This is an optimization exercise on Yosys and OpenROAD, whose aim is small area and few clock cycles, not a production implementation.
In this exercise RTL edits were held to simulation tests only and were not proved equivalent to the original.
Power figures rest on the tool's default switching activity, not on a simulated workload.

Figure 1. PDN straps and rails.
(1 px per um) Pins as bars on the die edge. Tap cells in grey.
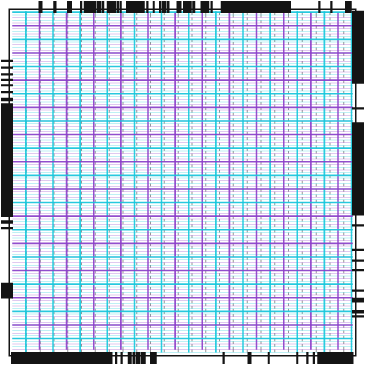
Figure 2. Pin map.
(1 px per um) Pins as bars across the die edge, other pins in grey.
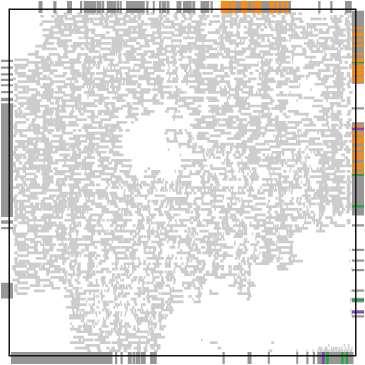
## flow/run.sh

```bash
#!/bin/bash
# synth_recipe.tcl (not shown) runs the flow's synth.tcl, then flattens the netlist and writes it again
# the make line also repeats each setting of config.mk as NAME=value (left out here)
make -C /OpenROAD-flow-scripts/flow DESIGN_CONFIG=/design/flow/config.mk WORK_HOME=/design/flow/orfs CLKGATE_MAP_FILE= SYNTH_SCRIPT=/design/flow/synth_recipe.tcl finish
```

## flow/config.mk

```make
export PLATFORM = sky130hd
export DESIGN_NAME = pcie_us_axi_master_x64
export DESIGN_NICKNAME = pcie_us_axi_master_x64
export VERILOG_FILES = /design/flow/design.v
export SDC_FILE = /design/flow/constraint.sdc
export NUM_CORES = 8
export LEC_CHECK = 0
export CAP_MARGIN = 20
export CORE_MARGIN = 2
export CORE_UTILIZATION = 40
export SLEW_MARGIN = 20
```

## flow/constraint.sdc

```tcl
create_clock -name core_clock -period 10.0 [get_ports {clk}]
set_input_delay 2.0000 -clock core_clock [delete_from_list [all_inputs] [get_ports {clk}]]
set_output_delay 2.0000 -clock core_clock [all_outputs]
set_load 0.01 [all_outputs]
```

## flow/design.v

```verilog
`timescale 1ns / 1ps
module pulse_merge #
(
    parameter INPUT_WIDTH = 2,
    parameter COUNT_WIDTH = 4
)
(
    input  wire                   clk,
    input  wire                   rst,
    input  wire [INPUT_WIDTH-1:0] pulse_in,
    output wire [COUNT_WIDTH-1:0] count_out,
    output wire                   pulse_out
);
reg [COUNT_WIDTH-1:0] count_reg, count_next;
reg pulse_reg, pulse_next;
assign count_out = count_reg;
assign pulse_out = pulse_reg;
integer i;
always @* begin
    count_next = count_reg;
    pulse_next = count_reg > 0;
    if (count_reg > 0) begin
        count_next = count_reg - 1;
    end
    for (i = 0; i < INPUT_WIDTH; i = i + 1) begin
        count_next = count_next + pulse_in[i];
    end
end
always @(posedge clk) begin
    if (rst) begin
        count_reg <= {COUNT_WIDTH{1'b0}};
        pulse_reg <= 1'b0;
    end else begin
        count_reg <= count_next;
        pulse_reg <= pulse_next;
    end
end
endmodule
`timescale 1ns / 1ps
module pcie_us_axis_cq_demux #
(
    parameter M_COUNT = 2,
    parameter AXIS_PCIE_DATA_WIDTH = 256,
    parameter AXIS_PCIE_KEEP_WIDTH = (AXIS_PCIE_DATA_WIDTH/32),
    parameter AXIS_PCIE_CQ_USER_WIDTH = AXIS_PCIE_DATA_WIDTH < 512 ? 85 : 183
)
(
    input  wire                                       clk,
    input  wire                                       rst,
    input  wire [AXIS_PCIE_DATA_WIDTH-1:0]            s_axis_cq_tdata,
    input  wire [AXIS_PCIE_KEEP_WIDTH-1:0]            s_axis_cq_tkeep,
    input  wire                                       s_axis_cq_tvalid,
    output wire                                       s_axis_cq_tready,
    input  wire                                       s_axis_cq_tlast,
    input  wire [AXIS_PCIE_CQ_USER_WIDTH-1:0]         s_axis_cq_tuser,
    output wire [M_COUNT*AXIS_PCIE_DATA_WIDTH-1:0]    m_axis_cq_tdata,
    output wire [M_COUNT*AXIS_PCIE_KEEP_WIDTH-1:0]    m_axis_cq_tkeep,
    output wire [M_COUNT-1:0]                         m_axis_cq_tvalid,
    input  wire [M_COUNT-1:0]                         m_axis_cq_tready,
    output wire [M_COUNT-1:0]                         m_axis_cq_tlast,
    output wire [M_COUNT*AXIS_PCIE_CQ_USER_WIDTH-1:0] m_axis_cq_tuser,
    output wire [3:0]                                 req_type,
    output wire [7:0]                                 target_function,
    output wire [2:0]                                 bar_id,
    output wire [7:0]                                 msg_code,
    output wire [2:0]                                 msg_routing,
    input  wire                                       enable,
    input  wire                                       drop,
    input  wire [M_COUNT-1:0]                         select
);
parameter CL_M_COUNT = $clog2(M_COUNT);
reg [CL_M_COUNT-1:0] select_reg, select_ctl, select_next;
reg drop_reg, drop_ctl, drop_next;
reg frame_reg, frame_ctl, frame_next;
reg s_axis_cq_tready_reg, s_axis_cq_tready_next;
reg [AXIS_PCIE_DATA_WIDTH-1:0]    temp_s_axis_cq_tdata_reg;
reg [AXIS_PCIE_KEEP_WIDTH-1:0]    temp_s_axis_cq_tkeep_reg;
reg                               temp_s_axis_cq_tvalid_reg;
reg                               temp_s_axis_cq_tlast_reg;
reg [AXIS_PCIE_CQ_USER_WIDTH-1:0] temp_s_axis_cq_tuser_reg;
reg  [AXIS_PCIE_DATA_WIDTH-1:0]    m_axis_cq_tdata_int;
reg  [AXIS_PCIE_KEEP_WIDTH-1:0]    m_axis_cq_tkeep_int;
reg  [M_COUNT-1:0]                 m_axis_cq_tvalid_int;
reg                                m_axis_cq_tready_int_reg;
reg                                m_axis_cq_tlast_int;
reg  [AXIS_PCIE_CQ_USER_WIDTH-1:0] m_axis_cq_tuser_int;
wire                               m_axis_cq_tready_int_early;
assign s_axis_cq_tready = (s_axis_cq_tready_reg || (AXIS_PCIE_DATA_WIDTH == 64 && !temp_s_axis_cq_tvalid_reg)) && enable;
assign req_type =        AXIS_PCIE_DATA_WIDTH > 64 ? s_axis_cq_tdata[78:75]   : s_axis_cq_tdata[14:11];
assign target_function = AXIS_PCIE_DATA_WIDTH > 64 ? s_axis_cq_tdata[111:104] : s_axis_cq_tdata[47:40];
assign bar_id =          AXIS_PCIE_DATA_WIDTH > 64 ? s_axis_cq_tdata[114:112] : s_axis_cq_tdata[50:48];
assign msg_code =        AXIS_PCIE_DATA_WIDTH > 64 ? s_axis_cq_tdata[111:104] : s_axis_cq_tdata[47:40];
assign msg_routing =     AXIS_PCIE_DATA_WIDTH > 64 ? s_axis_cq_tdata[114:112] : s_axis_cq_tdata[50:48];
integer i;
always @* begin
    select_next = select_reg;
    select_ctl = select_reg;
    drop_next = drop_reg;
    drop_ctl = drop_reg;
    frame_next = frame_reg;
    frame_ctl = frame_reg;
    s_axis_cq_tready_next = 1'b0;
    if (AXIS_PCIE_DATA_WIDTH == 64) begin
        if (temp_s_axis_cq_tvalid_reg && s_axis_cq_tready) begin
            if (temp_s_axis_cq_tlast_reg) begin
                frame_next = 1'b0;
                drop_next = 1'b0;
            end
        end
    end else begin
        if (s_axis_cq_tvalid && s_axis_cq_tready) begin
            if (s_axis_cq_tlast) begin
                frame_next = 1'b0;
                drop_next = 1'b0;
            end
        end
    end
    if (!frame_reg && (AXIS_PCIE_DATA_WIDTH != 64 || temp_s_axis_cq_tvalid_reg) && s_axis_cq_tvalid && s_axis_cq_tready) begin
        select_ctl = 0;
        drop_ctl = 1'b1;
        frame_ctl = 1'b1;
        for (i = M_COUNT-1; i >= 0; i = i - 1) begin
            if (select[i]) begin
                select_ctl = i;
                drop_ctl = 1'b0;
            end
        end
        drop_ctl = drop_ctl || drop;
        if (AXIS_PCIE_DATA_WIDTH == 64) begin
            if (!(s_axis_cq_tready && temp_s_axis_cq_tvalid_reg && temp_s_axis_cq_tlast_reg)) begin
                select_next = select_ctl;
                drop_next = drop_ctl;
                frame_next = 1'b1;
            end
        end else begin
            if (!(s_axis_cq_tready && s_axis_cq_tvalid && s_axis_cq_tlast)) begin
                select_next = select_ctl;
                drop_next = drop_ctl;
                frame_next = 1'b1;
            end
        end
    end
    s_axis_cq_tready_next = m_axis_cq_tready_int_early || drop_ctl;
    if (AXIS_PCIE_DATA_WIDTH == 64) begin
        m_axis_cq_tdata_int  = temp_s_axis_cq_tdata_reg;
        m_axis_cq_tkeep_int  = temp_s_axis_cq_tkeep_reg;
        m_axis_cq_tvalid_int = (temp_s_axis_cq_tvalid_reg && s_axis_cq_tready && !drop_ctl && frame_ctl) << select_ctl;
        m_axis_cq_tlast_int  = temp_s_axis_cq_tlast_reg;
        m_axis_cq_tuser_int  = temp_s_axis_cq_tuser_reg; 
    end else begin
        m_axis_cq_tdata_int  = s_axis_cq_tdata;
        m_axis_cq_tkeep_int  = s_axis_cq_tkeep;
        m_axis_cq_tvalid_int = (s_axis_cq_tvalid && s_axis_cq_tready && !drop_ctl && frame_ctl) << select_ctl;
        m_axis_cq_tlast_int  = s_axis_cq_tlast;
        m_axis_cq_tuser_int  = s_axis_cq_tuser; 
    end
end
always @(posedge clk) begin
    if (rst) begin
        select_reg <= 2'd0;
        drop_reg <= 1'b0;
        frame_reg <= 1'b0;
        s_axis_cq_tready_reg <= 1'b0;
    end else begin
        select_reg <= select_next;
        drop_reg <= drop_next;
        frame_reg <= frame_next;
        s_axis_cq_tready_reg <= s_axis_cq_tready_next;
    end
    if (AXIS_PCIE_DATA_WIDTH == 64) begin
        temp_s_axis_cq_tvalid_reg <= temp_s_axis_cq_tvalid_reg && !(s_axis_cq_tready && !drop_ctl && frame_ctl);
        if (s_axis_cq_tready && s_axis_cq_tvalid) begin
            temp_s_axis_cq_tdata_reg <= s_axis_cq_tdata;
            temp_s_axis_cq_tkeep_reg <= s_axis_cq_tkeep;
            temp_s_axis_cq_tvalid_reg <= 1'b1;
            temp_s_axis_cq_tlast_reg <= s_axis_cq_tlast;
            temp_s_axis_cq_tuser_reg <= s_axis_cq_tuser;
        end
    end
    if (rst) begin
        temp_s_axis_cq_tvalid_reg <= 1'b0;
    end
end
reg [AXIS_PCIE_DATA_WIDTH-1:0]    m_axis_cq_tdata_reg;
reg [AXIS_PCIE_KEEP_WIDTH-1:0]    m_axis_cq_tkeep_reg;
reg [M_COUNT-1:0]                 m_axis_cq_tvalid_reg, m_axis_cq_tvalid_next;
reg                               m_axis_cq_tlast_reg;
reg [AXIS_PCIE_CQ_USER_WIDTH-1:0] m_axis_cq_tuser_reg;
reg [AXIS_PCIE_DATA_WIDTH-1:0]    temp_m_axis_cq_tdata_reg;
reg [AXIS_PCIE_KEEP_WIDTH-1:0]    temp_m_axis_cq_tkeep_reg;
reg [M_COUNT-1:0]                 temp_m_axis_cq_tvalid_reg, temp_m_axis_cq_tvalid_next;
reg                               temp_m_axis_cq_tlast_reg;
reg [AXIS_PCIE_CQ_USER_WIDTH-1:0] temp_m_axis_cq_tuser_reg;
reg store_axis_int_to_output;
reg store_axis_int_to_temp;
reg store_axis_cq_temp_to_output;
assign m_axis_cq_tdata  = {M_COUNT{m_axis_cq_tdata_reg}};
assign m_axis_cq_tkeep  = {M_COUNT{m_axis_cq_tkeep_reg}};
assign m_axis_cq_tvalid = m_axis_cq_tvalid_reg;
assign m_axis_cq_tlast  = {M_COUNT{m_axis_cq_tlast_reg}};
assign m_axis_cq_tuser  = {M_COUNT{m_axis_cq_tuser_reg}};
assign m_axis_cq_tready_int_early = (m_axis_cq_tready & m_axis_cq_tvalid) || (!temp_m_axis_cq_tvalid_reg && (!m_axis_cq_tvalid || !m_axis_cq_tvalid_int));
always @* begin
    m_axis_cq_tvalid_next = m_axis_cq_tvalid_reg;
    temp_m_axis_cq_tvalid_next = temp_m_axis_cq_tvalid_reg;
    store_axis_int_to_output = 1'b0;
    store_axis_int_to_temp = 1'b0;
    store_axis_cq_temp_to_output = 1'b0;
    if (m_axis_cq_tready_int_reg) begin
        if ((m_axis_cq_tready & m_axis_cq_tvalid) || !m_axis_cq_tvalid) begin
            m_axis_cq_tvalid_next = m_axis_cq_tvalid_int;
            store_axis_int_to_output = 1'b1;
        end else begin
            temp_m_axis_cq_tvalid_next = m_axis_cq_tvalid_int;
            store_axis_int_to_temp = 1'b1;
        end
    end else if (m_axis_cq_tready & m_axis_cq_tvalid) begin
        m_axis_cq_tvalid_next = temp_m_axis_cq_tvalid_reg;
        temp_m_axis_cq_tvalid_next = 1'b0;
        store_axis_cq_temp_to_output = 1'b1;
    end
end
always @(posedge clk) begin
    if (rst) begin
        m_axis_cq_tvalid_reg <= {M_COUNT{1'b0}};
        m_axis_cq_tready_int_reg <= 1'b0;
        temp_m_axis_cq_tvalid_reg <= 1'b0;
    end else begin
        m_axis_cq_tvalid_reg <= m_axis_cq_tvalid_next;
        m_axis_cq_tready_int_reg <= m_axis_cq_tready_int_early;
        temp_m_axis_cq_tvalid_reg <= temp_m_axis_cq_tvalid_next;
    end
    if (store_axis_int_to_output) begin
        m_axis_cq_tdata_reg <= m_axis_cq_tdata_int;
        m_axis_cq_tkeep_reg <= m_axis_cq_tkeep_int;
        m_axis_cq_tlast_reg <= m_axis_cq_tlast_int;
        m_axis_cq_tuser_reg <= m_axis_cq_tuser_int;
    end else if (store_axis_cq_temp_to_output) begin
        m_axis_cq_tdata_reg <= temp_m_axis_cq_tdata_reg;
        m_axis_cq_tkeep_reg <= temp_m_axis_cq_tkeep_reg;
        m_axis_cq_tlast_reg <= temp_m_axis_cq_tlast_reg;
        m_axis_cq_tuser_reg <= temp_m_axis_cq_tuser_reg;
    end
    if (store_axis_int_to_temp) begin
        temp_m_axis_cq_tdata_reg <= m_axis_cq_tdata_int;
        temp_m_axis_cq_tkeep_reg <= m_axis_cq_tkeep_int;
        temp_m_axis_cq_tlast_reg <= m_axis_cq_tlast_int;
        temp_m_axis_cq_tuser_reg <= m_axis_cq_tuser_int;
    end
end
endmodule
`timescale 1ns / 1ps
module pcie_us_axi_master_rd #
(
    parameter AXIS_PCIE_DATA_WIDTH = 256,
    parameter AXIS_PCIE_KEEP_WIDTH = (AXIS_PCIE_DATA_WIDTH/32),
    parameter AXIS_PCIE_CQ_USER_WIDTH = AXIS_PCIE_DATA_WIDTH < 512 ? 85 : 183,
    parameter AXIS_PCIE_CC_USER_WIDTH = AXIS_PCIE_DATA_WIDTH < 512 ? 33 : 81,
    parameter AXI_DATA_WIDTH = AXIS_PCIE_DATA_WIDTH,
    parameter AXI_ADDR_WIDTH = 64,
    parameter AXI_STRB_WIDTH = (AXI_DATA_WIDTH/8),
    parameter AXI_ID_WIDTH = 8,
    parameter AXI_MAX_BURST_LEN = 256
)
(
    input  wire                               clk,
    input  wire                               rst,
    input  wire [AXIS_PCIE_DATA_WIDTH-1:0]    s_axis_cq_tdata,
    input  wire [AXIS_PCIE_KEEP_WIDTH-1:0]    s_axis_cq_tkeep,
    input  wire                               s_axis_cq_tvalid,
    output wire                               s_axis_cq_tready,
    input  wire                               s_axis_cq_tlast,
    input  wire [AXIS_PCIE_CQ_USER_WIDTH-1:0] s_axis_cq_tuser,
    output wire [AXIS_PCIE_DATA_WIDTH-1:0]    m_axis_cc_tdata,
    output wire [AXIS_PCIE_KEEP_WIDTH-1:0]    m_axis_cc_tkeep,
    output wire                               m_axis_cc_tvalid,
    input  wire                               m_axis_cc_tready,
    output wire                               m_axis_cc_tlast,
    output wire [AXIS_PCIE_CC_USER_WIDTH-1:0] m_axis_cc_tuser,
    output wire [AXI_ID_WIDTH-1:0]            m_axi_arid,
    output wire [AXI_ADDR_WIDTH-1:0]          m_axi_araddr,
    output wire [7:0]                         m_axi_arlen,
    output wire [2:0]                         m_axi_arsize,
    output wire [1:0]                         m_axi_arburst,
    output wire                               m_axi_arlock,
    output wire [3:0]                         m_axi_arcache,
    output wire [2:0]                         m_axi_arprot,
    output wire                               m_axi_arvalid,
    input  wire                               m_axi_arready,
    input  wire [AXI_ID_WIDTH-1:0]            m_axi_rid,
    input  wire [AXI_DATA_WIDTH-1:0]          m_axi_rdata,
    input  wire [1:0]                         m_axi_rresp,
    input  wire                               m_axi_rlast,
    input  wire                               m_axi_rvalid,
    output wire                               m_axi_rready,
    input  wire [15:0]                        completer_id,
    input  wire                               completer_id_enable,
    input  wire [2:0]                         max_payload_size,
    output wire                               status_error_cor,
    output wire                               status_error_uncor
);
parameter PCIE_ADDR_WIDTH = 64;
parameter AXI_WORD_WIDTH = AXI_STRB_WIDTH;
parameter AXI_WORD_SIZE = AXI_DATA_WIDTH/AXI_WORD_WIDTH;
parameter AXI_BURST_SIZE = $clog2(AXI_STRB_WIDTH);
parameter AXI_MAX_BURST_SIZE = AXI_MAX_BURST_LEN*AXI_WORD_WIDTH;
parameter AXIS_PCIE_WORD_WIDTH = AXIS_PCIE_KEEP_WIDTH;
parameter AXIS_PCIE_WORD_SIZE = AXIS_PCIE_DATA_WIDTH/AXIS_PCIE_WORD_WIDTH;
parameter OFFSET_WIDTH = $clog2(AXI_DATA_WIDTH/32);
localparam [3:0]
    REQ_MEM_READ = 4'b0000,
    REQ_MEM_WRITE = 4'b0001,
    REQ_IO_READ = 4'b0010,
    REQ_IO_WRITE = 4'b0011,
    REQ_MEM_FETCH_ADD = 4'b0100,
    REQ_MEM_SWAP = 4'b0101,
    REQ_MEM_CAS = 4'b0110,
    REQ_MEM_READ_LOCKED = 4'b0111,
    REQ_CFG_READ_0 = 4'b1000,
    REQ_CFG_READ_1 = 4'b1001,
    REQ_CFG_WRITE_0 = 4'b1010,
    REQ_CFG_WRITE_1 = 4'b1011,
    REQ_MSG = 4'b1100,
    REQ_MSG_VENDOR = 4'b1101,
    REQ_MSG_ATS = 4'b1110;
localparam [2:0]
    CPL_STATUS_SC  = 3'b000,  
    CPL_STATUS_UR  = 3'b001,  
    CPL_STATUS_CRS = 3'b010,  
    CPL_STATUS_CA  = 3'b100;  
localparam [2:0]
    AXI_STATE_IDLE = 3'd0,
    AXI_STATE_HEADER = 3'd1,
    AXI_STATE_START = 3'd2,
    AXI_STATE_REQ = 3'd3,
    AXI_STATE_WAIT_END = 3'd4;
reg [2:0] axi_state_reg, axi_state_next;
localparam [2:0]
    TLP_STATE_IDLE = 3'd0,
    TLP_STATE_HEADER_1 = 3'd1,
    TLP_STATE_HEADER_2 = 3'd2,
    TLP_STATE_TRANSFER = 3'd3,
    TLP_STATE_CPL_1 = 3'd4,
    TLP_STATE_CPL_2 = 3'd5;
reg [2:0] tlp_state_reg, tlp_state_next;
reg transfer_in_save;
reg tlp_cmd_ready;
reg [1:0] first_be_offset;
reg [1:0] last_be_offset;
reg [2:0] single_dword_len;
reg [PCIE_ADDR_WIDTH-1:0] pcie_addr_reg, pcie_addr_next;
reg [AXI_ADDR_WIDTH-1:0] axi_addr_reg, axi_addr_next;
reg [12:0] op_count_reg, op_count_next;
reg [10:0] op_dword_count_reg, op_dword_count_next;
reg [10:0] tr_dword_count_reg, tr_dword_count_next;
reg [10:0] tlp_dword_count_reg, tlp_dword_count_next;
reg [3:0] first_be_reg, first_be_next;
reg [3:0] last_be_reg, last_be_next;
reg [1:0] at_reg, at_next;
reg [PCIE_ADDR_WIDTH-1:0] tlp_addr_reg, tlp_addr_next;
reg [12:0] tlp_len_reg, tlp_len_next;
reg [OFFSET_WIDTH-1:0] offset_reg, offset_next;
reg [10:0] dword_count_reg, dword_count_next;
reg [9:0] input_cycle_count_reg, input_cycle_count_next;
reg [9:0] output_cycle_count_reg, output_cycle_count_next;
reg input_active_reg, input_active_next;
reg bubble_cycle_reg, bubble_cycle_next;
reg last_cycle_reg, last_cycle_next;
reg last_tlp_reg, last_tlp_next;
reg [2:0] status_reg, status_next;
reg [15:0] requester_id_reg, requester_id_next;
reg [7:0] tag_reg, tag_next;
reg [2:0] tc_reg, tc_next;
reg [2:0] attr_reg, attr_next;
reg [1:0] tlp_cmd_at_reg, tlp_cmd_at_next;
reg [PCIE_ADDR_WIDTH-1:0] tlp_cmd_addr_reg, tlp_cmd_addr_next;
reg [12:0] tlp_cmd_byte_len_reg, tlp_cmd_byte_len_next;
reg [10:0] tlp_cmd_dword_len_reg, tlp_cmd_dword_len_next;
reg [9:0] tlp_cmd_input_cycle_len_reg, tlp_cmd_input_cycle_len_next;
reg [9:0] tlp_cmd_output_cycle_len_reg, tlp_cmd_output_cycle_len_next;
reg [OFFSET_WIDTH-1:0] tlp_cmd_offset_reg, tlp_cmd_offset_next;
reg [2:0] tlp_cmd_status_reg, tlp_cmd_status_next;
reg [15:0] tlp_cmd_requester_id_reg, tlp_cmd_requester_id_next;
reg [7:0] tlp_cmd_tag_reg, tlp_cmd_tag_next;
reg [2:0] tlp_cmd_tc_reg, tlp_cmd_tc_next;
reg [2:0] tlp_cmd_attr_reg, tlp_cmd_attr_next;
reg tlp_cmd_bubble_cycle_reg, tlp_cmd_bubble_cycle_next;
reg tlp_cmd_last_reg, tlp_cmd_last_next;
reg tlp_cmd_valid_reg, tlp_cmd_valid_next;
reg [10:0] max_payload_size_dw_reg;
reg s_axis_cq_tready_reg, s_axis_cq_tready_next;
reg [AXI_ADDR_WIDTH-1:0] m_axi_araddr_reg, m_axi_araddr_next;
reg [7:0] m_axi_arlen_reg, m_axi_arlen_next;
reg m_axi_arvalid_reg, m_axi_arvalid_next;
reg m_axi_rready_reg, m_axi_rready_next;
reg [AXI_DATA_WIDTH-1:0] save_axi_rdata_reg;
wire [AXI_DATA_WIDTH-1:0] shift_axi_rdata = {m_axi_rdata, save_axi_rdata_reg} >> ((AXI_STRB_WIDTH/4-offset_reg)*32);
reg status_error_cor_reg, status_error_cor_next;
reg status_error_uncor_reg, status_error_uncor_next;
reg  [AXIS_PCIE_DATA_WIDTH-1:0]    m_axis_cc_tdata_int;
reg  [AXIS_PCIE_KEEP_WIDTH-1:0]    m_axis_cc_tkeep_int;
reg                                m_axis_cc_tvalid_int;
reg                                m_axis_cc_tready_int_reg;
reg                                m_axis_cc_tlast_int;
reg  [AXIS_PCIE_CC_USER_WIDTH-1:0] m_axis_cc_tuser_int;
wire                               m_axis_cc_tready_int_early;
assign s_axis_cq_tready = s_axis_cq_tready_reg;
assign m_axi_arid = {AXI_ID_WIDTH{1'b0}};
assign m_axi_araddr = m_axi_araddr_reg;
assign m_axi_arlen = m_axi_arlen_reg;
assign m_axi_arsize = AXI_BURST_SIZE;
assign m_axi_arburst = 2'b01;
assign m_axi_arlock = 1'b0;
assign m_axi_arcache = 4'b0011;
assign m_axi_arprot = 3'b010;
assign m_axi_arvalid = m_axi_arvalid_reg;
assign m_axi_rready = m_axi_rready_reg;
assign status_error_cor = status_error_cor_reg;
assign status_error_uncor = status_error_uncor_reg;
always @* begin
    casez (first_be_next)
        4'b0000: single_dword_len = 3'd0;
        4'b0001: single_dword_len = 3'd1;
        4'b0010: single_dword_len = 3'd1;
        4'b0100: single_dword_len = 3'd1;
        4'b1000: single_dword_len = 3'd1;
        4'b0011: single_dword_len = 3'd2;
        4'b0110: single_dword_len = 3'd2;
        4'b1100: single_dword_len = 3'd2;
        4'b01z1: single_dword_len = 3'd3;
        4'b1z10: single_dword_len = 3'd3;
        4'b1zz1: single_dword_len = 3'd4;
    endcase
    casez (first_be_next)
        4'b0000: first_be_offset = 2'b00;
        4'bzzz1: first_be_offset = 2'b00;
        4'bzz10: first_be_offset = 2'b01;
        4'bz100: first_be_offset = 2'b10;
        4'b1000: first_be_offset = 2'b11;
    endcase
    casez (last_be_next)
        4'b0000: last_be_offset = 2'b00;
        4'b1zzz: last_be_offset = 2'b00;
        4'b01zz: last_be_offset = 2'b01;
        4'b001z: last_be_offset = 2'b10;
        4'b0001: last_be_offset = 2'b11;
    endcase
end
always @* begin
    axi_state_next = AXI_STATE_IDLE;
    s_axis_cq_tready_next = 1'b0;
    m_axi_araddr_next = m_axi_araddr_reg;
    m_axi_arlen_next = m_axi_arlen_reg;
    m_axi_arvalid_next = m_axi_arvalid_reg && !m_axi_arready;
    pcie_addr_next = pcie_addr_reg;
    axi_addr_next = axi_addr_reg;
    op_count_next = op_count_reg;
    op_dword_count_next = op_dword_count_reg;
    tr_dword_count_next = tr_dword_count_reg;
    tlp_dword_count_next = tlp_dword_count_reg;
    first_be_next = first_be_reg;
    last_be_next = last_be_reg;
    tlp_cmd_at_next = tlp_cmd_at_reg;
    tlp_cmd_addr_next = tlp_cmd_addr_reg;
    tlp_cmd_byte_len_next = tlp_cmd_byte_len_reg;
    tlp_cmd_dword_len_next = tlp_cmd_dword_len_reg;
    tlp_cmd_input_cycle_len_next = tlp_cmd_input_cycle_len_reg;
    tlp_cmd_output_cycle_len_next = tlp_cmd_output_cycle_len_reg;
    tlp_cmd_offset_next = tlp_cmd_offset_reg;
    tlp_cmd_status_next = tlp_cmd_status_reg;
    tlp_cmd_requester_id_next = tlp_cmd_requester_id_reg;
    tlp_cmd_tag_next = tlp_cmd_tag_reg;
    tlp_cmd_attr_next = tlp_cmd_attr_reg;
    tlp_cmd_tc_next = tlp_cmd_tc_reg;
    tlp_cmd_bubble_cycle_next = tlp_cmd_bubble_cycle_reg;
    tlp_cmd_last_next = tlp_cmd_last_reg;
    tlp_cmd_valid_next = tlp_cmd_valid_reg && !tlp_cmd_ready;
    status_error_cor_next = 1'b0;
    status_error_uncor_next = 1'b0;
    case (axi_state_reg)
        AXI_STATE_IDLE: begin
            s_axis_cq_tready_next = !tlp_cmd_valid_reg;
            if (s_axis_cq_tready & s_axis_cq_tvalid) begin
                tlp_cmd_at_next = s_axis_cq_tdata[1:0];
                pcie_addr_next = {s_axis_cq_tdata[63:2], first_be_offset};
                tlp_cmd_status_next = CPL_STATUS_SC;  
                if (AXIS_PCIE_DATA_WIDTH > 64) begin
                    op_dword_count_next = s_axis_cq_tdata[74:64];
                    if (op_dword_count_next == 1) begin
                        op_count_next = single_dword_len;
                    end else begin
                        op_count_next = (op_dword_count_next << 2) - first_be_offset - last_be_offset;
                    end
                    tlp_cmd_requester_id_next = s_axis_cq_tdata[95:80];
                    tlp_cmd_tag_next = s_axis_cq_tdata[103:96];
                    tlp_cmd_tc_next = s_axis_cq_tdata[123:121];
                    tlp_cmd_attr_next = s_axis_cq_tdata[126:124];
                end
                if (AXIS_PCIE_DATA_WIDTH == 512) begin
                    first_be_next = s_axis_cq_tuser[3:0];
                    last_be_next = s_axis_cq_tuser[11:8];
                end else begin
                    first_be_next = s_axis_cq_tuser[3:0];
                    last_be_next = s_axis_cq_tuser[7:4];
                end
                if (AXIS_PCIE_DATA_WIDTH == 64) begin
                    s_axis_cq_tready_next = 1'b1;
                    if (s_axis_cq_tlast) begin
                        status_error_uncor_next = 1'b1;
                        axi_state_next = AXI_STATE_IDLE;
                    end else begin
                        axi_state_next = AXI_STATE_HEADER;
                    end
                end else begin
                    if (s_axis_cq_tdata[78:75] == REQ_MEM_READ) begin
                        s_axis_cq_tready_next = 1'b0;
                        axi_state_next = AXI_STATE_START;
                    end else if (s_axis_cq_tdata[78:75] == REQ_MEM_WRITE || (s_axis_cq_tdata[78:75] & 4'b1100) == 4'b1100) begin
                        status_error_uncor_next = 1'b1;
                        if (s_axis_cq_tlast) begin
                            axi_state_next = AXI_STATE_IDLE;
                        end else begin
                            s_axis_cq_tready_next = 1'b1;
                            axi_state_next = AXI_STATE_WAIT_END;
                        end
                    end else begin
                        tlp_cmd_status_next = CPL_STATUS_UR;  
                        tlp_cmd_valid_next = 1'b1;
                        status_error_cor_next = 1'b1;
                        if (s_axis_cq_tlast) begin
                            axi_state_next = AXI_STATE_IDLE;
                        end else begin
                            s_axis_cq_tready_next = 1'b1;
                            axi_state_next = AXI_STATE_WAIT_END;
                        end
                    end
                end
            end else begin
                axi_state_next = AXI_STATE_IDLE;
            end
        end
        AXI_STATE_HEADER: begin
            s_axis_cq_tready_next = 1'b1;
            if (s_axis_cq_tready & s_axis_cq_tvalid) begin
                op_dword_count_next = s_axis_cq_tdata[10:0];
                if (op_dword_count_next == 1) begin
                    op_count_next = single_dword_len;
                end else begin
                    op_count_next = (op_dword_count_next << 2) - first_be_offset - last_be_offset;
                end
                tlp_cmd_requester_id_next = s_axis_cq_tdata[31:16];
                tlp_cmd_tag_next = s_axis_cq_tdata[39:32];
                tlp_cmd_tc_next = s_axis_cq_tdata[59:57];
                tlp_cmd_attr_next = s_axis_cq_tdata[62:60];
                if (s_axis_cq_tdata[14:11] == REQ_MEM_READ) begin
                    s_axis_cq_tready_next = 1'b0;
                    axi_state_next = AXI_STATE_START;
                end else if (s_axis_cq_tdata[14:11] == REQ_MEM_WRITE || (s_axis_cq_tdata[14:11] & 4'b1100) == 4'b1100) begin
                    status_error_uncor_next = 1'b1;
                    if (s_axis_cq_tlast) begin
                        axi_state_next = AXI_STATE_IDLE;
                    end else begin
                        s_axis_cq_tready_next = 1'b1;
                        axi_state_next = AXI_STATE_WAIT_END;
                    end
                end else begin
                    tlp_cmd_status_next = CPL_STATUS_UR;  
                    tlp_cmd_valid_next = 1'b1;
                    status_error_cor_next = 1'b1;
                    if (s_axis_cq_tlast) begin
                        axi_state_next = AXI_STATE_IDLE;
                    end else begin
                        s_axis_cq_tready_next = 1'b1;
                        axi_state_next = AXI_STATE_WAIT_END;
                    end
                end
            end else begin
                axi_state_next = AXI_STATE_HEADER;
            end
        end
        AXI_STATE_START: begin
            if (!tlp_cmd_valid_reg) begin
                if (op_dword_count_reg <= max_payload_size_dw_reg) begin
                    tlp_dword_count_next = op_dword_count_reg;
                end else begin
                    tlp_dword_count_next = max_payload_size_dw_reg - pcie_addr_reg[6:2];
                end
                op_count_next = op_count_reg - (tlp_dword_count_next << 2) + pcie_addr_reg[1:0];
                op_dword_count_next = op_dword_count_reg - tlp_dword_count_next;
                tlp_cmd_input_cycle_len_next = (tlp_dword_count_next + pcie_addr_reg[OFFSET_WIDTH+2-1:2] - 1) >> (AXI_BURST_SIZE-2);
                if (AXIS_PCIE_DATA_WIDTH == 64) begin
                    tlp_cmd_output_cycle_len_next = (tlp_dword_count_next + 1 - 1) >> (AXI_BURST_SIZE-2);
                end else begin
                    tlp_cmd_output_cycle_len_next = (tlp_dword_count_next + 3 - 1) >> (AXI_BURST_SIZE-2);
                end
                tlp_cmd_addr_next = pcie_addr_reg;
                tlp_cmd_byte_len_next = op_count_reg;
                tlp_cmd_dword_len_next = tlp_dword_count_next;
                if (AXIS_PCIE_DATA_WIDTH == 64) begin
                    tlp_cmd_offset_next = 1-pcie_addr_reg[OFFSET_WIDTH+2-1:2];
                    tlp_cmd_bubble_cycle_next = 1'b0;
                end else begin
                    tlp_cmd_offset_next = 3-pcie_addr_reg[OFFSET_WIDTH+2-1:2];
                    tlp_cmd_bubble_cycle_next = pcie_addr_reg[OFFSET_WIDTH+2-1:2] > 3;
                end
                tlp_cmd_last_next = op_dword_count_next == 0;
                tlp_cmd_valid_next = 1'b1;
                axi_state_next = AXI_STATE_REQ;
            end else begin
                axi_state_next = AXI_STATE_START;
            end
        end
        AXI_STATE_REQ: begin
            if (!m_axi_arvalid) begin
                if (tlp_dword_count_reg <= AXI_MAX_BURST_SIZE/4) begin
                    tr_dword_count_next = tlp_dword_count_reg;
                end else begin
                    tr_dword_count_next = AXI_MAX_BURST_SIZE/4 - pcie_addr_reg[OFFSET_WIDTH+2-1:2];
                end
                m_axi_araddr_next = pcie_addr_reg;
                m_axi_arlen_next = (tr_dword_count_next + pcie_addr_reg[OFFSET_WIDTH+2-1:2] - 1) >> (AXI_BURST_SIZE-2);
                m_axi_arvalid_next = 1;
                pcie_addr_next = pcie_addr_reg + (tr_dword_count_next << 2);
                pcie_addr_next[1:0] = 2'b0;
                tlp_dword_count_next = tlp_dword_count_reg - tr_dword_count_next;
                if (tlp_dword_count_next > 0) begin
                    axi_state_next = AXI_STATE_REQ;
                end else if (op_dword_count_next > 0) begin
                    axi_state_next = AXI_STATE_START;
                end else begin
                    axi_state_next = AXI_STATE_IDLE;
                end
            end else begin
                axi_state_next = AXI_STATE_REQ;
            end
        end
        AXI_STATE_WAIT_END: begin
            s_axis_cq_tready_next = 1'b1;
            if (s_axis_cq_tready & s_axis_cq_tvalid) begin
                if (s_axis_cq_tlast) begin
                    s_axis_cq_tready_next = !tlp_cmd_valid_reg;
                    axi_state_next = AXI_STATE_IDLE;
                end else begin
                    axi_state_next = AXI_STATE_WAIT_END;
                end
            end else begin
                axi_state_next = AXI_STATE_WAIT_END;
            end
        end
    endcase
end
always @* begin
    tlp_state_next = TLP_STATE_IDLE;
    transfer_in_save = 1'b0;
    tlp_cmd_ready = 1'b0;
    m_axi_rready_next = 1'b0;
    at_next = at_reg;
    tlp_addr_next = tlp_addr_reg;
    tlp_len_next = tlp_len_reg;
    dword_count_next = dword_count_reg;
    offset_next = offset_reg;
    input_cycle_count_next = input_cycle_count_reg;
    output_cycle_count_next = output_cycle_count_reg;
    input_active_next = input_active_reg;
    bubble_cycle_next = bubble_cycle_reg;
    last_cycle_next = last_cycle_reg;
    last_tlp_next = last_tlp_reg;
    status_next = status_reg;
    requester_id_next = requester_id_reg;
    tag_next = tag_reg;
    tc_next = tc_reg;
    attr_next = attr_reg;
    m_axis_cc_tdata_int = {AXIS_PCIE_DATA_WIDTH{1'b0}};
    m_axis_cc_tkeep_int = {AXIS_PCIE_KEEP_WIDTH{1'b0}};
    m_axis_cc_tvalid_int = 1'b0;
    m_axis_cc_tlast_int = 1'b0;
    m_axis_cc_tuser_int = {AXIS_PCIE_CC_USER_WIDTH{1'b0}};
    m_axis_cc_tdata_int[6:0] = tlp_addr_reg;  
    m_axis_cc_tdata_int[9:8] = at_reg;
    m_axis_cc_tdata_int[28:16] = tlp_len_reg;  
    m_axis_cc_tdata_int[42:32] = dword_count_reg;
    m_axis_cc_tdata_int[45:43] = status_reg;
    m_axis_cc_tdata_int[63:48] = requester_id_reg;
    if (AXIS_PCIE_DATA_WIDTH > 64) begin
        m_axis_cc_tdata_int[71:64] = tag_reg;
        m_axis_cc_tdata_int[87:72] = completer_id;
        m_axis_cc_tdata_int[88] = completer_id_enable;
        m_axis_cc_tdata_int[91:89] = tc_reg;
        m_axis_cc_tdata_int[94:92] = attr_reg;
        m_axis_cc_tdata_int[95] = 1'b0;  
        if (AXIS_PCIE_DATA_WIDTH == 256) begin
            m_axis_cc_tdata_int[255:96] = shift_axi_rdata[255:96];
        end else begin
            m_axis_cc_tdata_int[127:96] = shift_axi_rdata[127:96];
        end
    end
    if (AXIS_PCIE_DATA_WIDTH == 512) begin
        m_axis_cc_tkeep_int = 16'b0000000000000111;
    end else if (AXIS_PCIE_DATA_WIDTH == 256) begin
        m_axis_cc_tkeep_int = 8'b00000111;
    end else if (AXIS_PCIE_DATA_WIDTH == 128) begin
        m_axis_cc_tkeep_int = 4'b0111;
    end else if (AXIS_PCIE_DATA_WIDTH == 64) begin
        m_axis_cc_tkeep_int = 2'b11;
    end
    if (AXIS_PCIE_DATA_WIDTH == 512) begin
        m_axis_cc_tuser_int[1:0] = 2'b01;  
        m_axis_cc_tuser_int[3:2] = 2'd0;  
        m_axis_cc_tuser_int[5:4] = 2'd0;  
        m_axis_cc_tuser_int[7:6] = 2'b01;  
        m_axis_cc_tuser_int[11:8]  = 4'd3;  
        m_axis_cc_tuser_int[15:12] = 4'd0;  
        m_axis_cc_tuser_int[16] = 1'b0;  
        m_axis_cc_tuser_int[80:17] = 64'd0;  
    end else begin
        m_axis_cc_tuser_int[0] = 1'b0;  
        m_axis_cc_tuser_int[32:1] = 32'd0;  
    end
    case (tlp_state_reg)
        TLP_STATE_IDLE: begin
            m_axi_rready_next = 1'b0;
            at_next = tlp_cmd_at_reg;
            tlp_addr_next = tlp_cmd_addr_reg;
            tlp_len_next = tlp_cmd_byte_len_reg;
            dword_count_next = tlp_cmd_dword_len_reg;
            offset_next = tlp_cmd_offset_reg;
            input_cycle_count_next = tlp_cmd_input_cycle_len_reg;
            output_cycle_count_next = tlp_cmd_output_cycle_len_reg;
            input_active_next = 1'b1;
            bubble_cycle_next = tlp_cmd_bubble_cycle_reg;
            last_cycle_next = tlp_cmd_output_cycle_len_reg == 0;
            last_tlp_next = tlp_cmd_last_reg;
            status_next = tlp_cmd_status_reg;
            requester_id_next = tlp_cmd_requester_id_reg;
            tag_next = tlp_cmd_tag_reg;
            tc_next = tlp_cmd_tc_reg;
            attr_next = tlp_cmd_attr_reg;
            if (tlp_cmd_valid_reg) begin
                tlp_cmd_ready = 1'b1;
                if (status_next == CPL_STATUS_SC) begin
                    if (AXIS_PCIE_DATA_WIDTH == 64) begin
                        m_axi_rready_next = 1'b0;
                    end else begin
                        m_axi_rready_next = m_axis_cc_tready_int_early;
                    end
                    tlp_state_next = TLP_STATE_HEADER_1;
                end else begin
                    tlp_state_next = TLP_STATE_CPL_1;
                end
            end else begin
                tlp_state_next = TLP_STATE_IDLE;
            end
        end
        TLP_STATE_HEADER_1: begin
            if (AXIS_PCIE_DATA_WIDTH == 64) begin
                m_axi_rready_next = 1'b0;
                if (m_axis_cc_tready_int_reg) begin
                    m_axis_cc_tvalid_int = 1'b1;
                    m_axi_rready_next = m_axis_cc_tready_int_early;
                    tlp_state_next = TLP_STATE_HEADER_2;
                end else begin
                    tlp_state_next = TLP_STATE_HEADER_1;
                end
            end else begin
                m_axi_rready_next = m_axis_cc_tready_int_early && input_active_reg;
                if (m_axis_cc_tready_int_reg && ((m_axi_rready && m_axi_rvalid) || !input_active_reg)) begin
                    transfer_in_save = m_axi_rready && m_axi_rvalid;
                    if (AXIS_PCIE_DATA_WIDTH >= 256 && bubble_cycle_reg) begin
                        if (input_active_reg) begin
                            input_cycle_count_next = input_cycle_count_reg - 1;
                            input_active_next = input_cycle_count_reg > 0;
                        end
                        bubble_cycle_next = 1'b0;
                        m_axi_rready_next = m_axis_cc_tready_int_early && input_active_next;
                        tlp_state_next = TLP_STATE_HEADER_1;
                    end else begin
                        dword_count_next = dword_count_reg - (AXIS_PCIE_KEEP_WIDTH-3);
                        if (input_active_reg) begin
                            input_cycle_count_next = input_cycle_count_reg - 1;
                            input_active_next = input_cycle_count_reg > 0;
                        end
                        output_cycle_count_next = output_cycle_count_reg - 1;
                        last_cycle_next = output_cycle_count_next == 0;
                        m_axis_cc_tdata_int[AXIS_PCIE_DATA_WIDTH-1:96] = shift_axi_rdata[AXIS_PCIE_DATA_WIDTH-1:96];
                        m_axis_cc_tvalid_int = 1'b1;
                        if (dword_count_reg >= AXIS_PCIE_KEEP_WIDTH-3) begin
                            m_axis_cc_tkeep_int = {AXIS_PCIE_KEEP_WIDTH{1'b1}};
                        end else begin
                            m_axis_cc_tkeep_int = {AXIS_PCIE_KEEP_WIDTH{1'b1}} >> (AXIS_PCIE_KEEP_WIDTH-3 - dword_count_reg);
                        end
                        if (last_cycle_reg) begin
                            m_axis_cc_tlast_int = 1'b1;
                            at_next = tlp_cmd_at_reg;
                            tlp_addr_next = tlp_cmd_addr_reg;
                            tlp_len_next = tlp_cmd_byte_len_reg;
                            dword_count_next = tlp_cmd_dword_len_reg;
                            offset_next = tlp_cmd_offset_reg;
                            input_cycle_count_next = tlp_cmd_input_cycle_len_reg;
                            output_cycle_count_next = tlp_cmd_output_cycle_len_reg;
                            input_active_next = 1'b1;
                            bubble_cycle_next = tlp_cmd_bubble_cycle_reg;
                            last_cycle_next = tlp_cmd_output_cycle_len_reg == 0;
                            last_tlp_next = tlp_cmd_last_reg;
                            status_next = tlp_cmd_status_reg;
                            requester_id_next = tlp_cmd_requester_id_reg;
                            tag_next = tlp_cmd_tag_reg;
                            tc_next = tlp_cmd_tc_reg;
                            attr_next = tlp_cmd_attr_reg;
                            if (tlp_cmd_valid_reg) begin
                                tlp_cmd_ready = 1'b1;
                                m_axi_rready_next = m_axis_cc_tready_int_early;
                                tlp_state_next = TLP_STATE_HEADER_1;
                                if (status_next != CPL_STATUS_SC) begin
                                    m_axi_rready_next = 1'b0;
                                    tlp_state_next = TLP_STATE_CPL_1;
                                end
                            end else begin
                                m_axi_rready_next = 1'b0;
                                tlp_state_next = TLP_STATE_IDLE;
                            end
                        end else begin
                            m_axi_rready_next = m_axis_cc_tready_int_early && input_active_next;
                            tlp_state_next = TLP_STATE_TRANSFER;
                        end
                    end
                end else begin
                    tlp_state_next = TLP_STATE_HEADER_1;
                end
            end
        end
        TLP_STATE_HEADER_2: begin
            m_axi_rready_next = m_axis_cc_tready_int_early && input_active_reg;
            m_axis_cc_tdata_int[7:0] = tag_reg;
            m_axis_cc_tdata_int[23:8] = completer_id;
            m_axis_cc_tdata_int[24] = completer_id_enable;
            m_axis_cc_tdata_int[27:25] = tc_reg;
            m_axis_cc_tdata_int[30:28] = attr_reg;
            m_axis_cc_tdata_int[31] = 1'b0;  
            m_axis_cc_tdata_int[63:32] = shift_axi_rdata[63:32];
            if (m_axis_cc_tready_int_reg && ((m_axi_rready && m_axi_rvalid) || !input_active_reg)) begin
                transfer_in_save = m_axi_rready && m_axi_rvalid;
                dword_count_next = dword_count_reg - 1;
                if (input_active_reg) begin
                    input_cycle_count_next = input_cycle_count_reg - 1;
                    input_active_next = input_cycle_count_reg > 0;
                end
                output_cycle_count_next = output_cycle_count_reg - 1;
                last_cycle_next = output_cycle_count_next == 0;
                m_axis_cc_tvalid_int = 1'b1;
                if (dword_count_reg >= 1) begin
                    m_axis_cc_tkeep_int = 2'b11;
                end else begin
                    m_axis_cc_tkeep_int = 2'b11 >> (1 - dword_count_reg);
                end
                if (last_cycle_reg) begin
                    m_axis_cc_tlast_int = 1'b1;
                    at_next = tlp_cmd_at_reg;
                    tlp_addr_next = tlp_cmd_addr_reg;
                    tlp_len_next = tlp_cmd_byte_len_reg;
                    dword_count_next = tlp_cmd_dword_len_reg;
                    offset_next = tlp_cmd_offset_reg;
                    input_cycle_count_next = tlp_cmd_input_cycle_len_reg;
                    output_cycle_count_next = tlp_cmd_output_cycle_len_reg;
                    input_active_next = 1'b1;
                    bubble_cycle_next = tlp_cmd_bubble_cycle_reg;
                    last_cycle_next = tlp_cmd_output_cycle_len_reg == 0;
                    last_tlp_next = tlp_cmd_last_reg;
                    status_next = tlp_cmd_status_reg;
                    requester_id_next = tlp_cmd_requester_id_reg;
                    tag_next = tlp_cmd_tag_reg;
                    tc_next = tlp_cmd_tc_reg;
                    attr_next = tlp_cmd_attr_reg;
                    if (tlp_cmd_valid_reg) begin
                        tlp_cmd_ready = 1'b1;
                        m_axi_rready_next = 1'b0;
                        tlp_state_next = TLP_STATE_HEADER_1;
                        if (status_next != CPL_STATUS_SC) begin
                            m_axi_rready_next = 1'b0;
                            tlp_state_next = TLP_STATE_CPL_1;
                        end
                    end else begin
                        m_axi_rready_next = 1'b0;
                        tlp_state_next = TLP_STATE_IDLE;
                    end
                end else begin
                    m_axi_rready_next = m_axis_cc_tready_int_early && input_active_next;
                    tlp_state_next = TLP_STATE_TRANSFER;
                end
            end else begin
                tlp_state_next = TLP_STATE_HEADER_2;
            end
        end
        TLP_STATE_TRANSFER: begin
            m_axi_rready_next = m_axis_cc_tready_int_early && input_active_reg;
            if (m_axis_cc_tready_int_reg && ((m_axi_rready && m_axi_rvalid) || !input_active_reg)) begin
                transfer_in_save = 1'b1;
                if (bubble_cycle_reg) begin
                    if (input_active_reg) begin
                        input_cycle_count_next = input_cycle_count_reg - 1;
                        input_active_next = input_cycle_count_reg > 0;
                    end
                    bubble_cycle_next = 1'b0;
                    m_axi_rready_next = m_axis_cc_tready_int_early && input_active_next;
                    tlp_state_next = TLP_STATE_TRANSFER;
                end else begin
                    dword_count_next = dword_count_reg - AXI_STRB_WIDTH/4;
                    if (input_active_reg) begin
                        input_cycle_count_next = input_cycle_count_reg - 1;
                        input_active_next = input_cycle_count_reg > 0;
                    end
                    output_cycle_count_next = output_cycle_count_reg - 1;
                    last_cycle_next = output_cycle_count_next == 0;
                    m_axis_cc_tdata_int = shift_axi_rdata;
                    m_axis_cc_tvalid_int = 1'b1;
                    if (dword_count_reg >= AXI_STRB_WIDTH/4) begin
                        m_axis_cc_tkeep_int = {AXI_STRB_WIDTH{1'b1}};
                    end else begin
                        m_axis_cc_tkeep_int = {AXI_STRB_WIDTH{1'b1}} >> (AXI_STRB_WIDTH - dword_count_reg);
                    end
                    if (last_cycle_reg) begin
                        m_axis_cc_tlast_int = 1'b1;
                        at_next = tlp_cmd_at_reg;
                        tlp_addr_next = tlp_cmd_addr_reg;
                        tlp_len_next = tlp_cmd_byte_len_reg;
                        dword_count_next = tlp_cmd_dword_len_reg;
                        offset_next = tlp_cmd_offset_reg;
                        input_cycle_count_next = tlp_cmd_input_cycle_len_reg;
                        output_cycle_count_next = tlp_cmd_output_cycle_len_reg;
                        input_active_next = 1'b1;
                        bubble_cycle_next = tlp_cmd_bubble_cycle_reg;
                        last_cycle_next = tlp_cmd_output_cycle_len_reg == 0;
                        last_tlp_next = tlp_cmd_last_reg;
                        status_next = tlp_cmd_status_reg;
                        requester_id_next = tlp_cmd_requester_id_reg;
                        tag_next = tlp_cmd_tag_reg;
                        tc_next = tlp_cmd_tc_reg;
                        attr_next = tlp_cmd_attr_reg;
                        if (tlp_cmd_valid_reg) begin
                            tlp_cmd_ready = 1'b1;
                            if (AXIS_PCIE_DATA_WIDTH == 64) begin
                                m_axi_rready_next = 1'b0;
                            end else begin
                                m_axi_rready_next = m_axis_cc_tready_int_early;
                            end
                            tlp_state_next = TLP_STATE_HEADER_1;
                            if (status_next != CPL_STATUS_SC) begin
                                m_axi_rready_next = 1'b0;
                                tlp_state_next = TLP_STATE_CPL_1;
                            end
                        end else begin
                            m_axi_rready_next = 1'b0;
                            tlp_state_next = TLP_STATE_IDLE;
                        end
                    end else begin
                        m_axi_rready_next = m_axis_cc_tready_int_early && input_active_next;
                        tlp_state_next = TLP_STATE_TRANSFER;
                    end
                end
            end else begin
                tlp_state_next = TLP_STATE_TRANSFER;
            end
        end
        TLP_STATE_CPL_1: begin
            m_axis_cc_tvalid_int = 1'b1;
            m_axis_cc_tdata_int[28:16] = 13'd0;  
            m_axis_cc_tdata_int[42:32] = 11'd0;  
            m_axis_cc_tdata_int[45:43] = status_reg;
            if (AXIS_PCIE_DATA_WIDTH == 512) begin
                m_axis_cc_tkeep_int = 16'b0000000000000111;
                m_axis_cc_tlast_int = 1'b1;
            end else if (AXIS_PCIE_DATA_WIDTH == 256) begin
                m_axis_cc_tkeep_int = 8'b00000111;
                m_axis_cc_tlast_int = 1'b1;
            end else if (AXIS_PCIE_DATA_WIDTH == 128) begin
                m_axis_cc_tkeep_int = 4'b0111;
                m_axis_cc_tlast_int = 1'b1;
            end else if (AXIS_PCIE_DATA_WIDTH == 64) begin
                m_axis_cc_tkeep_int = 2'b11;
                m_axis_cc_tlast_int = 1'b0;
            end
            if (m_axis_cc_tready_int_reg) begin
                if (AXIS_PCIE_DATA_WIDTH == 64) begin
                    tlp_state_next = TLP_STATE_CPL_2;
                end else begin
                    at_next = tlp_cmd_at_reg;
                    tlp_addr_next = tlp_cmd_addr_reg;
                    tlp_len_next = tlp_cmd_byte_len_reg;
                    dword_count_next = tlp_cmd_dword_len_reg;
                    offset_next = tlp_cmd_offset_reg;
                    input_cycle_count_next = tlp_cmd_input_cycle_len_reg;
                    output_cycle_count_next = tlp_cmd_output_cycle_len_reg;
                    input_active_next = 1'b1;
                    bubble_cycle_next = tlp_cmd_bubble_cycle_reg;
                    last_cycle_next = tlp_cmd_output_cycle_len_reg == 0;
                    last_tlp_next = tlp_cmd_last_reg;
                    status_next = tlp_cmd_status_reg;
                    requester_id_next = tlp_cmd_requester_id_reg;
                    tag_next = tlp_cmd_tag_reg;
                    tc_next = tlp_cmd_tc_reg;
                    attr_next = tlp_cmd_attr_reg;
                    if (tlp_cmd_valid_reg) begin
                        tlp_cmd_ready = 1'b1;
                        m_axi_rready_next = m_axis_cc_tready_int_early;
                        tlp_state_next = TLP_STATE_HEADER_1;
                        if (status_next != CPL_STATUS_SC) begin
                            m_axi_rready_next = 1'b0;
                            tlp_state_next = TLP_STATE_CPL_1;
                        end
                    end else begin
                        m_axi_rready_next = 1'b0;
                        tlp_state_next = TLP_STATE_IDLE;
                    end
                end
            end else begin
                tlp_state_next = TLP_STATE_CPL_1;
            end
        end
        TLP_STATE_CPL_2: begin
            m_axis_cc_tvalid_int = 1'b1;
            m_axis_cc_tdata_int[7:0] = tag_reg;
            m_axis_cc_tdata_int[23:8] = completer_id;
            m_axis_cc_tdata_int[24] = completer_id_enable;
            m_axis_cc_tdata_int[27:25] = tc_reg;
            m_axis_cc_tdata_int[30:28] = attr_reg;
            m_axis_cc_tdata_int[31] = 1'b0;  
            m_axis_cc_tdata_int[63:32] = 32'd0;
            m_axis_cc_tkeep_int = 2'b01;
            m_axis_cc_tlast_int = 1'b1;
            if (m_axis_cc_tready_int_reg) begin
                at_next = tlp_cmd_at_reg;
                tlp_addr_next = tlp_cmd_addr_reg;
                tlp_len_next = tlp_cmd_byte_len_reg;
                dword_count_next = tlp_cmd_dword_len_reg;
                offset_next = tlp_cmd_offset_reg;
                input_cycle_count_next = tlp_cmd_input_cycle_len_reg;
                output_cycle_count_next = tlp_cmd_output_cycle_len_reg;
                input_active_next = 1'b1;
                bubble_cycle_next = tlp_cmd_bubble_cycle_reg;
                last_cycle_next = tlp_cmd_output_cycle_len_reg == 0;
                last_tlp_next = tlp_cmd_last_reg;
                status_next = tlp_cmd_status_reg;
                requester_id_next = tlp_cmd_requester_id_reg;
                tag_next = tlp_cmd_tag_reg;
                tc_next = tlp_cmd_tc_reg;
                attr_next = tlp_cmd_attr_reg;
                if (tlp_cmd_valid_reg) begin
                    tlp_cmd_ready = 1'b1;
                    m_axi_rready_next = 1'b0;
                    tlp_state_next = TLP_STATE_HEADER_1;
                    if (status_next != CPL_STATUS_SC) begin
                        m_axi_rready_next = 1'b0;
                        tlp_state_next = TLP_STATE_CPL_1;
                    end
                end else begin
                    m_axi_rready_next = 1'b0;
                    tlp_state_next = TLP_STATE_IDLE;
                end
            end else begin
                tlp_state_next = TLP_STATE_CPL_2;
            end
        end
    endcase
end
always @(posedge clk) begin
    if (rst) begin
        axi_state_reg <= AXI_STATE_IDLE;
        tlp_state_reg <= TLP_STATE_IDLE;
        tlp_cmd_valid_reg <= 1'b0;
        s_axis_cq_tready_reg <= 1'b0;
        m_axi_arvalid_reg <= 1'b0;
        m_axi_rready_reg <= 1'b0;
        status_error_cor_reg <= 1'b0;
        status_error_uncor_reg <= 1'b0;
    end else begin
        axi_state_reg <= axi_state_next;
        tlp_state_reg <= tlp_state_next;
        tlp_cmd_valid_reg <= tlp_cmd_valid_next;
        s_axis_cq_tready_reg <= s_axis_cq_tready_next;
        m_axi_arvalid_reg <= m_axi_arvalid_next;
        m_axi_rready_reg <= m_axi_rready_next;
        status_error_cor_reg <= status_error_cor_next;
        status_error_uncor_reg <= status_error_uncor_next;
    end
    pcie_addr_reg <= pcie_addr_next;
    axi_addr_reg <= axi_addr_next;
    op_count_reg <= op_count_next;
    op_dword_count_reg <= op_dword_count_next;
    tr_dword_count_reg <= tr_dword_count_next;
    tlp_dword_count_reg <= tlp_dword_count_next;
    first_be_reg <= first_be_next;
    last_be_reg <= last_be_next;
    at_reg <= at_next;
    tlp_addr_reg <= tlp_addr_next;
    tlp_len_reg <= tlp_len_next;
    dword_count_reg <= dword_count_next;
    offset_reg <= offset_next;
    input_cycle_count_reg <= input_cycle_count_next;
    output_cycle_count_reg <= output_cycle_count_next;
    input_active_reg <= input_active_next;
    bubble_cycle_reg <= bubble_cycle_next;
    last_cycle_reg <= last_cycle_next;
    last_tlp_reg <= last_tlp_next;
    status_reg <= status_next;
    requester_id_reg <= requester_id_next;
    tag_reg <= tag_next;
    tc_reg <= tc_next;
    attr_reg <= attr_next;
    tlp_cmd_at_reg <= tlp_cmd_at_next;
    tlp_cmd_addr_reg <= tlp_cmd_addr_next;
    tlp_cmd_byte_len_reg <= tlp_cmd_byte_len_next;
    tlp_cmd_dword_len_reg <= tlp_cmd_dword_len_next;
    tlp_cmd_input_cycle_len_reg <= tlp_cmd_input_cycle_len_next;
    tlp_cmd_output_cycle_len_reg <= tlp_cmd_output_cycle_len_next;
    tlp_cmd_offset_reg <= tlp_cmd_offset_next;
    tlp_cmd_status_reg <= tlp_cmd_status_next;
    tlp_cmd_requester_id_reg <= tlp_cmd_requester_id_next;
    tlp_cmd_tag_reg <= tlp_cmd_tag_next;
    tlp_cmd_tc_reg <= tlp_cmd_tc_next;
    tlp_cmd_attr_reg <= tlp_cmd_attr_next;
    tlp_cmd_bubble_cycle_reg <= tlp_cmd_bubble_cycle_next;
    tlp_cmd_last_reg <= tlp_cmd_last_next;
    m_axi_araddr_reg <= m_axi_araddr_next;
    m_axi_arlen_reg <= m_axi_arlen_next;
    max_payload_size_dw_reg <= 11'd32 << (max_payload_size > 5 ? 5 : max_payload_size);
    if (transfer_in_save) begin
        save_axi_rdata_reg <= m_axi_rdata;
    end
end
reg [AXIS_PCIE_DATA_WIDTH-1:0]    m_axis_cc_tdata_reg;
reg [AXIS_PCIE_KEEP_WIDTH-1:0]    m_axis_cc_tkeep_reg;
reg                               m_axis_cc_tvalid_reg, m_axis_cc_tvalid_next;
reg                               m_axis_cc_tlast_reg;
reg [AXIS_PCIE_CC_USER_WIDTH-1:0] m_axis_cc_tuser_reg;
reg [AXIS_PCIE_DATA_WIDTH-1:0]    temp_m_axis_cc_tdata_reg;
reg [AXIS_PCIE_KEEP_WIDTH-1:0]    temp_m_axis_cc_tkeep_reg;
reg                               temp_m_axis_cc_tvalid_reg, temp_m_axis_cc_tvalid_next;
reg                               temp_m_axis_cc_tlast_reg;
reg [AXIS_PCIE_CC_USER_WIDTH-1:0] temp_m_axis_cc_tuser_reg;
reg store_axis_cc_int_to_output;
reg store_axis_cc_int_to_temp;
reg store_axis_cc_temp_to_output;
assign m_axis_cc_tdata = m_axis_cc_tdata_reg;
assign m_axis_cc_tkeep = m_axis_cc_tkeep_reg;
assign m_axis_cc_tvalid = m_axis_cc_tvalid_reg;
assign m_axis_cc_tlast = m_axis_cc_tlast_reg;
assign m_axis_cc_tuser = m_axis_cc_tuser_reg;
assign m_axis_cc_tready_int_early = m_axis_cc_tready || (!temp_m_axis_cc_tvalid_reg && (!m_axis_cc_tvalid_reg || !m_axis_cc_tvalid_int));
always @* begin
    m_axis_cc_tvalid_next = m_axis_cc_tvalid_reg;
    temp_m_axis_cc_tvalid_next = temp_m_axis_cc_tvalid_reg;
    store_axis_cc_int_to_output = 1'b0;
    store_axis_cc_int_to_temp = 1'b0;
    store_axis_cc_temp_to_output = 1'b0;
    if (m_axis_cc_tready_int_reg) begin
        if (m_axis_cc_tready || !m_axis_cc_tvalid_reg) begin
            m_axis_cc_tvalid_next = m_axis_cc_tvalid_int;
            store_axis_cc_int_to_output = 1'b1;
        end else begin
            temp_m_axis_cc_tvalid_next = m_axis_cc_tvalid_int;
            store_axis_cc_int_to_temp = 1'b1;
        end
    end else if (m_axis_cc_tready) begin
        m_axis_cc_tvalid_next = temp_m_axis_cc_tvalid_reg;
        temp_m_axis_cc_tvalid_next = 1'b0;
        store_axis_cc_temp_to_output = 1'b1;
    end
end
always @(posedge clk) begin
    if (rst) begin
        m_axis_cc_tvalid_reg <= 1'b0;
        m_axis_cc_tready_int_reg <= 1'b0;
        temp_m_axis_cc_tvalid_reg <= 1'b0;
    end else begin
        m_axis_cc_tvalid_reg <= m_axis_cc_tvalid_next;
        m_axis_cc_tready_int_reg <= m_axis_cc_tready_int_early;
        temp_m_axis_cc_tvalid_reg <= temp_m_axis_cc_tvalid_next;
    end
    if (store_axis_cc_int_to_output) begin
        m_axis_cc_tdata_reg <= m_axis_cc_tdata_int;
        m_axis_cc_tkeep_reg <= m_axis_cc_tkeep_int;
        m_axis_cc_tlast_reg <= m_axis_cc_tlast_int;
        m_axis_cc_tuser_reg <= m_axis_cc_tuser_int;
    end else if (store_axis_cc_temp_to_output) begin
        m_axis_cc_tdata_reg <= temp_m_axis_cc_tdata_reg;
        m_axis_cc_tkeep_reg <= temp_m_axis_cc_tkeep_reg;
        m_axis_cc_tlast_reg <= temp_m_axis_cc_tlast_reg;
        m_axis_cc_tuser_reg <= temp_m_axis_cc_tuser_reg;
    end
    if (store_axis_cc_int_to_temp) begin
        temp_m_axis_cc_tdata_reg <= m_axis_cc_tdata_int;
        temp_m_axis_cc_tkeep_reg <= m_axis_cc_tkeep_int;
        temp_m_axis_cc_tlast_reg <= m_axis_cc_tlast_int;
        temp_m_axis_cc_tuser_reg <= m_axis_cc_tuser_int;
    end
end
endmodule
`timescale 1ns / 1ps
module pcie_us_axi_master_wr #
(
    parameter AXIS_PCIE_DATA_WIDTH = 256,
    parameter AXIS_PCIE_KEEP_WIDTH = (AXIS_PCIE_DATA_WIDTH/32),
    parameter AXIS_PCIE_CQ_USER_WIDTH = AXIS_PCIE_DATA_WIDTH < 512 ? 85 : 183,
    parameter AXI_DATA_WIDTH = AXIS_PCIE_DATA_WIDTH,
    parameter AXI_ADDR_WIDTH = 64,
    parameter AXI_STRB_WIDTH = (AXI_DATA_WIDTH/8),
    parameter AXI_ID_WIDTH = 8,
    parameter AXI_MAX_BURST_LEN = 256
)
(
    input  wire                               clk,
    input  wire                               rst,
    input  wire [AXIS_PCIE_DATA_WIDTH-1:0]    s_axis_cq_tdata,
    input  wire [AXIS_PCIE_KEEP_WIDTH-1:0]    s_axis_cq_tkeep,
    input  wire                               s_axis_cq_tvalid,
    output wire                               s_axis_cq_tready,
    input  wire                               s_axis_cq_tlast,
    input  wire [AXIS_PCIE_CQ_USER_WIDTH-1:0] s_axis_cq_tuser,
    output wire [AXI_ID_WIDTH-1:0]            m_axi_awid,
    output wire [AXI_ADDR_WIDTH-1:0]          m_axi_awaddr,
    output wire [7:0]                         m_axi_awlen,
    output wire [2:0]                         m_axi_awsize,
    output wire [1:0]                         m_axi_awburst,
    output wire                               m_axi_awlock,
    output wire [3:0]                         m_axi_awcache,
    output wire [2:0]                         m_axi_awprot,
    output wire                               m_axi_awvalid,
    input  wire                               m_axi_awready,
    output wire [AXI_DATA_WIDTH-1:0]          m_axi_wdata,
    output wire [AXI_STRB_WIDTH-1:0]          m_axi_wstrb,
    output wire                               m_axi_wlast,
    output wire                               m_axi_wvalid,
    input  wire                               m_axi_wready,
    input  wire [AXI_ID_WIDTH-1:0]            m_axi_bid,
    input  wire [1:0]                         m_axi_bresp,
    input  wire                               m_axi_bvalid,
    output wire                               m_axi_bready,
    output wire                               status_error_uncor
);
parameter AXI_WORD_WIDTH = AXI_STRB_WIDTH;
parameter AXI_WORD_SIZE = AXI_DATA_WIDTH/AXI_WORD_WIDTH;
parameter AXI_BURST_SIZE = $clog2(AXI_STRB_WIDTH);
parameter AXI_MAX_BURST_SIZE = AXI_MAX_BURST_LEN*AXI_WORD_WIDTH;
parameter AXIS_PCIE_WORD_WIDTH = AXIS_PCIE_KEEP_WIDTH;
parameter AXIS_PCIE_WORD_SIZE = AXIS_PCIE_DATA_WIDTH/AXIS_PCIE_WORD_WIDTH;
parameter OFFSET_WIDTH = $clog2(AXIS_PCIE_DATA_WIDTH/32);
localparam [3:0]
    REQ_MEM_READ = 4'b0000,
    REQ_MEM_WRITE = 4'b0001,
    REQ_IO_READ = 4'b0010,
    REQ_IO_WRITE = 4'b0011,
    REQ_MEM_FETCH_ADD = 4'b0100,
    REQ_MEM_SWAP = 4'b0101,
    REQ_MEM_CAS = 4'b0110,
    REQ_MEM_READ_LOCKED = 4'b0111,
    REQ_CFG_READ_0 = 4'b1000,
    REQ_CFG_READ_1 = 4'b1001,
    REQ_CFG_WRITE_0 = 4'b1010,
    REQ_CFG_WRITE_1 = 4'b1011,
    REQ_MSG = 4'b1100,
    REQ_MSG_VENDOR = 4'b1101,
    REQ_MSG_ATS = 4'b1110;
localparam [2:0]
    CPL_STATUS_SC  = 3'b000,  
    CPL_STATUS_UR  = 3'b001,  
    CPL_STATUS_CRS = 3'b010,  
    CPL_STATUS_CA  = 3'b100;  
localparam [1:0]
    STATE_IDLE = 2'd0,
    STATE_HEADER = 3'd1,
    STATE_TRANSFER = 2'd2,
    STATE_WAIT_END = 2'd3;
reg [1:0] state_reg, state_next;
reg transfer_in_save;
reg flush_save;
reg [AXI_ADDR_WIDTH-1:0] axi_addr_reg, axi_addr_next;
reg [9:0] op_dword_count_reg, op_dword_count_next;
reg [9:0] tr_dword_count_reg, tr_dword_count_next;
reg [11:0] input_cycle_count_reg, input_cycle_count_next;
reg [11:0] output_cycle_count_reg, output_cycle_count_next;
reg input_active_reg, input_active_next;
reg bubble_cycle_reg, bubble_cycle_next;
reg first_cycle_reg, first_cycle_next;
reg last_cycle_reg, last_cycle_next;
reg [3:0] type_reg, type_next;
reg [3:0] first_be_reg, first_be_next;
reg [3:0] last_be_reg, last_be_next;
reg [OFFSET_WIDTH-1:0] offset_reg, offset_next;
reg [OFFSET_WIDTH-1:0] first_cycle_offset_reg, first_cycle_offset_next;
reg [OFFSET_WIDTH-1:0] last_cycle_offset_reg, last_cycle_offset_next;
reg s_axis_cq_tready_reg, s_axis_cq_tready_next;
reg [AXI_ADDR_WIDTH-1:0] m_axi_awaddr_reg, m_axi_awaddr_next;
reg [7:0] m_axi_awlen_reg, m_axi_awlen_next;
reg m_axi_awvalid_reg, m_axi_awvalid_next;
reg [AXI_DATA_WIDTH-1:0] save_axis_tdata_reg;
wire [AXI_DATA_WIDTH-1:0] shift_axis_tdata = {s_axis_cq_tdata, save_axis_tdata_reg} >> ((AXI_STRB_WIDTH/4-offset_reg)*32);
reg status_error_uncor_reg, status_error_uncor_next;
reg  [AXI_DATA_WIDTH-1:0]  m_axi_wdata_int;
reg  [AXI_STRB_WIDTH-1:0]  m_axi_wstrb_int;
reg                        m_axi_wvalid_int;
reg                        m_axi_wready_int_reg;
reg                        m_axi_wlast_int;
wire                       m_axi_wready_int_early;
assign s_axis_cq_tready = s_axis_cq_tready_reg;
assign m_axi_awid = {AXI_ID_WIDTH{1'b0}};
assign m_axi_awaddr = m_axi_awaddr_reg;
assign m_axi_awlen = m_axi_awlen_reg;
assign m_axi_awsize = $clog2(AXI_STRB_WIDTH);
assign m_axi_awburst = 2'b01;
assign m_axi_awlock = 1'b0;
assign m_axi_awcache = 4'b0011;
assign m_axi_awprot = 3'b010;
assign m_axi_awvalid = m_axi_awvalid_reg;
assign m_axi_bready = 1'b1;
assign status_error_uncor = status_error_uncor_reg;
always @* begin
    state_next = STATE_IDLE;
    transfer_in_save = 1'b0;
    s_axis_cq_tready_next = 1'b0;
    type_next = type_reg;
    axi_addr_next = axi_addr_reg;
    op_dword_count_next = op_dword_count_reg;
    tr_dword_count_next = tr_dword_count_reg;
    input_cycle_count_next = input_cycle_count_reg;
    output_cycle_count_next = output_cycle_count_reg;
    input_active_next = input_active_reg;
    bubble_cycle_next = bubble_cycle_reg;
    first_cycle_next = first_cycle_reg;
    last_cycle_next = last_cycle_reg;
    first_be_next = first_be_reg;
    last_be_next = last_be_reg;
    offset_next = offset_reg;
    first_cycle_offset_next = first_cycle_offset_reg;
    last_cycle_offset_next = last_cycle_offset_reg;
    m_axi_awaddr_next = m_axi_awaddr_reg;
    m_axi_awlen_next = m_axi_awlen_reg;
    m_axi_awvalid_next = m_axi_awvalid_reg && !m_axi_awready;
    m_axi_wdata_int = shift_axis_tdata;
    m_axi_wstrb_int = {AXI_STRB_WIDTH{1'b1}};
    m_axi_wvalid_int = 1'b0;
    m_axi_wlast_int = 1'b0;
    status_error_uncor_next = 1'b0;
    case (state_reg)
        STATE_IDLE: begin
            if (AXIS_PCIE_DATA_WIDTH > 64) begin
                s_axis_cq_tready_next = m_axi_wready_int_early && (!m_axi_awvalid || m_axi_awready);
                if (s_axis_cq_tready && s_axis_cq_tvalid) begin
                    transfer_in_save = 1'b1;
                    axi_addr_next = {s_axis_cq_tdata[63:2], 2'b00};
                    op_dword_count_next = s_axis_cq_tdata[74:64];
                    type_next = s_axis_cq_tdata[78:75];
                    if (AXIS_PCIE_DATA_WIDTH == 512) begin
                        first_be_next = s_axis_cq_tuser[3:0];
                        last_be_next = s_axis_cq_tuser[11:8];
                    end else begin
                        first_be_next = s_axis_cq_tuser[3:0];
                        last_be_next = s_axis_cq_tuser[7:4];
                    end
                    if (op_dword_count_next == 1) begin
                        last_be_next = first_be_next;
                    end
                    if (op_dword_count_next <= AXI_MAX_BURST_SIZE/4) begin
                        tr_dword_count_next = op_dword_count_next;
                        m_axi_awlen_next = (tr_dword_count_next + axi_addr_next[OFFSET_WIDTH+2-1:2] - 1) >> (AXI_BURST_SIZE-2);
                    end else begin
                        tr_dword_count_next = AXI_MAX_BURST_SIZE/4 - axi_addr_next[OFFSET_WIDTH+2-1:2];
                        m_axi_awlen_next = (tr_dword_count_next - 1) >> (AXI_BURST_SIZE-2);
                    end
                    m_axi_awaddr_next = axi_addr_next;
                    if (AXIS_PCIE_DATA_WIDTH >= 256) begin
                        offset_next = axi_addr_next[OFFSET_WIDTH+2-1:2] - 4;
                        bubble_cycle_next = axi_addr_next[OFFSET_WIDTH+2-1:2] < 4;
                    end else begin
                        offset_next = axi_addr_next[OFFSET_WIDTH+2-1:2];
                        bubble_cycle_next = 1'b0;
                    end
                    first_cycle_offset_next = axi_addr_next[OFFSET_WIDTH+2-1:2];
                    first_cycle_next = 1'b1;
                    if (AXIS_PCIE_DATA_WIDTH >= 256) begin
                        input_cycle_count_next = (tr_dword_count_next + 4 - 1) >> (AXI_BURST_SIZE-2);
                    end else begin
                        input_cycle_count_next = (tr_dword_count_next - 1) >> (AXI_BURST_SIZE-2);
                    end
                    output_cycle_count_next = (tr_dword_count_next + axi_addr_next[OFFSET_WIDTH+2-1:2] - 1) >> (AXI_BURST_SIZE-2);
                    last_cycle_offset_next = axi_addr_next[OFFSET_WIDTH+2-1:2] + tr_dword_count_next;
                    last_cycle_next = output_cycle_count_next == 0;
                    input_active_next = 1'b1;
                    axi_addr_next = axi_addr_next + (tr_dword_count_next << 2);
                    op_dword_count_next = op_dword_count_next - tr_dword_count_next;
                    if (type_next == REQ_MEM_WRITE) begin
                        m_axi_awvalid_next = 1'b1;
                        if (AXIS_PCIE_DATA_WIDTH >= 256) begin
                            input_active_next = input_cycle_count_next > 0;
                            input_cycle_count_next = input_cycle_count_next - 1;
                            s_axis_cq_tready_next = 1'b0;
                            state_next = STATE_TRANSFER;
                        end else begin
                            s_axis_cq_tready_next = m_axi_wready_int_early;
                            state_next = STATE_TRANSFER;
                        end
                    end else begin
                        status_error_uncor_next = 1'b1;
                        if (s_axis_cq_tlast) begin
                            state_next = STATE_IDLE;
                        end else begin
                            s_axis_cq_tready_next = 1'b1;
                            state_next = STATE_WAIT_END;
                        end
                    end
                end else begin
                    state_next = STATE_IDLE;
                end
            end else begin
                s_axis_cq_tready_next = !m_axi_awvalid || m_axi_awready;
                if (s_axis_cq_tready & s_axis_cq_tvalid) begin
                    axi_addr_next = {s_axis_cq_tdata[63:2], 2'b00};
                    first_be_next = s_axis_cq_tuser[3:0];
                    last_be_next = s_axis_cq_tuser[7:4];
                    state_next = STATE_HEADER;
                end else begin
                    state_next = STATE_IDLE;
                end
            end
        end
        STATE_HEADER: begin
            s_axis_cq_tready_next = m_axi_wready_int_early;
            if (s_axis_cq_tready && s_axis_cq_tvalid) begin
                transfer_in_save = 1'b1;
                op_dword_count_next = s_axis_cq_tdata[10:0];
                type_next = s_axis_cq_tdata[14:11];
                if (op_dword_count_next == 1) begin
                    last_be_next = first_be_reg;
                end
                if (op_dword_count_next <= AXI_MAX_BURST_SIZE/4) begin
                    tr_dword_count_next = op_dword_count_next;
                end else begin
                    tr_dword_count_next = AXI_MAX_BURST_SIZE/4 - axi_addr_reg[OFFSET_WIDTH+2-1:2];
                end
                offset_next = axi_addr_reg[OFFSET_WIDTH+2-1:2];
                bubble_cycle_next = 1'b0;
                first_cycle_offset_next = axi_addr_reg[OFFSET_WIDTH+2-1:2];
                first_cycle_next = 1'b1;
                input_cycle_count_next = (tr_dword_count_next - 1) >> (AXI_BURST_SIZE-2);
                output_cycle_count_next = (tr_dword_count_next + axi_addr_reg[OFFSET_WIDTH+2-1:2] - 1) >> (AXI_BURST_SIZE-2);
                last_cycle_offset_next = axi_addr_reg[OFFSET_WIDTH+2-1:2] + tr_dword_count_next;
                last_cycle_next = output_cycle_count_next == 0;
                input_active_next = 1'b1;
                m_axi_awaddr_next = axi_addr_reg;
                m_axi_awlen_next = output_cycle_count_next;
                axi_addr_next = axi_addr_reg + (tr_dword_count_next << 2);
                op_dword_count_next = op_dword_count_next - tr_dword_count_next;
                if (type_next == REQ_MEM_WRITE) begin
                    m_axi_awvalid_next = 1'b1;
                    s_axis_cq_tready_next = m_axi_wready_int_early;
                    state_next = STATE_TRANSFER;
                end else begin
                    status_error_uncor_next = 1'b1;
                    if (s_axis_cq_tlast) begin
                        state_next = STATE_IDLE;
                    end else begin
                        s_axis_cq_tready_next = 1'b1;
                        state_next = STATE_WAIT_END;
                    end
                end
            end else begin
                state_next = STATE_HEADER;
            end
        end
        STATE_TRANSFER: begin
            s_axis_cq_tready_next = m_axi_wready_int_early && input_active_reg && !(AXIS_PCIE_DATA_WIDTH >= 256 && first_cycle_reg && !bubble_cycle_reg);
            if (m_axi_wready_int_reg && ((s_axis_cq_tready && s_axis_cq_tvalid) || !input_active_reg || (AXIS_PCIE_DATA_WIDTH >= 256 && first_cycle_reg && !bubble_cycle_reg))) begin
                transfer_in_save = s_axis_cq_tready && s_axis_cq_tvalid;
                if (AXIS_PCIE_DATA_WIDTH >= 256 && first_cycle_reg && !bubble_cycle_reg) begin
                    m_axi_wdata_int = {save_axis_tdata_reg, {AXIS_PCIE_DATA_WIDTH{1'b0}}} >> ((AXI_STRB_WIDTH/4-offset_reg)*32);
                    s_axis_cq_tready_next = m_axi_wready_int_early && input_active_reg;
                end else begin
                    m_axi_wdata_int = shift_axis_tdata;
                end
                if (first_cycle_reg) begin
                    m_axi_wstrb_int = {{AXI_STRB_WIDTH-4{1'b1}}, first_be_reg} << (first_cycle_offset_reg*4);
                end else begin
                    m_axi_wstrb_int = {AXI_STRB_WIDTH{1'b1}};
                end
                if (input_active_reg && !(AXIS_PCIE_DATA_WIDTH >= 256 && first_cycle_reg && !bubble_cycle_reg)) begin
                    input_cycle_count_next = input_cycle_count_reg - 1;
                    input_active_next = input_cycle_count_reg > 0;
                end
                output_cycle_count_next = output_cycle_count_reg - 1;
                last_cycle_next = output_cycle_count_next == 0;
                if (last_cycle_reg) begin
                    if (op_dword_count_reg == 0) begin
                        if (last_cycle_offset_reg > 0) begin
                            m_axi_wstrb_int = m_axi_wstrb_int & {last_be_reg, {AXI_STRB_WIDTH-4{1'b1}}} >> (AXI_STRB_WIDTH-last_cycle_offset_reg*4);
                        end else begin
                            m_axi_wstrb_int = m_axi_wstrb_int & {last_be_reg, {AXI_STRB_WIDTH-4{1'b1}}};
                        end
                    end
                    m_axi_wlast_int = 1'b1;
                end
                m_axi_wvalid_int = 1'b1;
                first_cycle_next = 1'b0;
                if (!last_cycle_reg) begin
                    s_axis_cq_tready_next = m_axi_wready_int_early && input_active_next;
                    state_next = STATE_TRANSFER;
                end else if (op_dword_count_reg > 0) begin
                    if (op_dword_count_reg <= AXI_MAX_BURST_SIZE/4) begin
                        tr_dword_count_next = op_dword_count_reg;
                        m_axi_awlen_next = (tr_dword_count_next + axi_addr_reg[OFFSET_WIDTH+2-1:2] - 1) >> (AXI_BURST_SIZE-2);
                    end else begin
                        tr_dword_count_next = AXI_MAX_BURST_SIZE/4 - axi_addr_reg[OFFSET_WIDTH+2-1:2];
                        m_axi_awlen_next = (tr_dword_count_next - 1) >> (AXI_BURST_SIZE-2);
                    end
                    m_axi_awaddr_next = axi_addr_reg;
                    bubble_cycle_next = 1'b0;
                    first_cycle_next = 1'b0;
                    input_cycle_count_next = (tr_dword_count_next - offset_reg - 1) >> (AXI_BURST_SIZE-2);
                    output_cycle_count_next = (tr_dword_count_next + axi_addr_reg[OFFSET_WIDTH+2-1:2] - 1) >> (AXI_BURST_SIZE-2);
                    last_cycle_offset_next = axi_addr_reg[OFFSET_WIDTH+2-1:2] + tr_dword_count_next;
                    last_cycle_next = output_cycle_count_next == 0;
                    input_active_next = tr_dword_count_next > offset_reg;
                    axi_addr_next = axi_addr_reg + (tr_dword_count_next << 2);
                    op_dword_count_next = op_dword_count_reg - tr_dword_count_next;
                    m_axi_awvalid_next = 1'b1;
                    s_axis_cq_tready_next = m_axi_wready_int_early && input_active_next;
                    state_next = STATE_TRANSFER;
                end else begin
                    s_axis_cq_tready_next = m_axi_wready_int_early && (!m_axi_awvalid || m_axi_awready);
                    state_next = STATE_IDLE;
                end
            end else begin
                state_next = STATE_TRANSFER;
            end
        end
        STATE_WAIT_END: begin
            s_axis_cq_tready_next = 1'b1;
            if (s_axis_cq_tready & s_axis_cq_tvalid) begin
                if (s_axis_cq_tlast) begin
                    if (AXIS_PCIE_DATA_WIDTH > 64) begin
                        s_axis_cq_tready_next = m_axi_wready_int_early && (!m_axi_awvalid || m_axi_awready);
                    end else begin
                        s_axis_cq_tready_next = 1'b1;
                    end
                    state_next = STATE_IDLE;
                end else begin
                    state_next = STATE_WAIT_END;
                end
            end else begin
                state_next = STATE_WAIT_END;
            end
        end
    endcase
end
always @(posedge clk) begin
    if (rst) begin
        state_reg <= STATE_IDLE;
        s_axis_cq_tready_reg <= 1'b0;
        m_axi_awvalid_reg <= 1'b0;
        status_error_uncor_reg <= 1'b0;
    end else begin
        state_reg <= state_next;
        s_axis_cq_tready_reg <= s_axis_cq_tready_next;
        m_axi_awvalid_reg <= m_axi_awvalid_next;
        status_error_uncor_reg <= status_error_uncor_next;
    end
    axi_addr_reg <= axi_addr_next;
    op_dword_count_reg <= op_dword_count_next;
    tr_dword_count_reg <= tr_dword_count_next;
    input_cycle_count_reg <= input_cycle_count_next;
    output_cycle_count_reg <= output_cycle_count_next;
    input_active_reg <= input_active_next;
    bubble_cycle_reg <= bubble_cycle_next;
    first_cycle_reg <= first_cycle_next;
    last_cycle_reg <= last_cycle_next;
    type_reg <= type_next;
    first_be_reg <= first_be_next;
    last_be_reg <= last_be_next;
    offset_reg <= offset_next;
    first_cycle_offset_reg <= first_cycle_offset_next;
    last_cycle_offset_reg <= last_cycle_offset_next;
    m_axi_awaddr_reg <= m_axi_awaddr_next;
    m_axi_awlen_reg <= m_axi_awlen_next;
    if (transfer_in_save) begin
        save_axis_tdata_reg <= s_axis_cq_tdata;
    end
end
reg [AXI_DATA_WIDTH-1:0] m_axi_wdata_reg;
reg [AXI_STRB_WIDTH-1:0] m_axi_wstrb_reg;
reg                      m_axi_wvalid_reg, m_axi_wvalid_next;
reg                      m_axi_wlast_reg;
reg [AXI_DATA_WIDTH-1:0] temp_m_axi_wdata_reg;
reg [AXI_STRB_WIDTH-1:0] temp_m_axi_wstrb_reg;
reg                      temp_m_axi_wvalid_reg, temp_m_axi_wvalid_next;
reg                      temp_m_axi_wlast_reg;
reg store_axi_w_int_to_output;
reg store_axi_w_int_to_temp;
reg store_axi_w_temp_to_output;
assign m_axi_wdata = m_axi_wdata_reg;
assign m_axi_wstrb = m_axi_wstrb_reg;
assign m_axi_wvalid = m_axi_wvalid_reg;
assign m_axi_wlast = m_axi_wlast_reg;
assign m_axi_wready_int_early = m_axi_wready || (!temp_m_axi_wvalid_reg && (!m_axi_wvalid_reg || !m_axi_wvalid_int));
always @* begin
    m_axi_wvalid_next = m_axi_wvalid_reg;
    temp_m_axi_wvalid_next = temp_m_axi_wvalid_reg;
    store_axi_w_int_to_output = 1'b0;
    store_axi_w_int_to_temp = 1'b0;
    store_axi_w_temp_to_output = 1'b0;
    if (m_axi_wready_int_reg) begin
        if (m_axi_wready || !m_axi_wvalid_reg) begin
            m_axi_wvalid_next = m_axi_wvalid_int;
            store_axi_w_int_to_output = 1'b1;
        end else begin
            temp_m_axi_wvalid_next = m_axi_wvalid_int;
            store_axi_w_int_to_temp = 1'b1;
        end
    end else if (m_axi_wready) begin
        m_axi_wvalid_next = temp_m_axi_wvalid_reg;
        temp_m_axi_wvalid_next = 1'b0;
        store_axi_w_temp_to_output = 1'b1;
    end
end
always @(posedge clk) begin
    if (rst) begin
        m_axi_wvalid_reg <= 1'b0;
        m_axi_wready_int_reg <= 1'b0;
        temp_m_axi_wvalid_reg <= 1'b0;
    end else begin
        m_axi_wvalid_reg <= m_axi_wvalid_next;
        m_axi_wready_int_reg <= m_axi_wready_int_early;
        temp_m_axi_wvalid_reg <= temp_m_axi_wvalid_next;
    end
    if (store_axi_w_int_to_output) begin
        m_axi_wdata_reg <= m_axi_wdata_int;
        m_axi_wstrb_reg <= m_axi_wstrb_int;
        m_axi_wlast_reg <= m_axi_wlast_int;
    end else if (store_axi_w_temp_to_output) begin
        m_axi_wdata_reg <= temp_m_axi_wdata_reg;
        m_axi_wstrb_reg <= temp_m_axi_wstrb_reg;
        m_axi_wlast_reg <= temp_m_axi_wlast_reg;
    end
    if (store_axi_w_int_to_temp) begin
        temp_m_axi_wdata_reg <= m_axi_wdata_int;
        temp_m_axi_wstrb_reg <= m_axi_wstrb_int;
        temp_m_axi_wlast_reg <= m_axi_wlast_int;
    end
end
endmodule
`timescale 1ns / 1ps
module pcie_us_axi_master #
(
    parameter AXIS_PCIE_DATA_WIDTH = 256,
    parameter AXIS_PCIE_KEEP_WIDTH = (AXIS_PCIE_DATA_WIDTH/32),
    parameter AXIS_PCIE_CQ_USER_WIDTH = AXIS_PCIE_DATA_WIDTH < 512 ? 85 : 183,
    parameter AXIS_PCIE_CC_USER_WIDTH = AXIS_PCIE_DATA_WIDTH < 512 ? 33 : 81,
    parameter AXI_DATA_WIDTH = AXIS_PCIE_DATA_WIDTH,
    parameter AXI_ADDR_WIDTH = 64,
    parameter AXI_STRB_WIDTH = (AXI_DATA_WIDTH/8),
    parameter AXI_ID_WIDTH = 8,
    parameter AXI_MAX_BURST_LEN = 256
)
(
    input  wire                            clk,
    input  wire                            rst,
    input  wire [AXIS_PCIE_DATA_WIDTH-1:0]    s_axis_cq_tdata,
    input  wire [AXIS_PCIE_KEEP_WIDTH-1:0]    s_axis_cq_tkeep,
    input  wire                               s_axis_cq_tvalid,
    output wire                               s_axis_cq_tready,
    input  wire                               s_axis_cq_tlast,
    input  wire [AXIS_PCIE_CQ_USER_WIDTH-1:0] s_axis_cq_tuser,
    output wire [AXIS_PCIE_DATA_WIDTH-1:0]    m_axis_cc_tdata,
    output wire [AXIS_PCIE_KEEP_WIDTH-1:0]    m_axis_cc_tkeep,
    output wire                               m_axis_cc_tvalid,
    input  wire                               m_axis_cc_tready,
    output wire                               m_axis_cc_tlast,
    output wire [AXIS_PCIE_CC_USER_WIDTH-1:0] m_axis_cc_tuser,
    output wire [AXI_ID_WIDTH-1:0]         m_axi_awid,
    output wire [AXI_ADDR_WIDTH-1:0]       m_axi_awaddr,
    output wire [7:0]                      m_axi_awlen,
    output wire [2:0]                      m_axi_awsize,
    output wire [1:0]                      m_axi_awburst,
    output wire                            m_axi_awlock,
    output wire [3:0]                      m_axi_awcache,
    output wire [2:0]                      m_axi_awprot,
    output wire                            m_axi_awvalid,
    input  wire                            m_axi_awready,
    output wire [AXI_DATA_WIDTH-1:0]       m_axi_wdata,
    output wire [AXI_STRB_WIDTH-1:0]       m_axi_wstrb,
    output wire                            m_axi_wlast,
    output wire                            m_axi_wvalid,
    input  wire                            m_axi_wready,
    input  wire [AXI_ID_WIDTH-1:0]         m_axi_bid,
    input  wire [1:0]                      m_axi_bresp,
    input  wire                            m_axi_bvalid,
    output wire                            m_axi_bready,
    output wire [AXI_ID_WIDTH-1:0]         m_axi_arid,
    output wire [AXI_ADDR_WIDTH-1:0]       m_axi_araddr,
    output wire [7:0]                      m_axi_arlen,
    output wire [2:0]                      m_axi_arsize,
    output wire [1:0]                      m_axi_arburst,
    output wire                            m_axi_arlock,
    output wire [3:0]                      m_axi_arcache,
    output wire [2:0]                      m_axi_arprot,
    output wire                            m_axi_arvalid,
    input  wire                            m_axi_arready,
    input  wire [AXI_ID_WIDTH-1:0]         m_axi_rid,
    input  wire [AXI_DATA_WIDTH-1:0]       m_axi_rdata,
    input  wire [1:0]                      m_axi_rresp,
    input  wire                            m_axi_rlast,
    input  wire                            m_axi_rvalid,
    output wire                            m_axi_rready,
    input  wire [15:0]                     completer_id,
    input  wire                            completer_id_enable,
    input  wire [2:0]                      max_payload_size,
    output wire                            status_error_cor,
    output wire                            status_error_uncor
);
wire [AXIS_PCIE_DATA_WIDTH-1:0]    axis_cq_tdata_read;
wire [AXIS_PCIE_KEEP_WIDTH-1:0]    axis_cq_tkeep_read;
wire                               axis_cq_tvalid_read;
wire                               axis_cq_tready_read;
wire                               axis_cq_tlast_read;
wire [AXIS_PCIE_CQ_USER_WIDTH-1:0] axis_cq_tuser_read;
wire [AXIS_PCIE_DATA_WIDTH-1:0]    axis_cq_tdata_write;
wire [AXIS_PCIE_KEEP_WIDTH-1:0]    axis_cq_tkeep_write;
wire                               axis_cq_tvalid_write;
wire                               axis_cq_tready_write;
wire                               axis_cq_tlast_write;
wire [AXIS_PCIE_CQ_USER_WIDTH-1:0] axis_cq_tuser_write;
wire [3:0] req_type;
wire [1:0] select;
wire [1:0] status_error_uncor_int;
pcie_us_axis_cq_demux #(
    .M_COUNT(2),
    .AXIS_PCIE_DATA_WIDTH(AXIS_PCIE_DATA_WIDTH),
    .AXIS_PCIE_KEEP_WIDTH(AXIS_PCIE_KEEP_WIDTH),
    .AXIS_PCIE_CQ_USER_WIDTH(AXIS_PCIE_CQ_USER_WIDTH)
)
cq_demux_inst (
    .clk(clk),
    .rst(rst),
    .s_axis_cq_tdata(s_axis_cq_tdata),
    .s_axis_cq_tkeep(s_axis_cq_tkeep),
    .s_axis_cq_tvalid(s_axis_cq_tvalid),
    .s_axis_cq_tready(s_axis_cq_tready),
    .s_axis_cq_tlast(s_axis_cq_tlast),
    .s_axis_cq_tuser(s_axis_cq_tuser),
    .m_axis_cq_tdata({axis_cq_tdata_write, axis_cq_tdata_read}),
    .m_axis_cq_tkeep({axis_cq_tkeep_write, axis_cq_tkeep_read}),
    .m_axis_cq_tvalid({axis_cq_tvalid_write, axis_cq_tvalid_read}),
    .m_axis_cq_tready({axis_cq_tready_write, axis_cq_tready_read}),
    .m_axis_cq_tlast({axis_cq_tlast_write, axis_cq_tlast_read}),
    .m_axis_cq_tuser({axis_cq_tuser_write, axis_cq_tuser_read}),
    .req_type(req_type),
    .target_function(),
    .bar_id(),
    .msg_code(),
    .msg_routing(),
    .enable(1'b1),
    .drop(1'b0),
    .select(select)
);
assign select[1] = req_type == 4'b0001;
assign select[0] = ~select[1];
pcie_us_axi_master_rd #(
    .AXIS_PCIE_DATA_WIDTH(AXIS_PCIE_DATA_WIDTH),
    .AXIS_PCIE_KEEP_WIDTH(AXIS_PCIE_KEEP_WIDTH),
    .AXIS_PCIE_CC_USER_WIDTH(AXIS_PCIE_CC_USER_WIDTH),
    .AXIS_PCIE_CQ_USER_WIDTH(AXIS_PCIE_CQ_USER_WIDTH),
    .AXI_DATA_WIDTH(AXI_DATA_WIDTH),
    .AXI_ADDR_WIDTH(AXI_ADDR_WIDTH),
    .AXI_STRB_WIDTH(AXI_STRB_WIDTH),
    .AXI_ID_WIDTH(AXI_ID_WIDTH),
    .AXI_MAX_BURST_LEN(AXI_MAX_BURST_LEN)
)
pcie_us_axi_master_rd_inst (
    .clk(clk),
    .rst(rst),
    .s_axis_cq_tdata(axis_cq_tdata_read),
    .s_axis_cq_tkeep(axis_cq_tkeep_read),
    .s_axis_cq_tvalid(axis_cq_tvalid_read),
    .s_axis_cq_tready(axis_cq_tready_read),
    .s_axis_cq_tlast(axis_cq_tlast_read),
    .s_axis_cq_tuser(axis_cq_tuser_read),
    .m_axis_cc_tdata(m_axis_cc_tdata),
    .m_axis_cc_tkeep(m_axis_cc_tkeep),
    .m_axis_cc_tvalid(m_axis_cc_tvalid),
    .m_axis_cc_tready(m_axis_cc_tready),
    .m_axis_cc_tlast(m_axis_cc_tlast),
    .m_axis_cc_tuser(m_axis_cc_tuser),
    .m_axi_arid(m_axi_arid),
    .m_axi_araddr(m_axi_araddr),
    .m_axi_arlen(m_axi_arlen),
    .m_axi_arsize(m_axi_arsize),
    .m_axi_arburst(m_axi_arburst),
    .m_axi_arlock(m_axi_arlock),
    .m_axi_arcache(m_axi_arcache),
    .m_axi_arprot(m_axi_arprot),
    .m_axi_arvalid(m_axi_arvalid),
    .m_axi_arready(m_axi_arready),
    .m_axi_rid(m_axi_rid),
    .m_axi_rdata(m_axi_rdata),
    .m_axi_rresp(m_axi_rresp),
    .m_axi_rlast(m_axi_rlast),
    .m_axi_rvalid(m_axi_rvalid),
    .m_axi_rready(m_axi_rready),
    .completer_id(completer_id),
    .completer_id_enable(completer_id_enable),
    .max_payload_size(max_payload_size),
    .status_error_cor(status_error_cor),
    .status_error_uncor(status_error_uncor_int[0])
);
pcie_us_axi_master_wr #(
    .AXIS_PCIE_DATA_WIDTH(AXIS_PCIE_DATA_WIDTH),
    .AXIS_PCIE_KEEP_WIDTH(AXIS_PCIE_KEEP_WIDTH),
    .AXIS_PCIE_CQ_USER_WIDTH(AXIS_PCIE_CQ_USER_WIDTH),
    .AXI_DATA_WIDTH(AXI_DATA_WIDTH),
    .AXI_ADDR_WIDTH(AXI_ADDR_WIDTH),
    .AXI_STRB_WIDTH(AXI_STRB_WIDTH),
    .AXI_ID_WIDTH(AXI_ID_WIDTH),
    .AXI_MAX_BURST_LEN(AXI_MAX_BURST_LEN)
)
pcie_us_axi_master_wr_inst (
    .clk(clk),
    .rst(rst),
    .s_axis_cq_tdata(axis_cq_tdata_write),
    .s_axis_cq_tkeep(axis_cq_tkeep_write),
    .s_axis_cq_tvalid(axis_cq_tvalid_write),
    .s_axis_cq_tready(axis_cq_tready_write),
    .s_axis_cq_tlast(axis_cq_tlast_write),
    .s_axis_cq_tuser(axis_cq_tuser_write),
    .m_axi_awid(m_axi_awid),
    .m_axi_awaddr(m_axi_awaddr),
    .m_axi_awlen(m_axi_awlen),
    .m_axi_awsize(m_axi_awsize),
    .m_axi_awburst(m_axi_awburst),
    .m_axi_awlock(m_axi_awlock),
    .m_axi_awcache(m_axi_awcache),
    .m_axi_awprot(m_axi_awprot),
    .m_axi_awvalid(m_axi_awvalid),
    .m_axi_awready(m_axi_awready),
    .m_axi_wdata(m_axi_wdata),
    .m_axi_wstrb(m_axi_wstrb),
    .m_axi_wlast(m_axi_wlast),
    .m_axi_wvalid(m_axi_wvalid),
    .m_axi_wready(m_axi_wready),
    .m_axi_bid(m_axi_bid),
    .m_axi_bresp(m_axi_bresp),
    .m_axi_bvalid(m_axi_bvalid),
    .m_axi_bready(m_axi_bready),
    .status_error_uncor(status_error_uncor_int[1])
);
pulse_merge #(
    .INPUT_WIDTH(2),
    .COUNT_WIDTH(4)
)
status_error_uncor_pm_inst (
    .clk(clk),
    .rst(rst),
    .pulse_in(status_error_uncor_int),
    .count_out(),
    .pulse_out(status_error_uncor)
);
endmodule
`timescale 1ns / 1ps
module pcie_us_axi_master_x64 (
    input  wire          clk,
    input  wire          rst,
    input  wire [63:0]   s_axis_cq_tdata,
    input  wire [1:0]    s_axis_cq_tkeep,
    input  wire          s_axis_cq_tvalid,
    output wire          s_axis_cq_tready,
    input  wire          s_axis_cq_tlast,
    input  wire [84:0]   s_axis_cq_tuser,
    output wire [63:0]   m_axis_cc_tdata,
    output wire [1:0]    m_axis_cc_tkeep,
    output wire          m_axis_cc_tvalid,
    input  wire          m_axis_cc_tready,
    output wire          m_axis_cc_tlast,
    output wire [32:0]   m_axis_cc_tuser,
    output wire [7:0]    m_axi_awid,
    output wire [31:0]   m_axi_awaddr,
    output wire [7:0]    m_axi_awlen,
    output wire [2:0]    m_axi_awsize,
    output wire [1:0]    m_axi_awburst,
    output wire          m_axi_awlock,
    output wire [3:0]    m_axi_awcache,
    output wire [2:0]    m_axi_awprot,
    output wire          m_axi_awvalid,
    input  wire          m_axi_awready,
    output wire [63:0]   m_axi_wdata,
    output wire [7:0]    m_axi_wstrb,
    output wire          m_axi_wlast,
    output wire          m_axi_wvalid,
    input  wire          m_axi_wready,
    input  wire [7:0]    m_axi_bid,
    input  wire [1:0]    m_axi_bresp,
    input  wire          m_axi_bvalid,
    output wire          m_axi_bready,
    output wire [7:0]    m_axi_arid,
    output wire [31:0]   m_axi_araddr,
    output wire [7:0]    m_axi_arlen,
    output wire [2:0]    m_axi_arsize,
    output wire [1:0]    m_axi_arburst,
    output wire          m_axi_arlock,
    output wire [3:0]    m_axi_arcache,
    output wire [2:0]    m_axi_arprot,
    output wire          m_axi_arvalid,
    input  wire          m_axi_arready,
    input  wire [7:0]    m_axi_rid,
    input  wire [63:0]   m_axi_rdata,
    input  wire [1:0]    m_axi_rresp,
    input  wire          m_axi_rlast,
    input  wire          m_axi_rvalid,
    output wire          m_axi_rready,
    input  wire [15:0]   completer_id,
    input  wire          completer_id_enable,
    input  wire [2:0]    max_payload_size,
    output wire          status_error_cor,
    output wire          status_error_uncor
);
pcie_us_axi_master #(
    .AXIS_PCIE_DATA_WIDTH(64),
    .AXIS_PCIE_KEEP_WIDTH(2),
    .AXIS_PCIE_CQ_USER_WIDTH(85),
    .AXIS_PCIE_CC_USER_WIDTH(33),
    .AXI_DATA_WIDTH(64),
    .AXI_ADDR_WIDTH(32),
    .AXI_STRB_WIDTH(8),
    .AXI_ID_WIDTH(8),
    .AXI_MAX_BURST_LEN(256)
)
master_inst (
    .clk(clk),
    .rst(rst),
    .s_axis_cq_tdata(s_axis_cq_tdata),
    .s_axis_cq_tkeep(s_axis_cq_tkeep),
    .s_axis_cq_tvalid(s_axis_cq_tvalid),
    .s_axis_cq_tready(s_axis_cq_tready),
    .s_axis_cq_tlast(s_axis_cq_tlast),
    .s_axis_cq_tuser(s_axis_cq_tuser),
    .m_axis_cc_tdata(m_axis_cc_tdata),
    .m_axis_cc_tkeep(m_axis_cc_tkeep),
    .m_axis_cc_tvalid(m_axis_cc_tvalid),
    .m_axis_cc_tready(m_axis_cc_tready),
    .m_axis_cc_tlast(m_axis_cc_tlast),
    .m_axis_cc_tuser(m_axis_cc_tuser),
    .m_axi_awid(m_axi_awid),
    .m_axi_awaddr(m_axi_awaddr),
    .m_axi_awlen(m_axi_awlen),
    .m_axi_awsize(m_axi_awsize),
    .m_axi_awburst(m_axi_awburst),
    .m_axi_awlock(m_axi_awlock),
    .m_axi_awcache(m_axi_awcache),
    .m_axi_awprot(m_axi_awprot),
    .m_axi_awvalid(m_axi_awvalid),
    .m_axi_awready(m_axi_awready),
    .m_axi_wdata(m_axi_wdata),
    .m_axi_wstrb(m_axi_wstrb),
    .m_axi_wlast(m_axi_wlast),
    .m_axi_wvalid(m_axi_wvalid),
    .m_axi_wready(m_axi_wready),
    .m_axi_bid(m_axi_bid),
    .m_axi_bresp(m_axi_bresp),
    .m_axi_bvalid(m_axi_bvalid),
    .m_axi_bready(m_axi_bready),
    .m_axi_arid(m_axi_arid),
    .m_axi_araddr(m_axi_araddr),
    .m_axi_arlen(m_axi_arlen),
    .m_axi_arsize(m_axi_arsize),
    .m_axi_arburst(m_axi_arburst),
    .m_axi_arlock(m_axi_arlock),
    .m_axi_arcache(m_axi_arcache),
    .m_axi_arprot(m_axi_arprot),
    .m_axi_arvalid(m_axi_arvalid),
    .m_axi_arready(m_axi_arready),
    .m_axi_rid(m_axi_rid),
    .m_axi_rdata(m_axi_rdata),
    .m_axi_rresp(m_axi_rresp),
    .m_axi_rlast(m_axi_rlast),
    .m_axi_rvalid(m_axi_rvalid),
    .m_axi_rready(m_axi_rready),
    .completer_id(completer_id),
    .completer_id_enable(completer_id_enable),
    .max_payload_size(max_payload_size),
    .status_error_cor(status_error_cor),
    .status_error_uncor(status_error_uncor)
);
endmodule
```

==> metrics.md <==
| Metric | Value |
|---|---|
| Largest net degree at the start of global routing | `76` |
| Vias in the first global route | `28460` |
| First-pass GRT wire length | `about 180000 um` |
| WL final | `between 100000 and 150000 um` |
| CP bufs+invs | `1` |
| Synth Flop Type | `edfxtp_1` |
| Initial antenna violation count | `9` |
| Synth warnings | `4` |
| Cell variety after synth | `93` |
| Net count, final | `about 4300` |
| Setup TNS | `0 ps` |
| Fin cells | `around 5600` |
| Setup WS post-layout | `4977 ps` |
| Dpl hpwl | `between 80000 and 90000 um` |
| Hold path cells | `0` |
| Final worst path period need | `around 5000 ps` |
| Fraction of the yosys area taken by sequential cells | `63.42%` |
| Antenna-violating nets left | `0` |
| Largest area contributor in the netlist | `edfxtp_1` |
| Max stage delay on crit path | `roughly 650 ps` |
| Vias post-DR | `29550` |
| Crit path required time | `between 10000 and 15000 ps` |
| DR iter-0 viols | `2426` |
| Critical path peak fanout | `11` |
| Hold buffer count at CTS | `0` |
| Core Area | `0.1157 sq mm` |
| Dpl cell area | `0.05200 sq mm` |
| Post-CTS sizing | `0` |
| FF+latch count, synth | `999` |
| Post-place setup slack | `5038 ps` |
| Share of cells above drive strength 1 | `a little over an eighth` |
| Post-Syn Instances | `3546` |
| Outcome | `complete, no violations` |
| Min-delay worst type | `reg2reg` |
| RSZ-0062 raised after global routing | `false` |
| Post-Syn Area | `roughly 0.046 sq mm` |
| Worst Path Arrival | `5460 ps` |
| Clock root buffer | `clkbuf_16` |
| Row count | `~130` |
| CTS Buffer Depth | `3` |
| Top cells by area, synth | `edfxtp_1 61%, mux2_2 6.8%, ha_1 3.1%` |
| CTS tree | `built` |
| Later-pin clock latency in the skew report | `720 ps` |
| Area delta synth->final | `19.81%` |
| Post-synth EDFFs | `roughly 950` |
| Worst-path clk slew | `~60 ps` |
| Worst path slowest cell | `a21oi_1` |
| Area share of the largest cell type after synthesis | `61.18%` |
| Max-Cap Viols | `0` |
| CP endpoint kind | `flip-flop` |
| IO Pins | `570` |
| CTS sink cnt | `between 900 and 1000` |
| Final setup violation count | `0` |
| Least-Margin Pin Slew | `1127 ps` |
| Mapped Avg Cell Area | `approximately 13 sq um` |
| Max Transition Viols Final | `0` |
| Commonest cells post-synth | `947 x edfxtp_1, 282 x mux2_2, 281 x nand2_1, 258 x nor2_1, 168 x a21oi_1` |
| Gr usage total | `between 20% and 30%` |
| Critical path's top delay family | `compound AO/OA/AOI/OAI gates` |
| Fin crit share | `between 50% and 60%` |
| Design Area, Final | `between 0.05 and 0.06 sq mm` |
| FF-to-FF path depth | `15` |
| Initial Util | `around two fifths` |
| Crit-path cells | `nor4_1 -> nand3b_1 -> a21oi_1 -> nor2_1 -> a21oi_1 -> inv_1 -> ha_1 -> and3_1 -> o311ai_1 -> a31oi_1 -> a211o_1 -> a21oi_2 -> nor4_1 -> xnor2_1 -> o21ai_1` |
| DIE AREA | `between 0.1 and 0.15 sq mm` |
| Min Hold Slack | `412.7 ps` |
| Drt drc | `0` |
| GRT overflow | `0` |
| Crit path depth | `15` |
| Slew HR | `approximately a quarter` |
| Cell leakage power | `~20 nW` |
| Fillcell total | `between 10000 and 15000` |
| Commonest cells after routing, fill and taps aside | `947 x edfxtp_1, 390 x clkdlybuf4s50_1, 282 x mux2_2` |
| Crit start category | `flip-flop` |
| Num CTS Buffers | `approximately 110` |
| Commonest non-fill, non-tap cell in the layout | `edfxtp_1` |
| Via-per-instance ratio | `~5.3` |
| Routed wire length per instance | `roughly 22 um` |
| Most frequent cell after synthesis | `edfxtp_1` |
| Clk_skew | `about 55 ps` |
| Routability cong. | `0.8671` |
| Pwr Density | `201.6 mW/mm^2` |
| Async set or reset register ratio after synthesis | `0%` |
| Pre-antenna DRT Iters | `5` |
| Endpoints failing hold | `0` |
| Critical path class | `reg2reg` |
| H-tree levels | `3` |
| Post-CTS Setup Inserts | `0` |
| Max Fclk | `199.1 MHz` |
| Placed cells | `~5400` |
| Peak supply drop | `between 0.15 and 0.2 mV` |
Testbench counts, summed over its fixed seeds: cycles 90,732.
Back to the opening pictures, Figure 1:
VDD: shown in purple. VSS: shown in cyan.
1524 tap cells. 25 straps on met4. 126 met1 rails follow the rows.

Back to the opening pictures, Figure 2:
`m_axi_arsize`: shown in purple, pins 3, direction output, edge 2 right, 1 bottom. `m_axi_rdata`: shown in orange, pins 64, direction input, edge 32 right, 32 top. `m_axi_awid`: shown in green, pins 8, direction output, edge 4 right, 4 bottom.
All pins by edge: 173 bottom, 159 top, 133 right, 105 left.
chip width: 344.9 um
Die H: 344.9 um
Port Buffers: 390

[area by class of cell]
class	instances	area (sq um)	share of cell area (%)
Multi-Input combinational cell	2279	15870	28.50
Clock inverter	69	853.3	1.532
Tap cell	1524	1907	3.424
Sequential cell	999	29480	52.94
Clock buffer	132	2803	5.033
Inverter	116	435.4	0.7819
Antenna cell	5	12.51	0.02247
Timing Repair Buffer	445	4329	7.774
[per-layer routing]
metal / global-route usage [%] / part of all wire (%) / up-vias
li1: - / - / 13880
met1: 28.82 / 45 / 14510
met2: 31.37 / 45 / 955
met3: 3.562 / 6.2 / 202
met4: 7.792 / 3.7 / 4
met5: 0 / 0.023 / -
[through the flow]
step / total power [mW] / util [%]
floorplan: 6.465 / -
global placement: 7.166 / 44.93
detailed placement: 7.195 / 44.93
CTS: 11.32 / 48.09
global route: 11.70 / 48.11
finish: 11.22 / 48.12
[power by group]
| group | internal, mW | leakage, nW | switching, mW |
|---|---|---|---|
| logic | 0.785 | 8.57 | 1.06 |
| clock network | 2.37 | 1.74 | 1.73 |
| registers | 5.02 | 9.30 | 0.252 |
| total | 8.18 | 19.6 | 3.04 |
[worst paths after layout]
kind | slack [ps] | to | from
max | 4980 | flip-flop | flip-flop
min | 410 | flip-flop | flip-flop
max reg2reg | 4980 | flip-flop | flip-flop
min reg2reg | 410 | flip-flop | flip-flop
[kinds of logic after synthesis]
kind of cell               after synthesis  share of synthesized area, %
other                                    2                       0.01616
and+or+nand+nor                        880                         8.924
AOI/OAI and AO/OA                      623                         8.229
adders and majority gates              122                         3.359
xor gates and xnor gates               202                         3.806
DFF                                    999                         63.42
buffers and inverters                  345                         3.454
muxes                                  373                         8.792

-- port drivers added, routing unchanged --
The flow's constraints put no driver on any port. The routed layout listed below was extracted and timed again, unchanged, in two steps.
Step 1: set_driving_cell puts a clkbuf_16 on clk and a buf_2 on each other input, an assumption about the parent block.
Step 2, shift: input delay + t, output delay - t, t = (earliest + latest rising clock arrival at the registers) / 2. This alone moves slack from input paths to output paths.
Three values: ideal ports, drivers, drivers and shift; two values: the first two.
t, ns: 0.759
setup slack, ns: 4.977 / 4.977 / 4.977
clock arrival spread, ns: 0.055 / 0.056
worst register clock-pin slew, ns: 0.07 / 0.07
After both steps setup and hold are still met in this run. For this run, drivers alone change the setup slack by 0.000 ns; drivers and shift together by 0.000 ns.
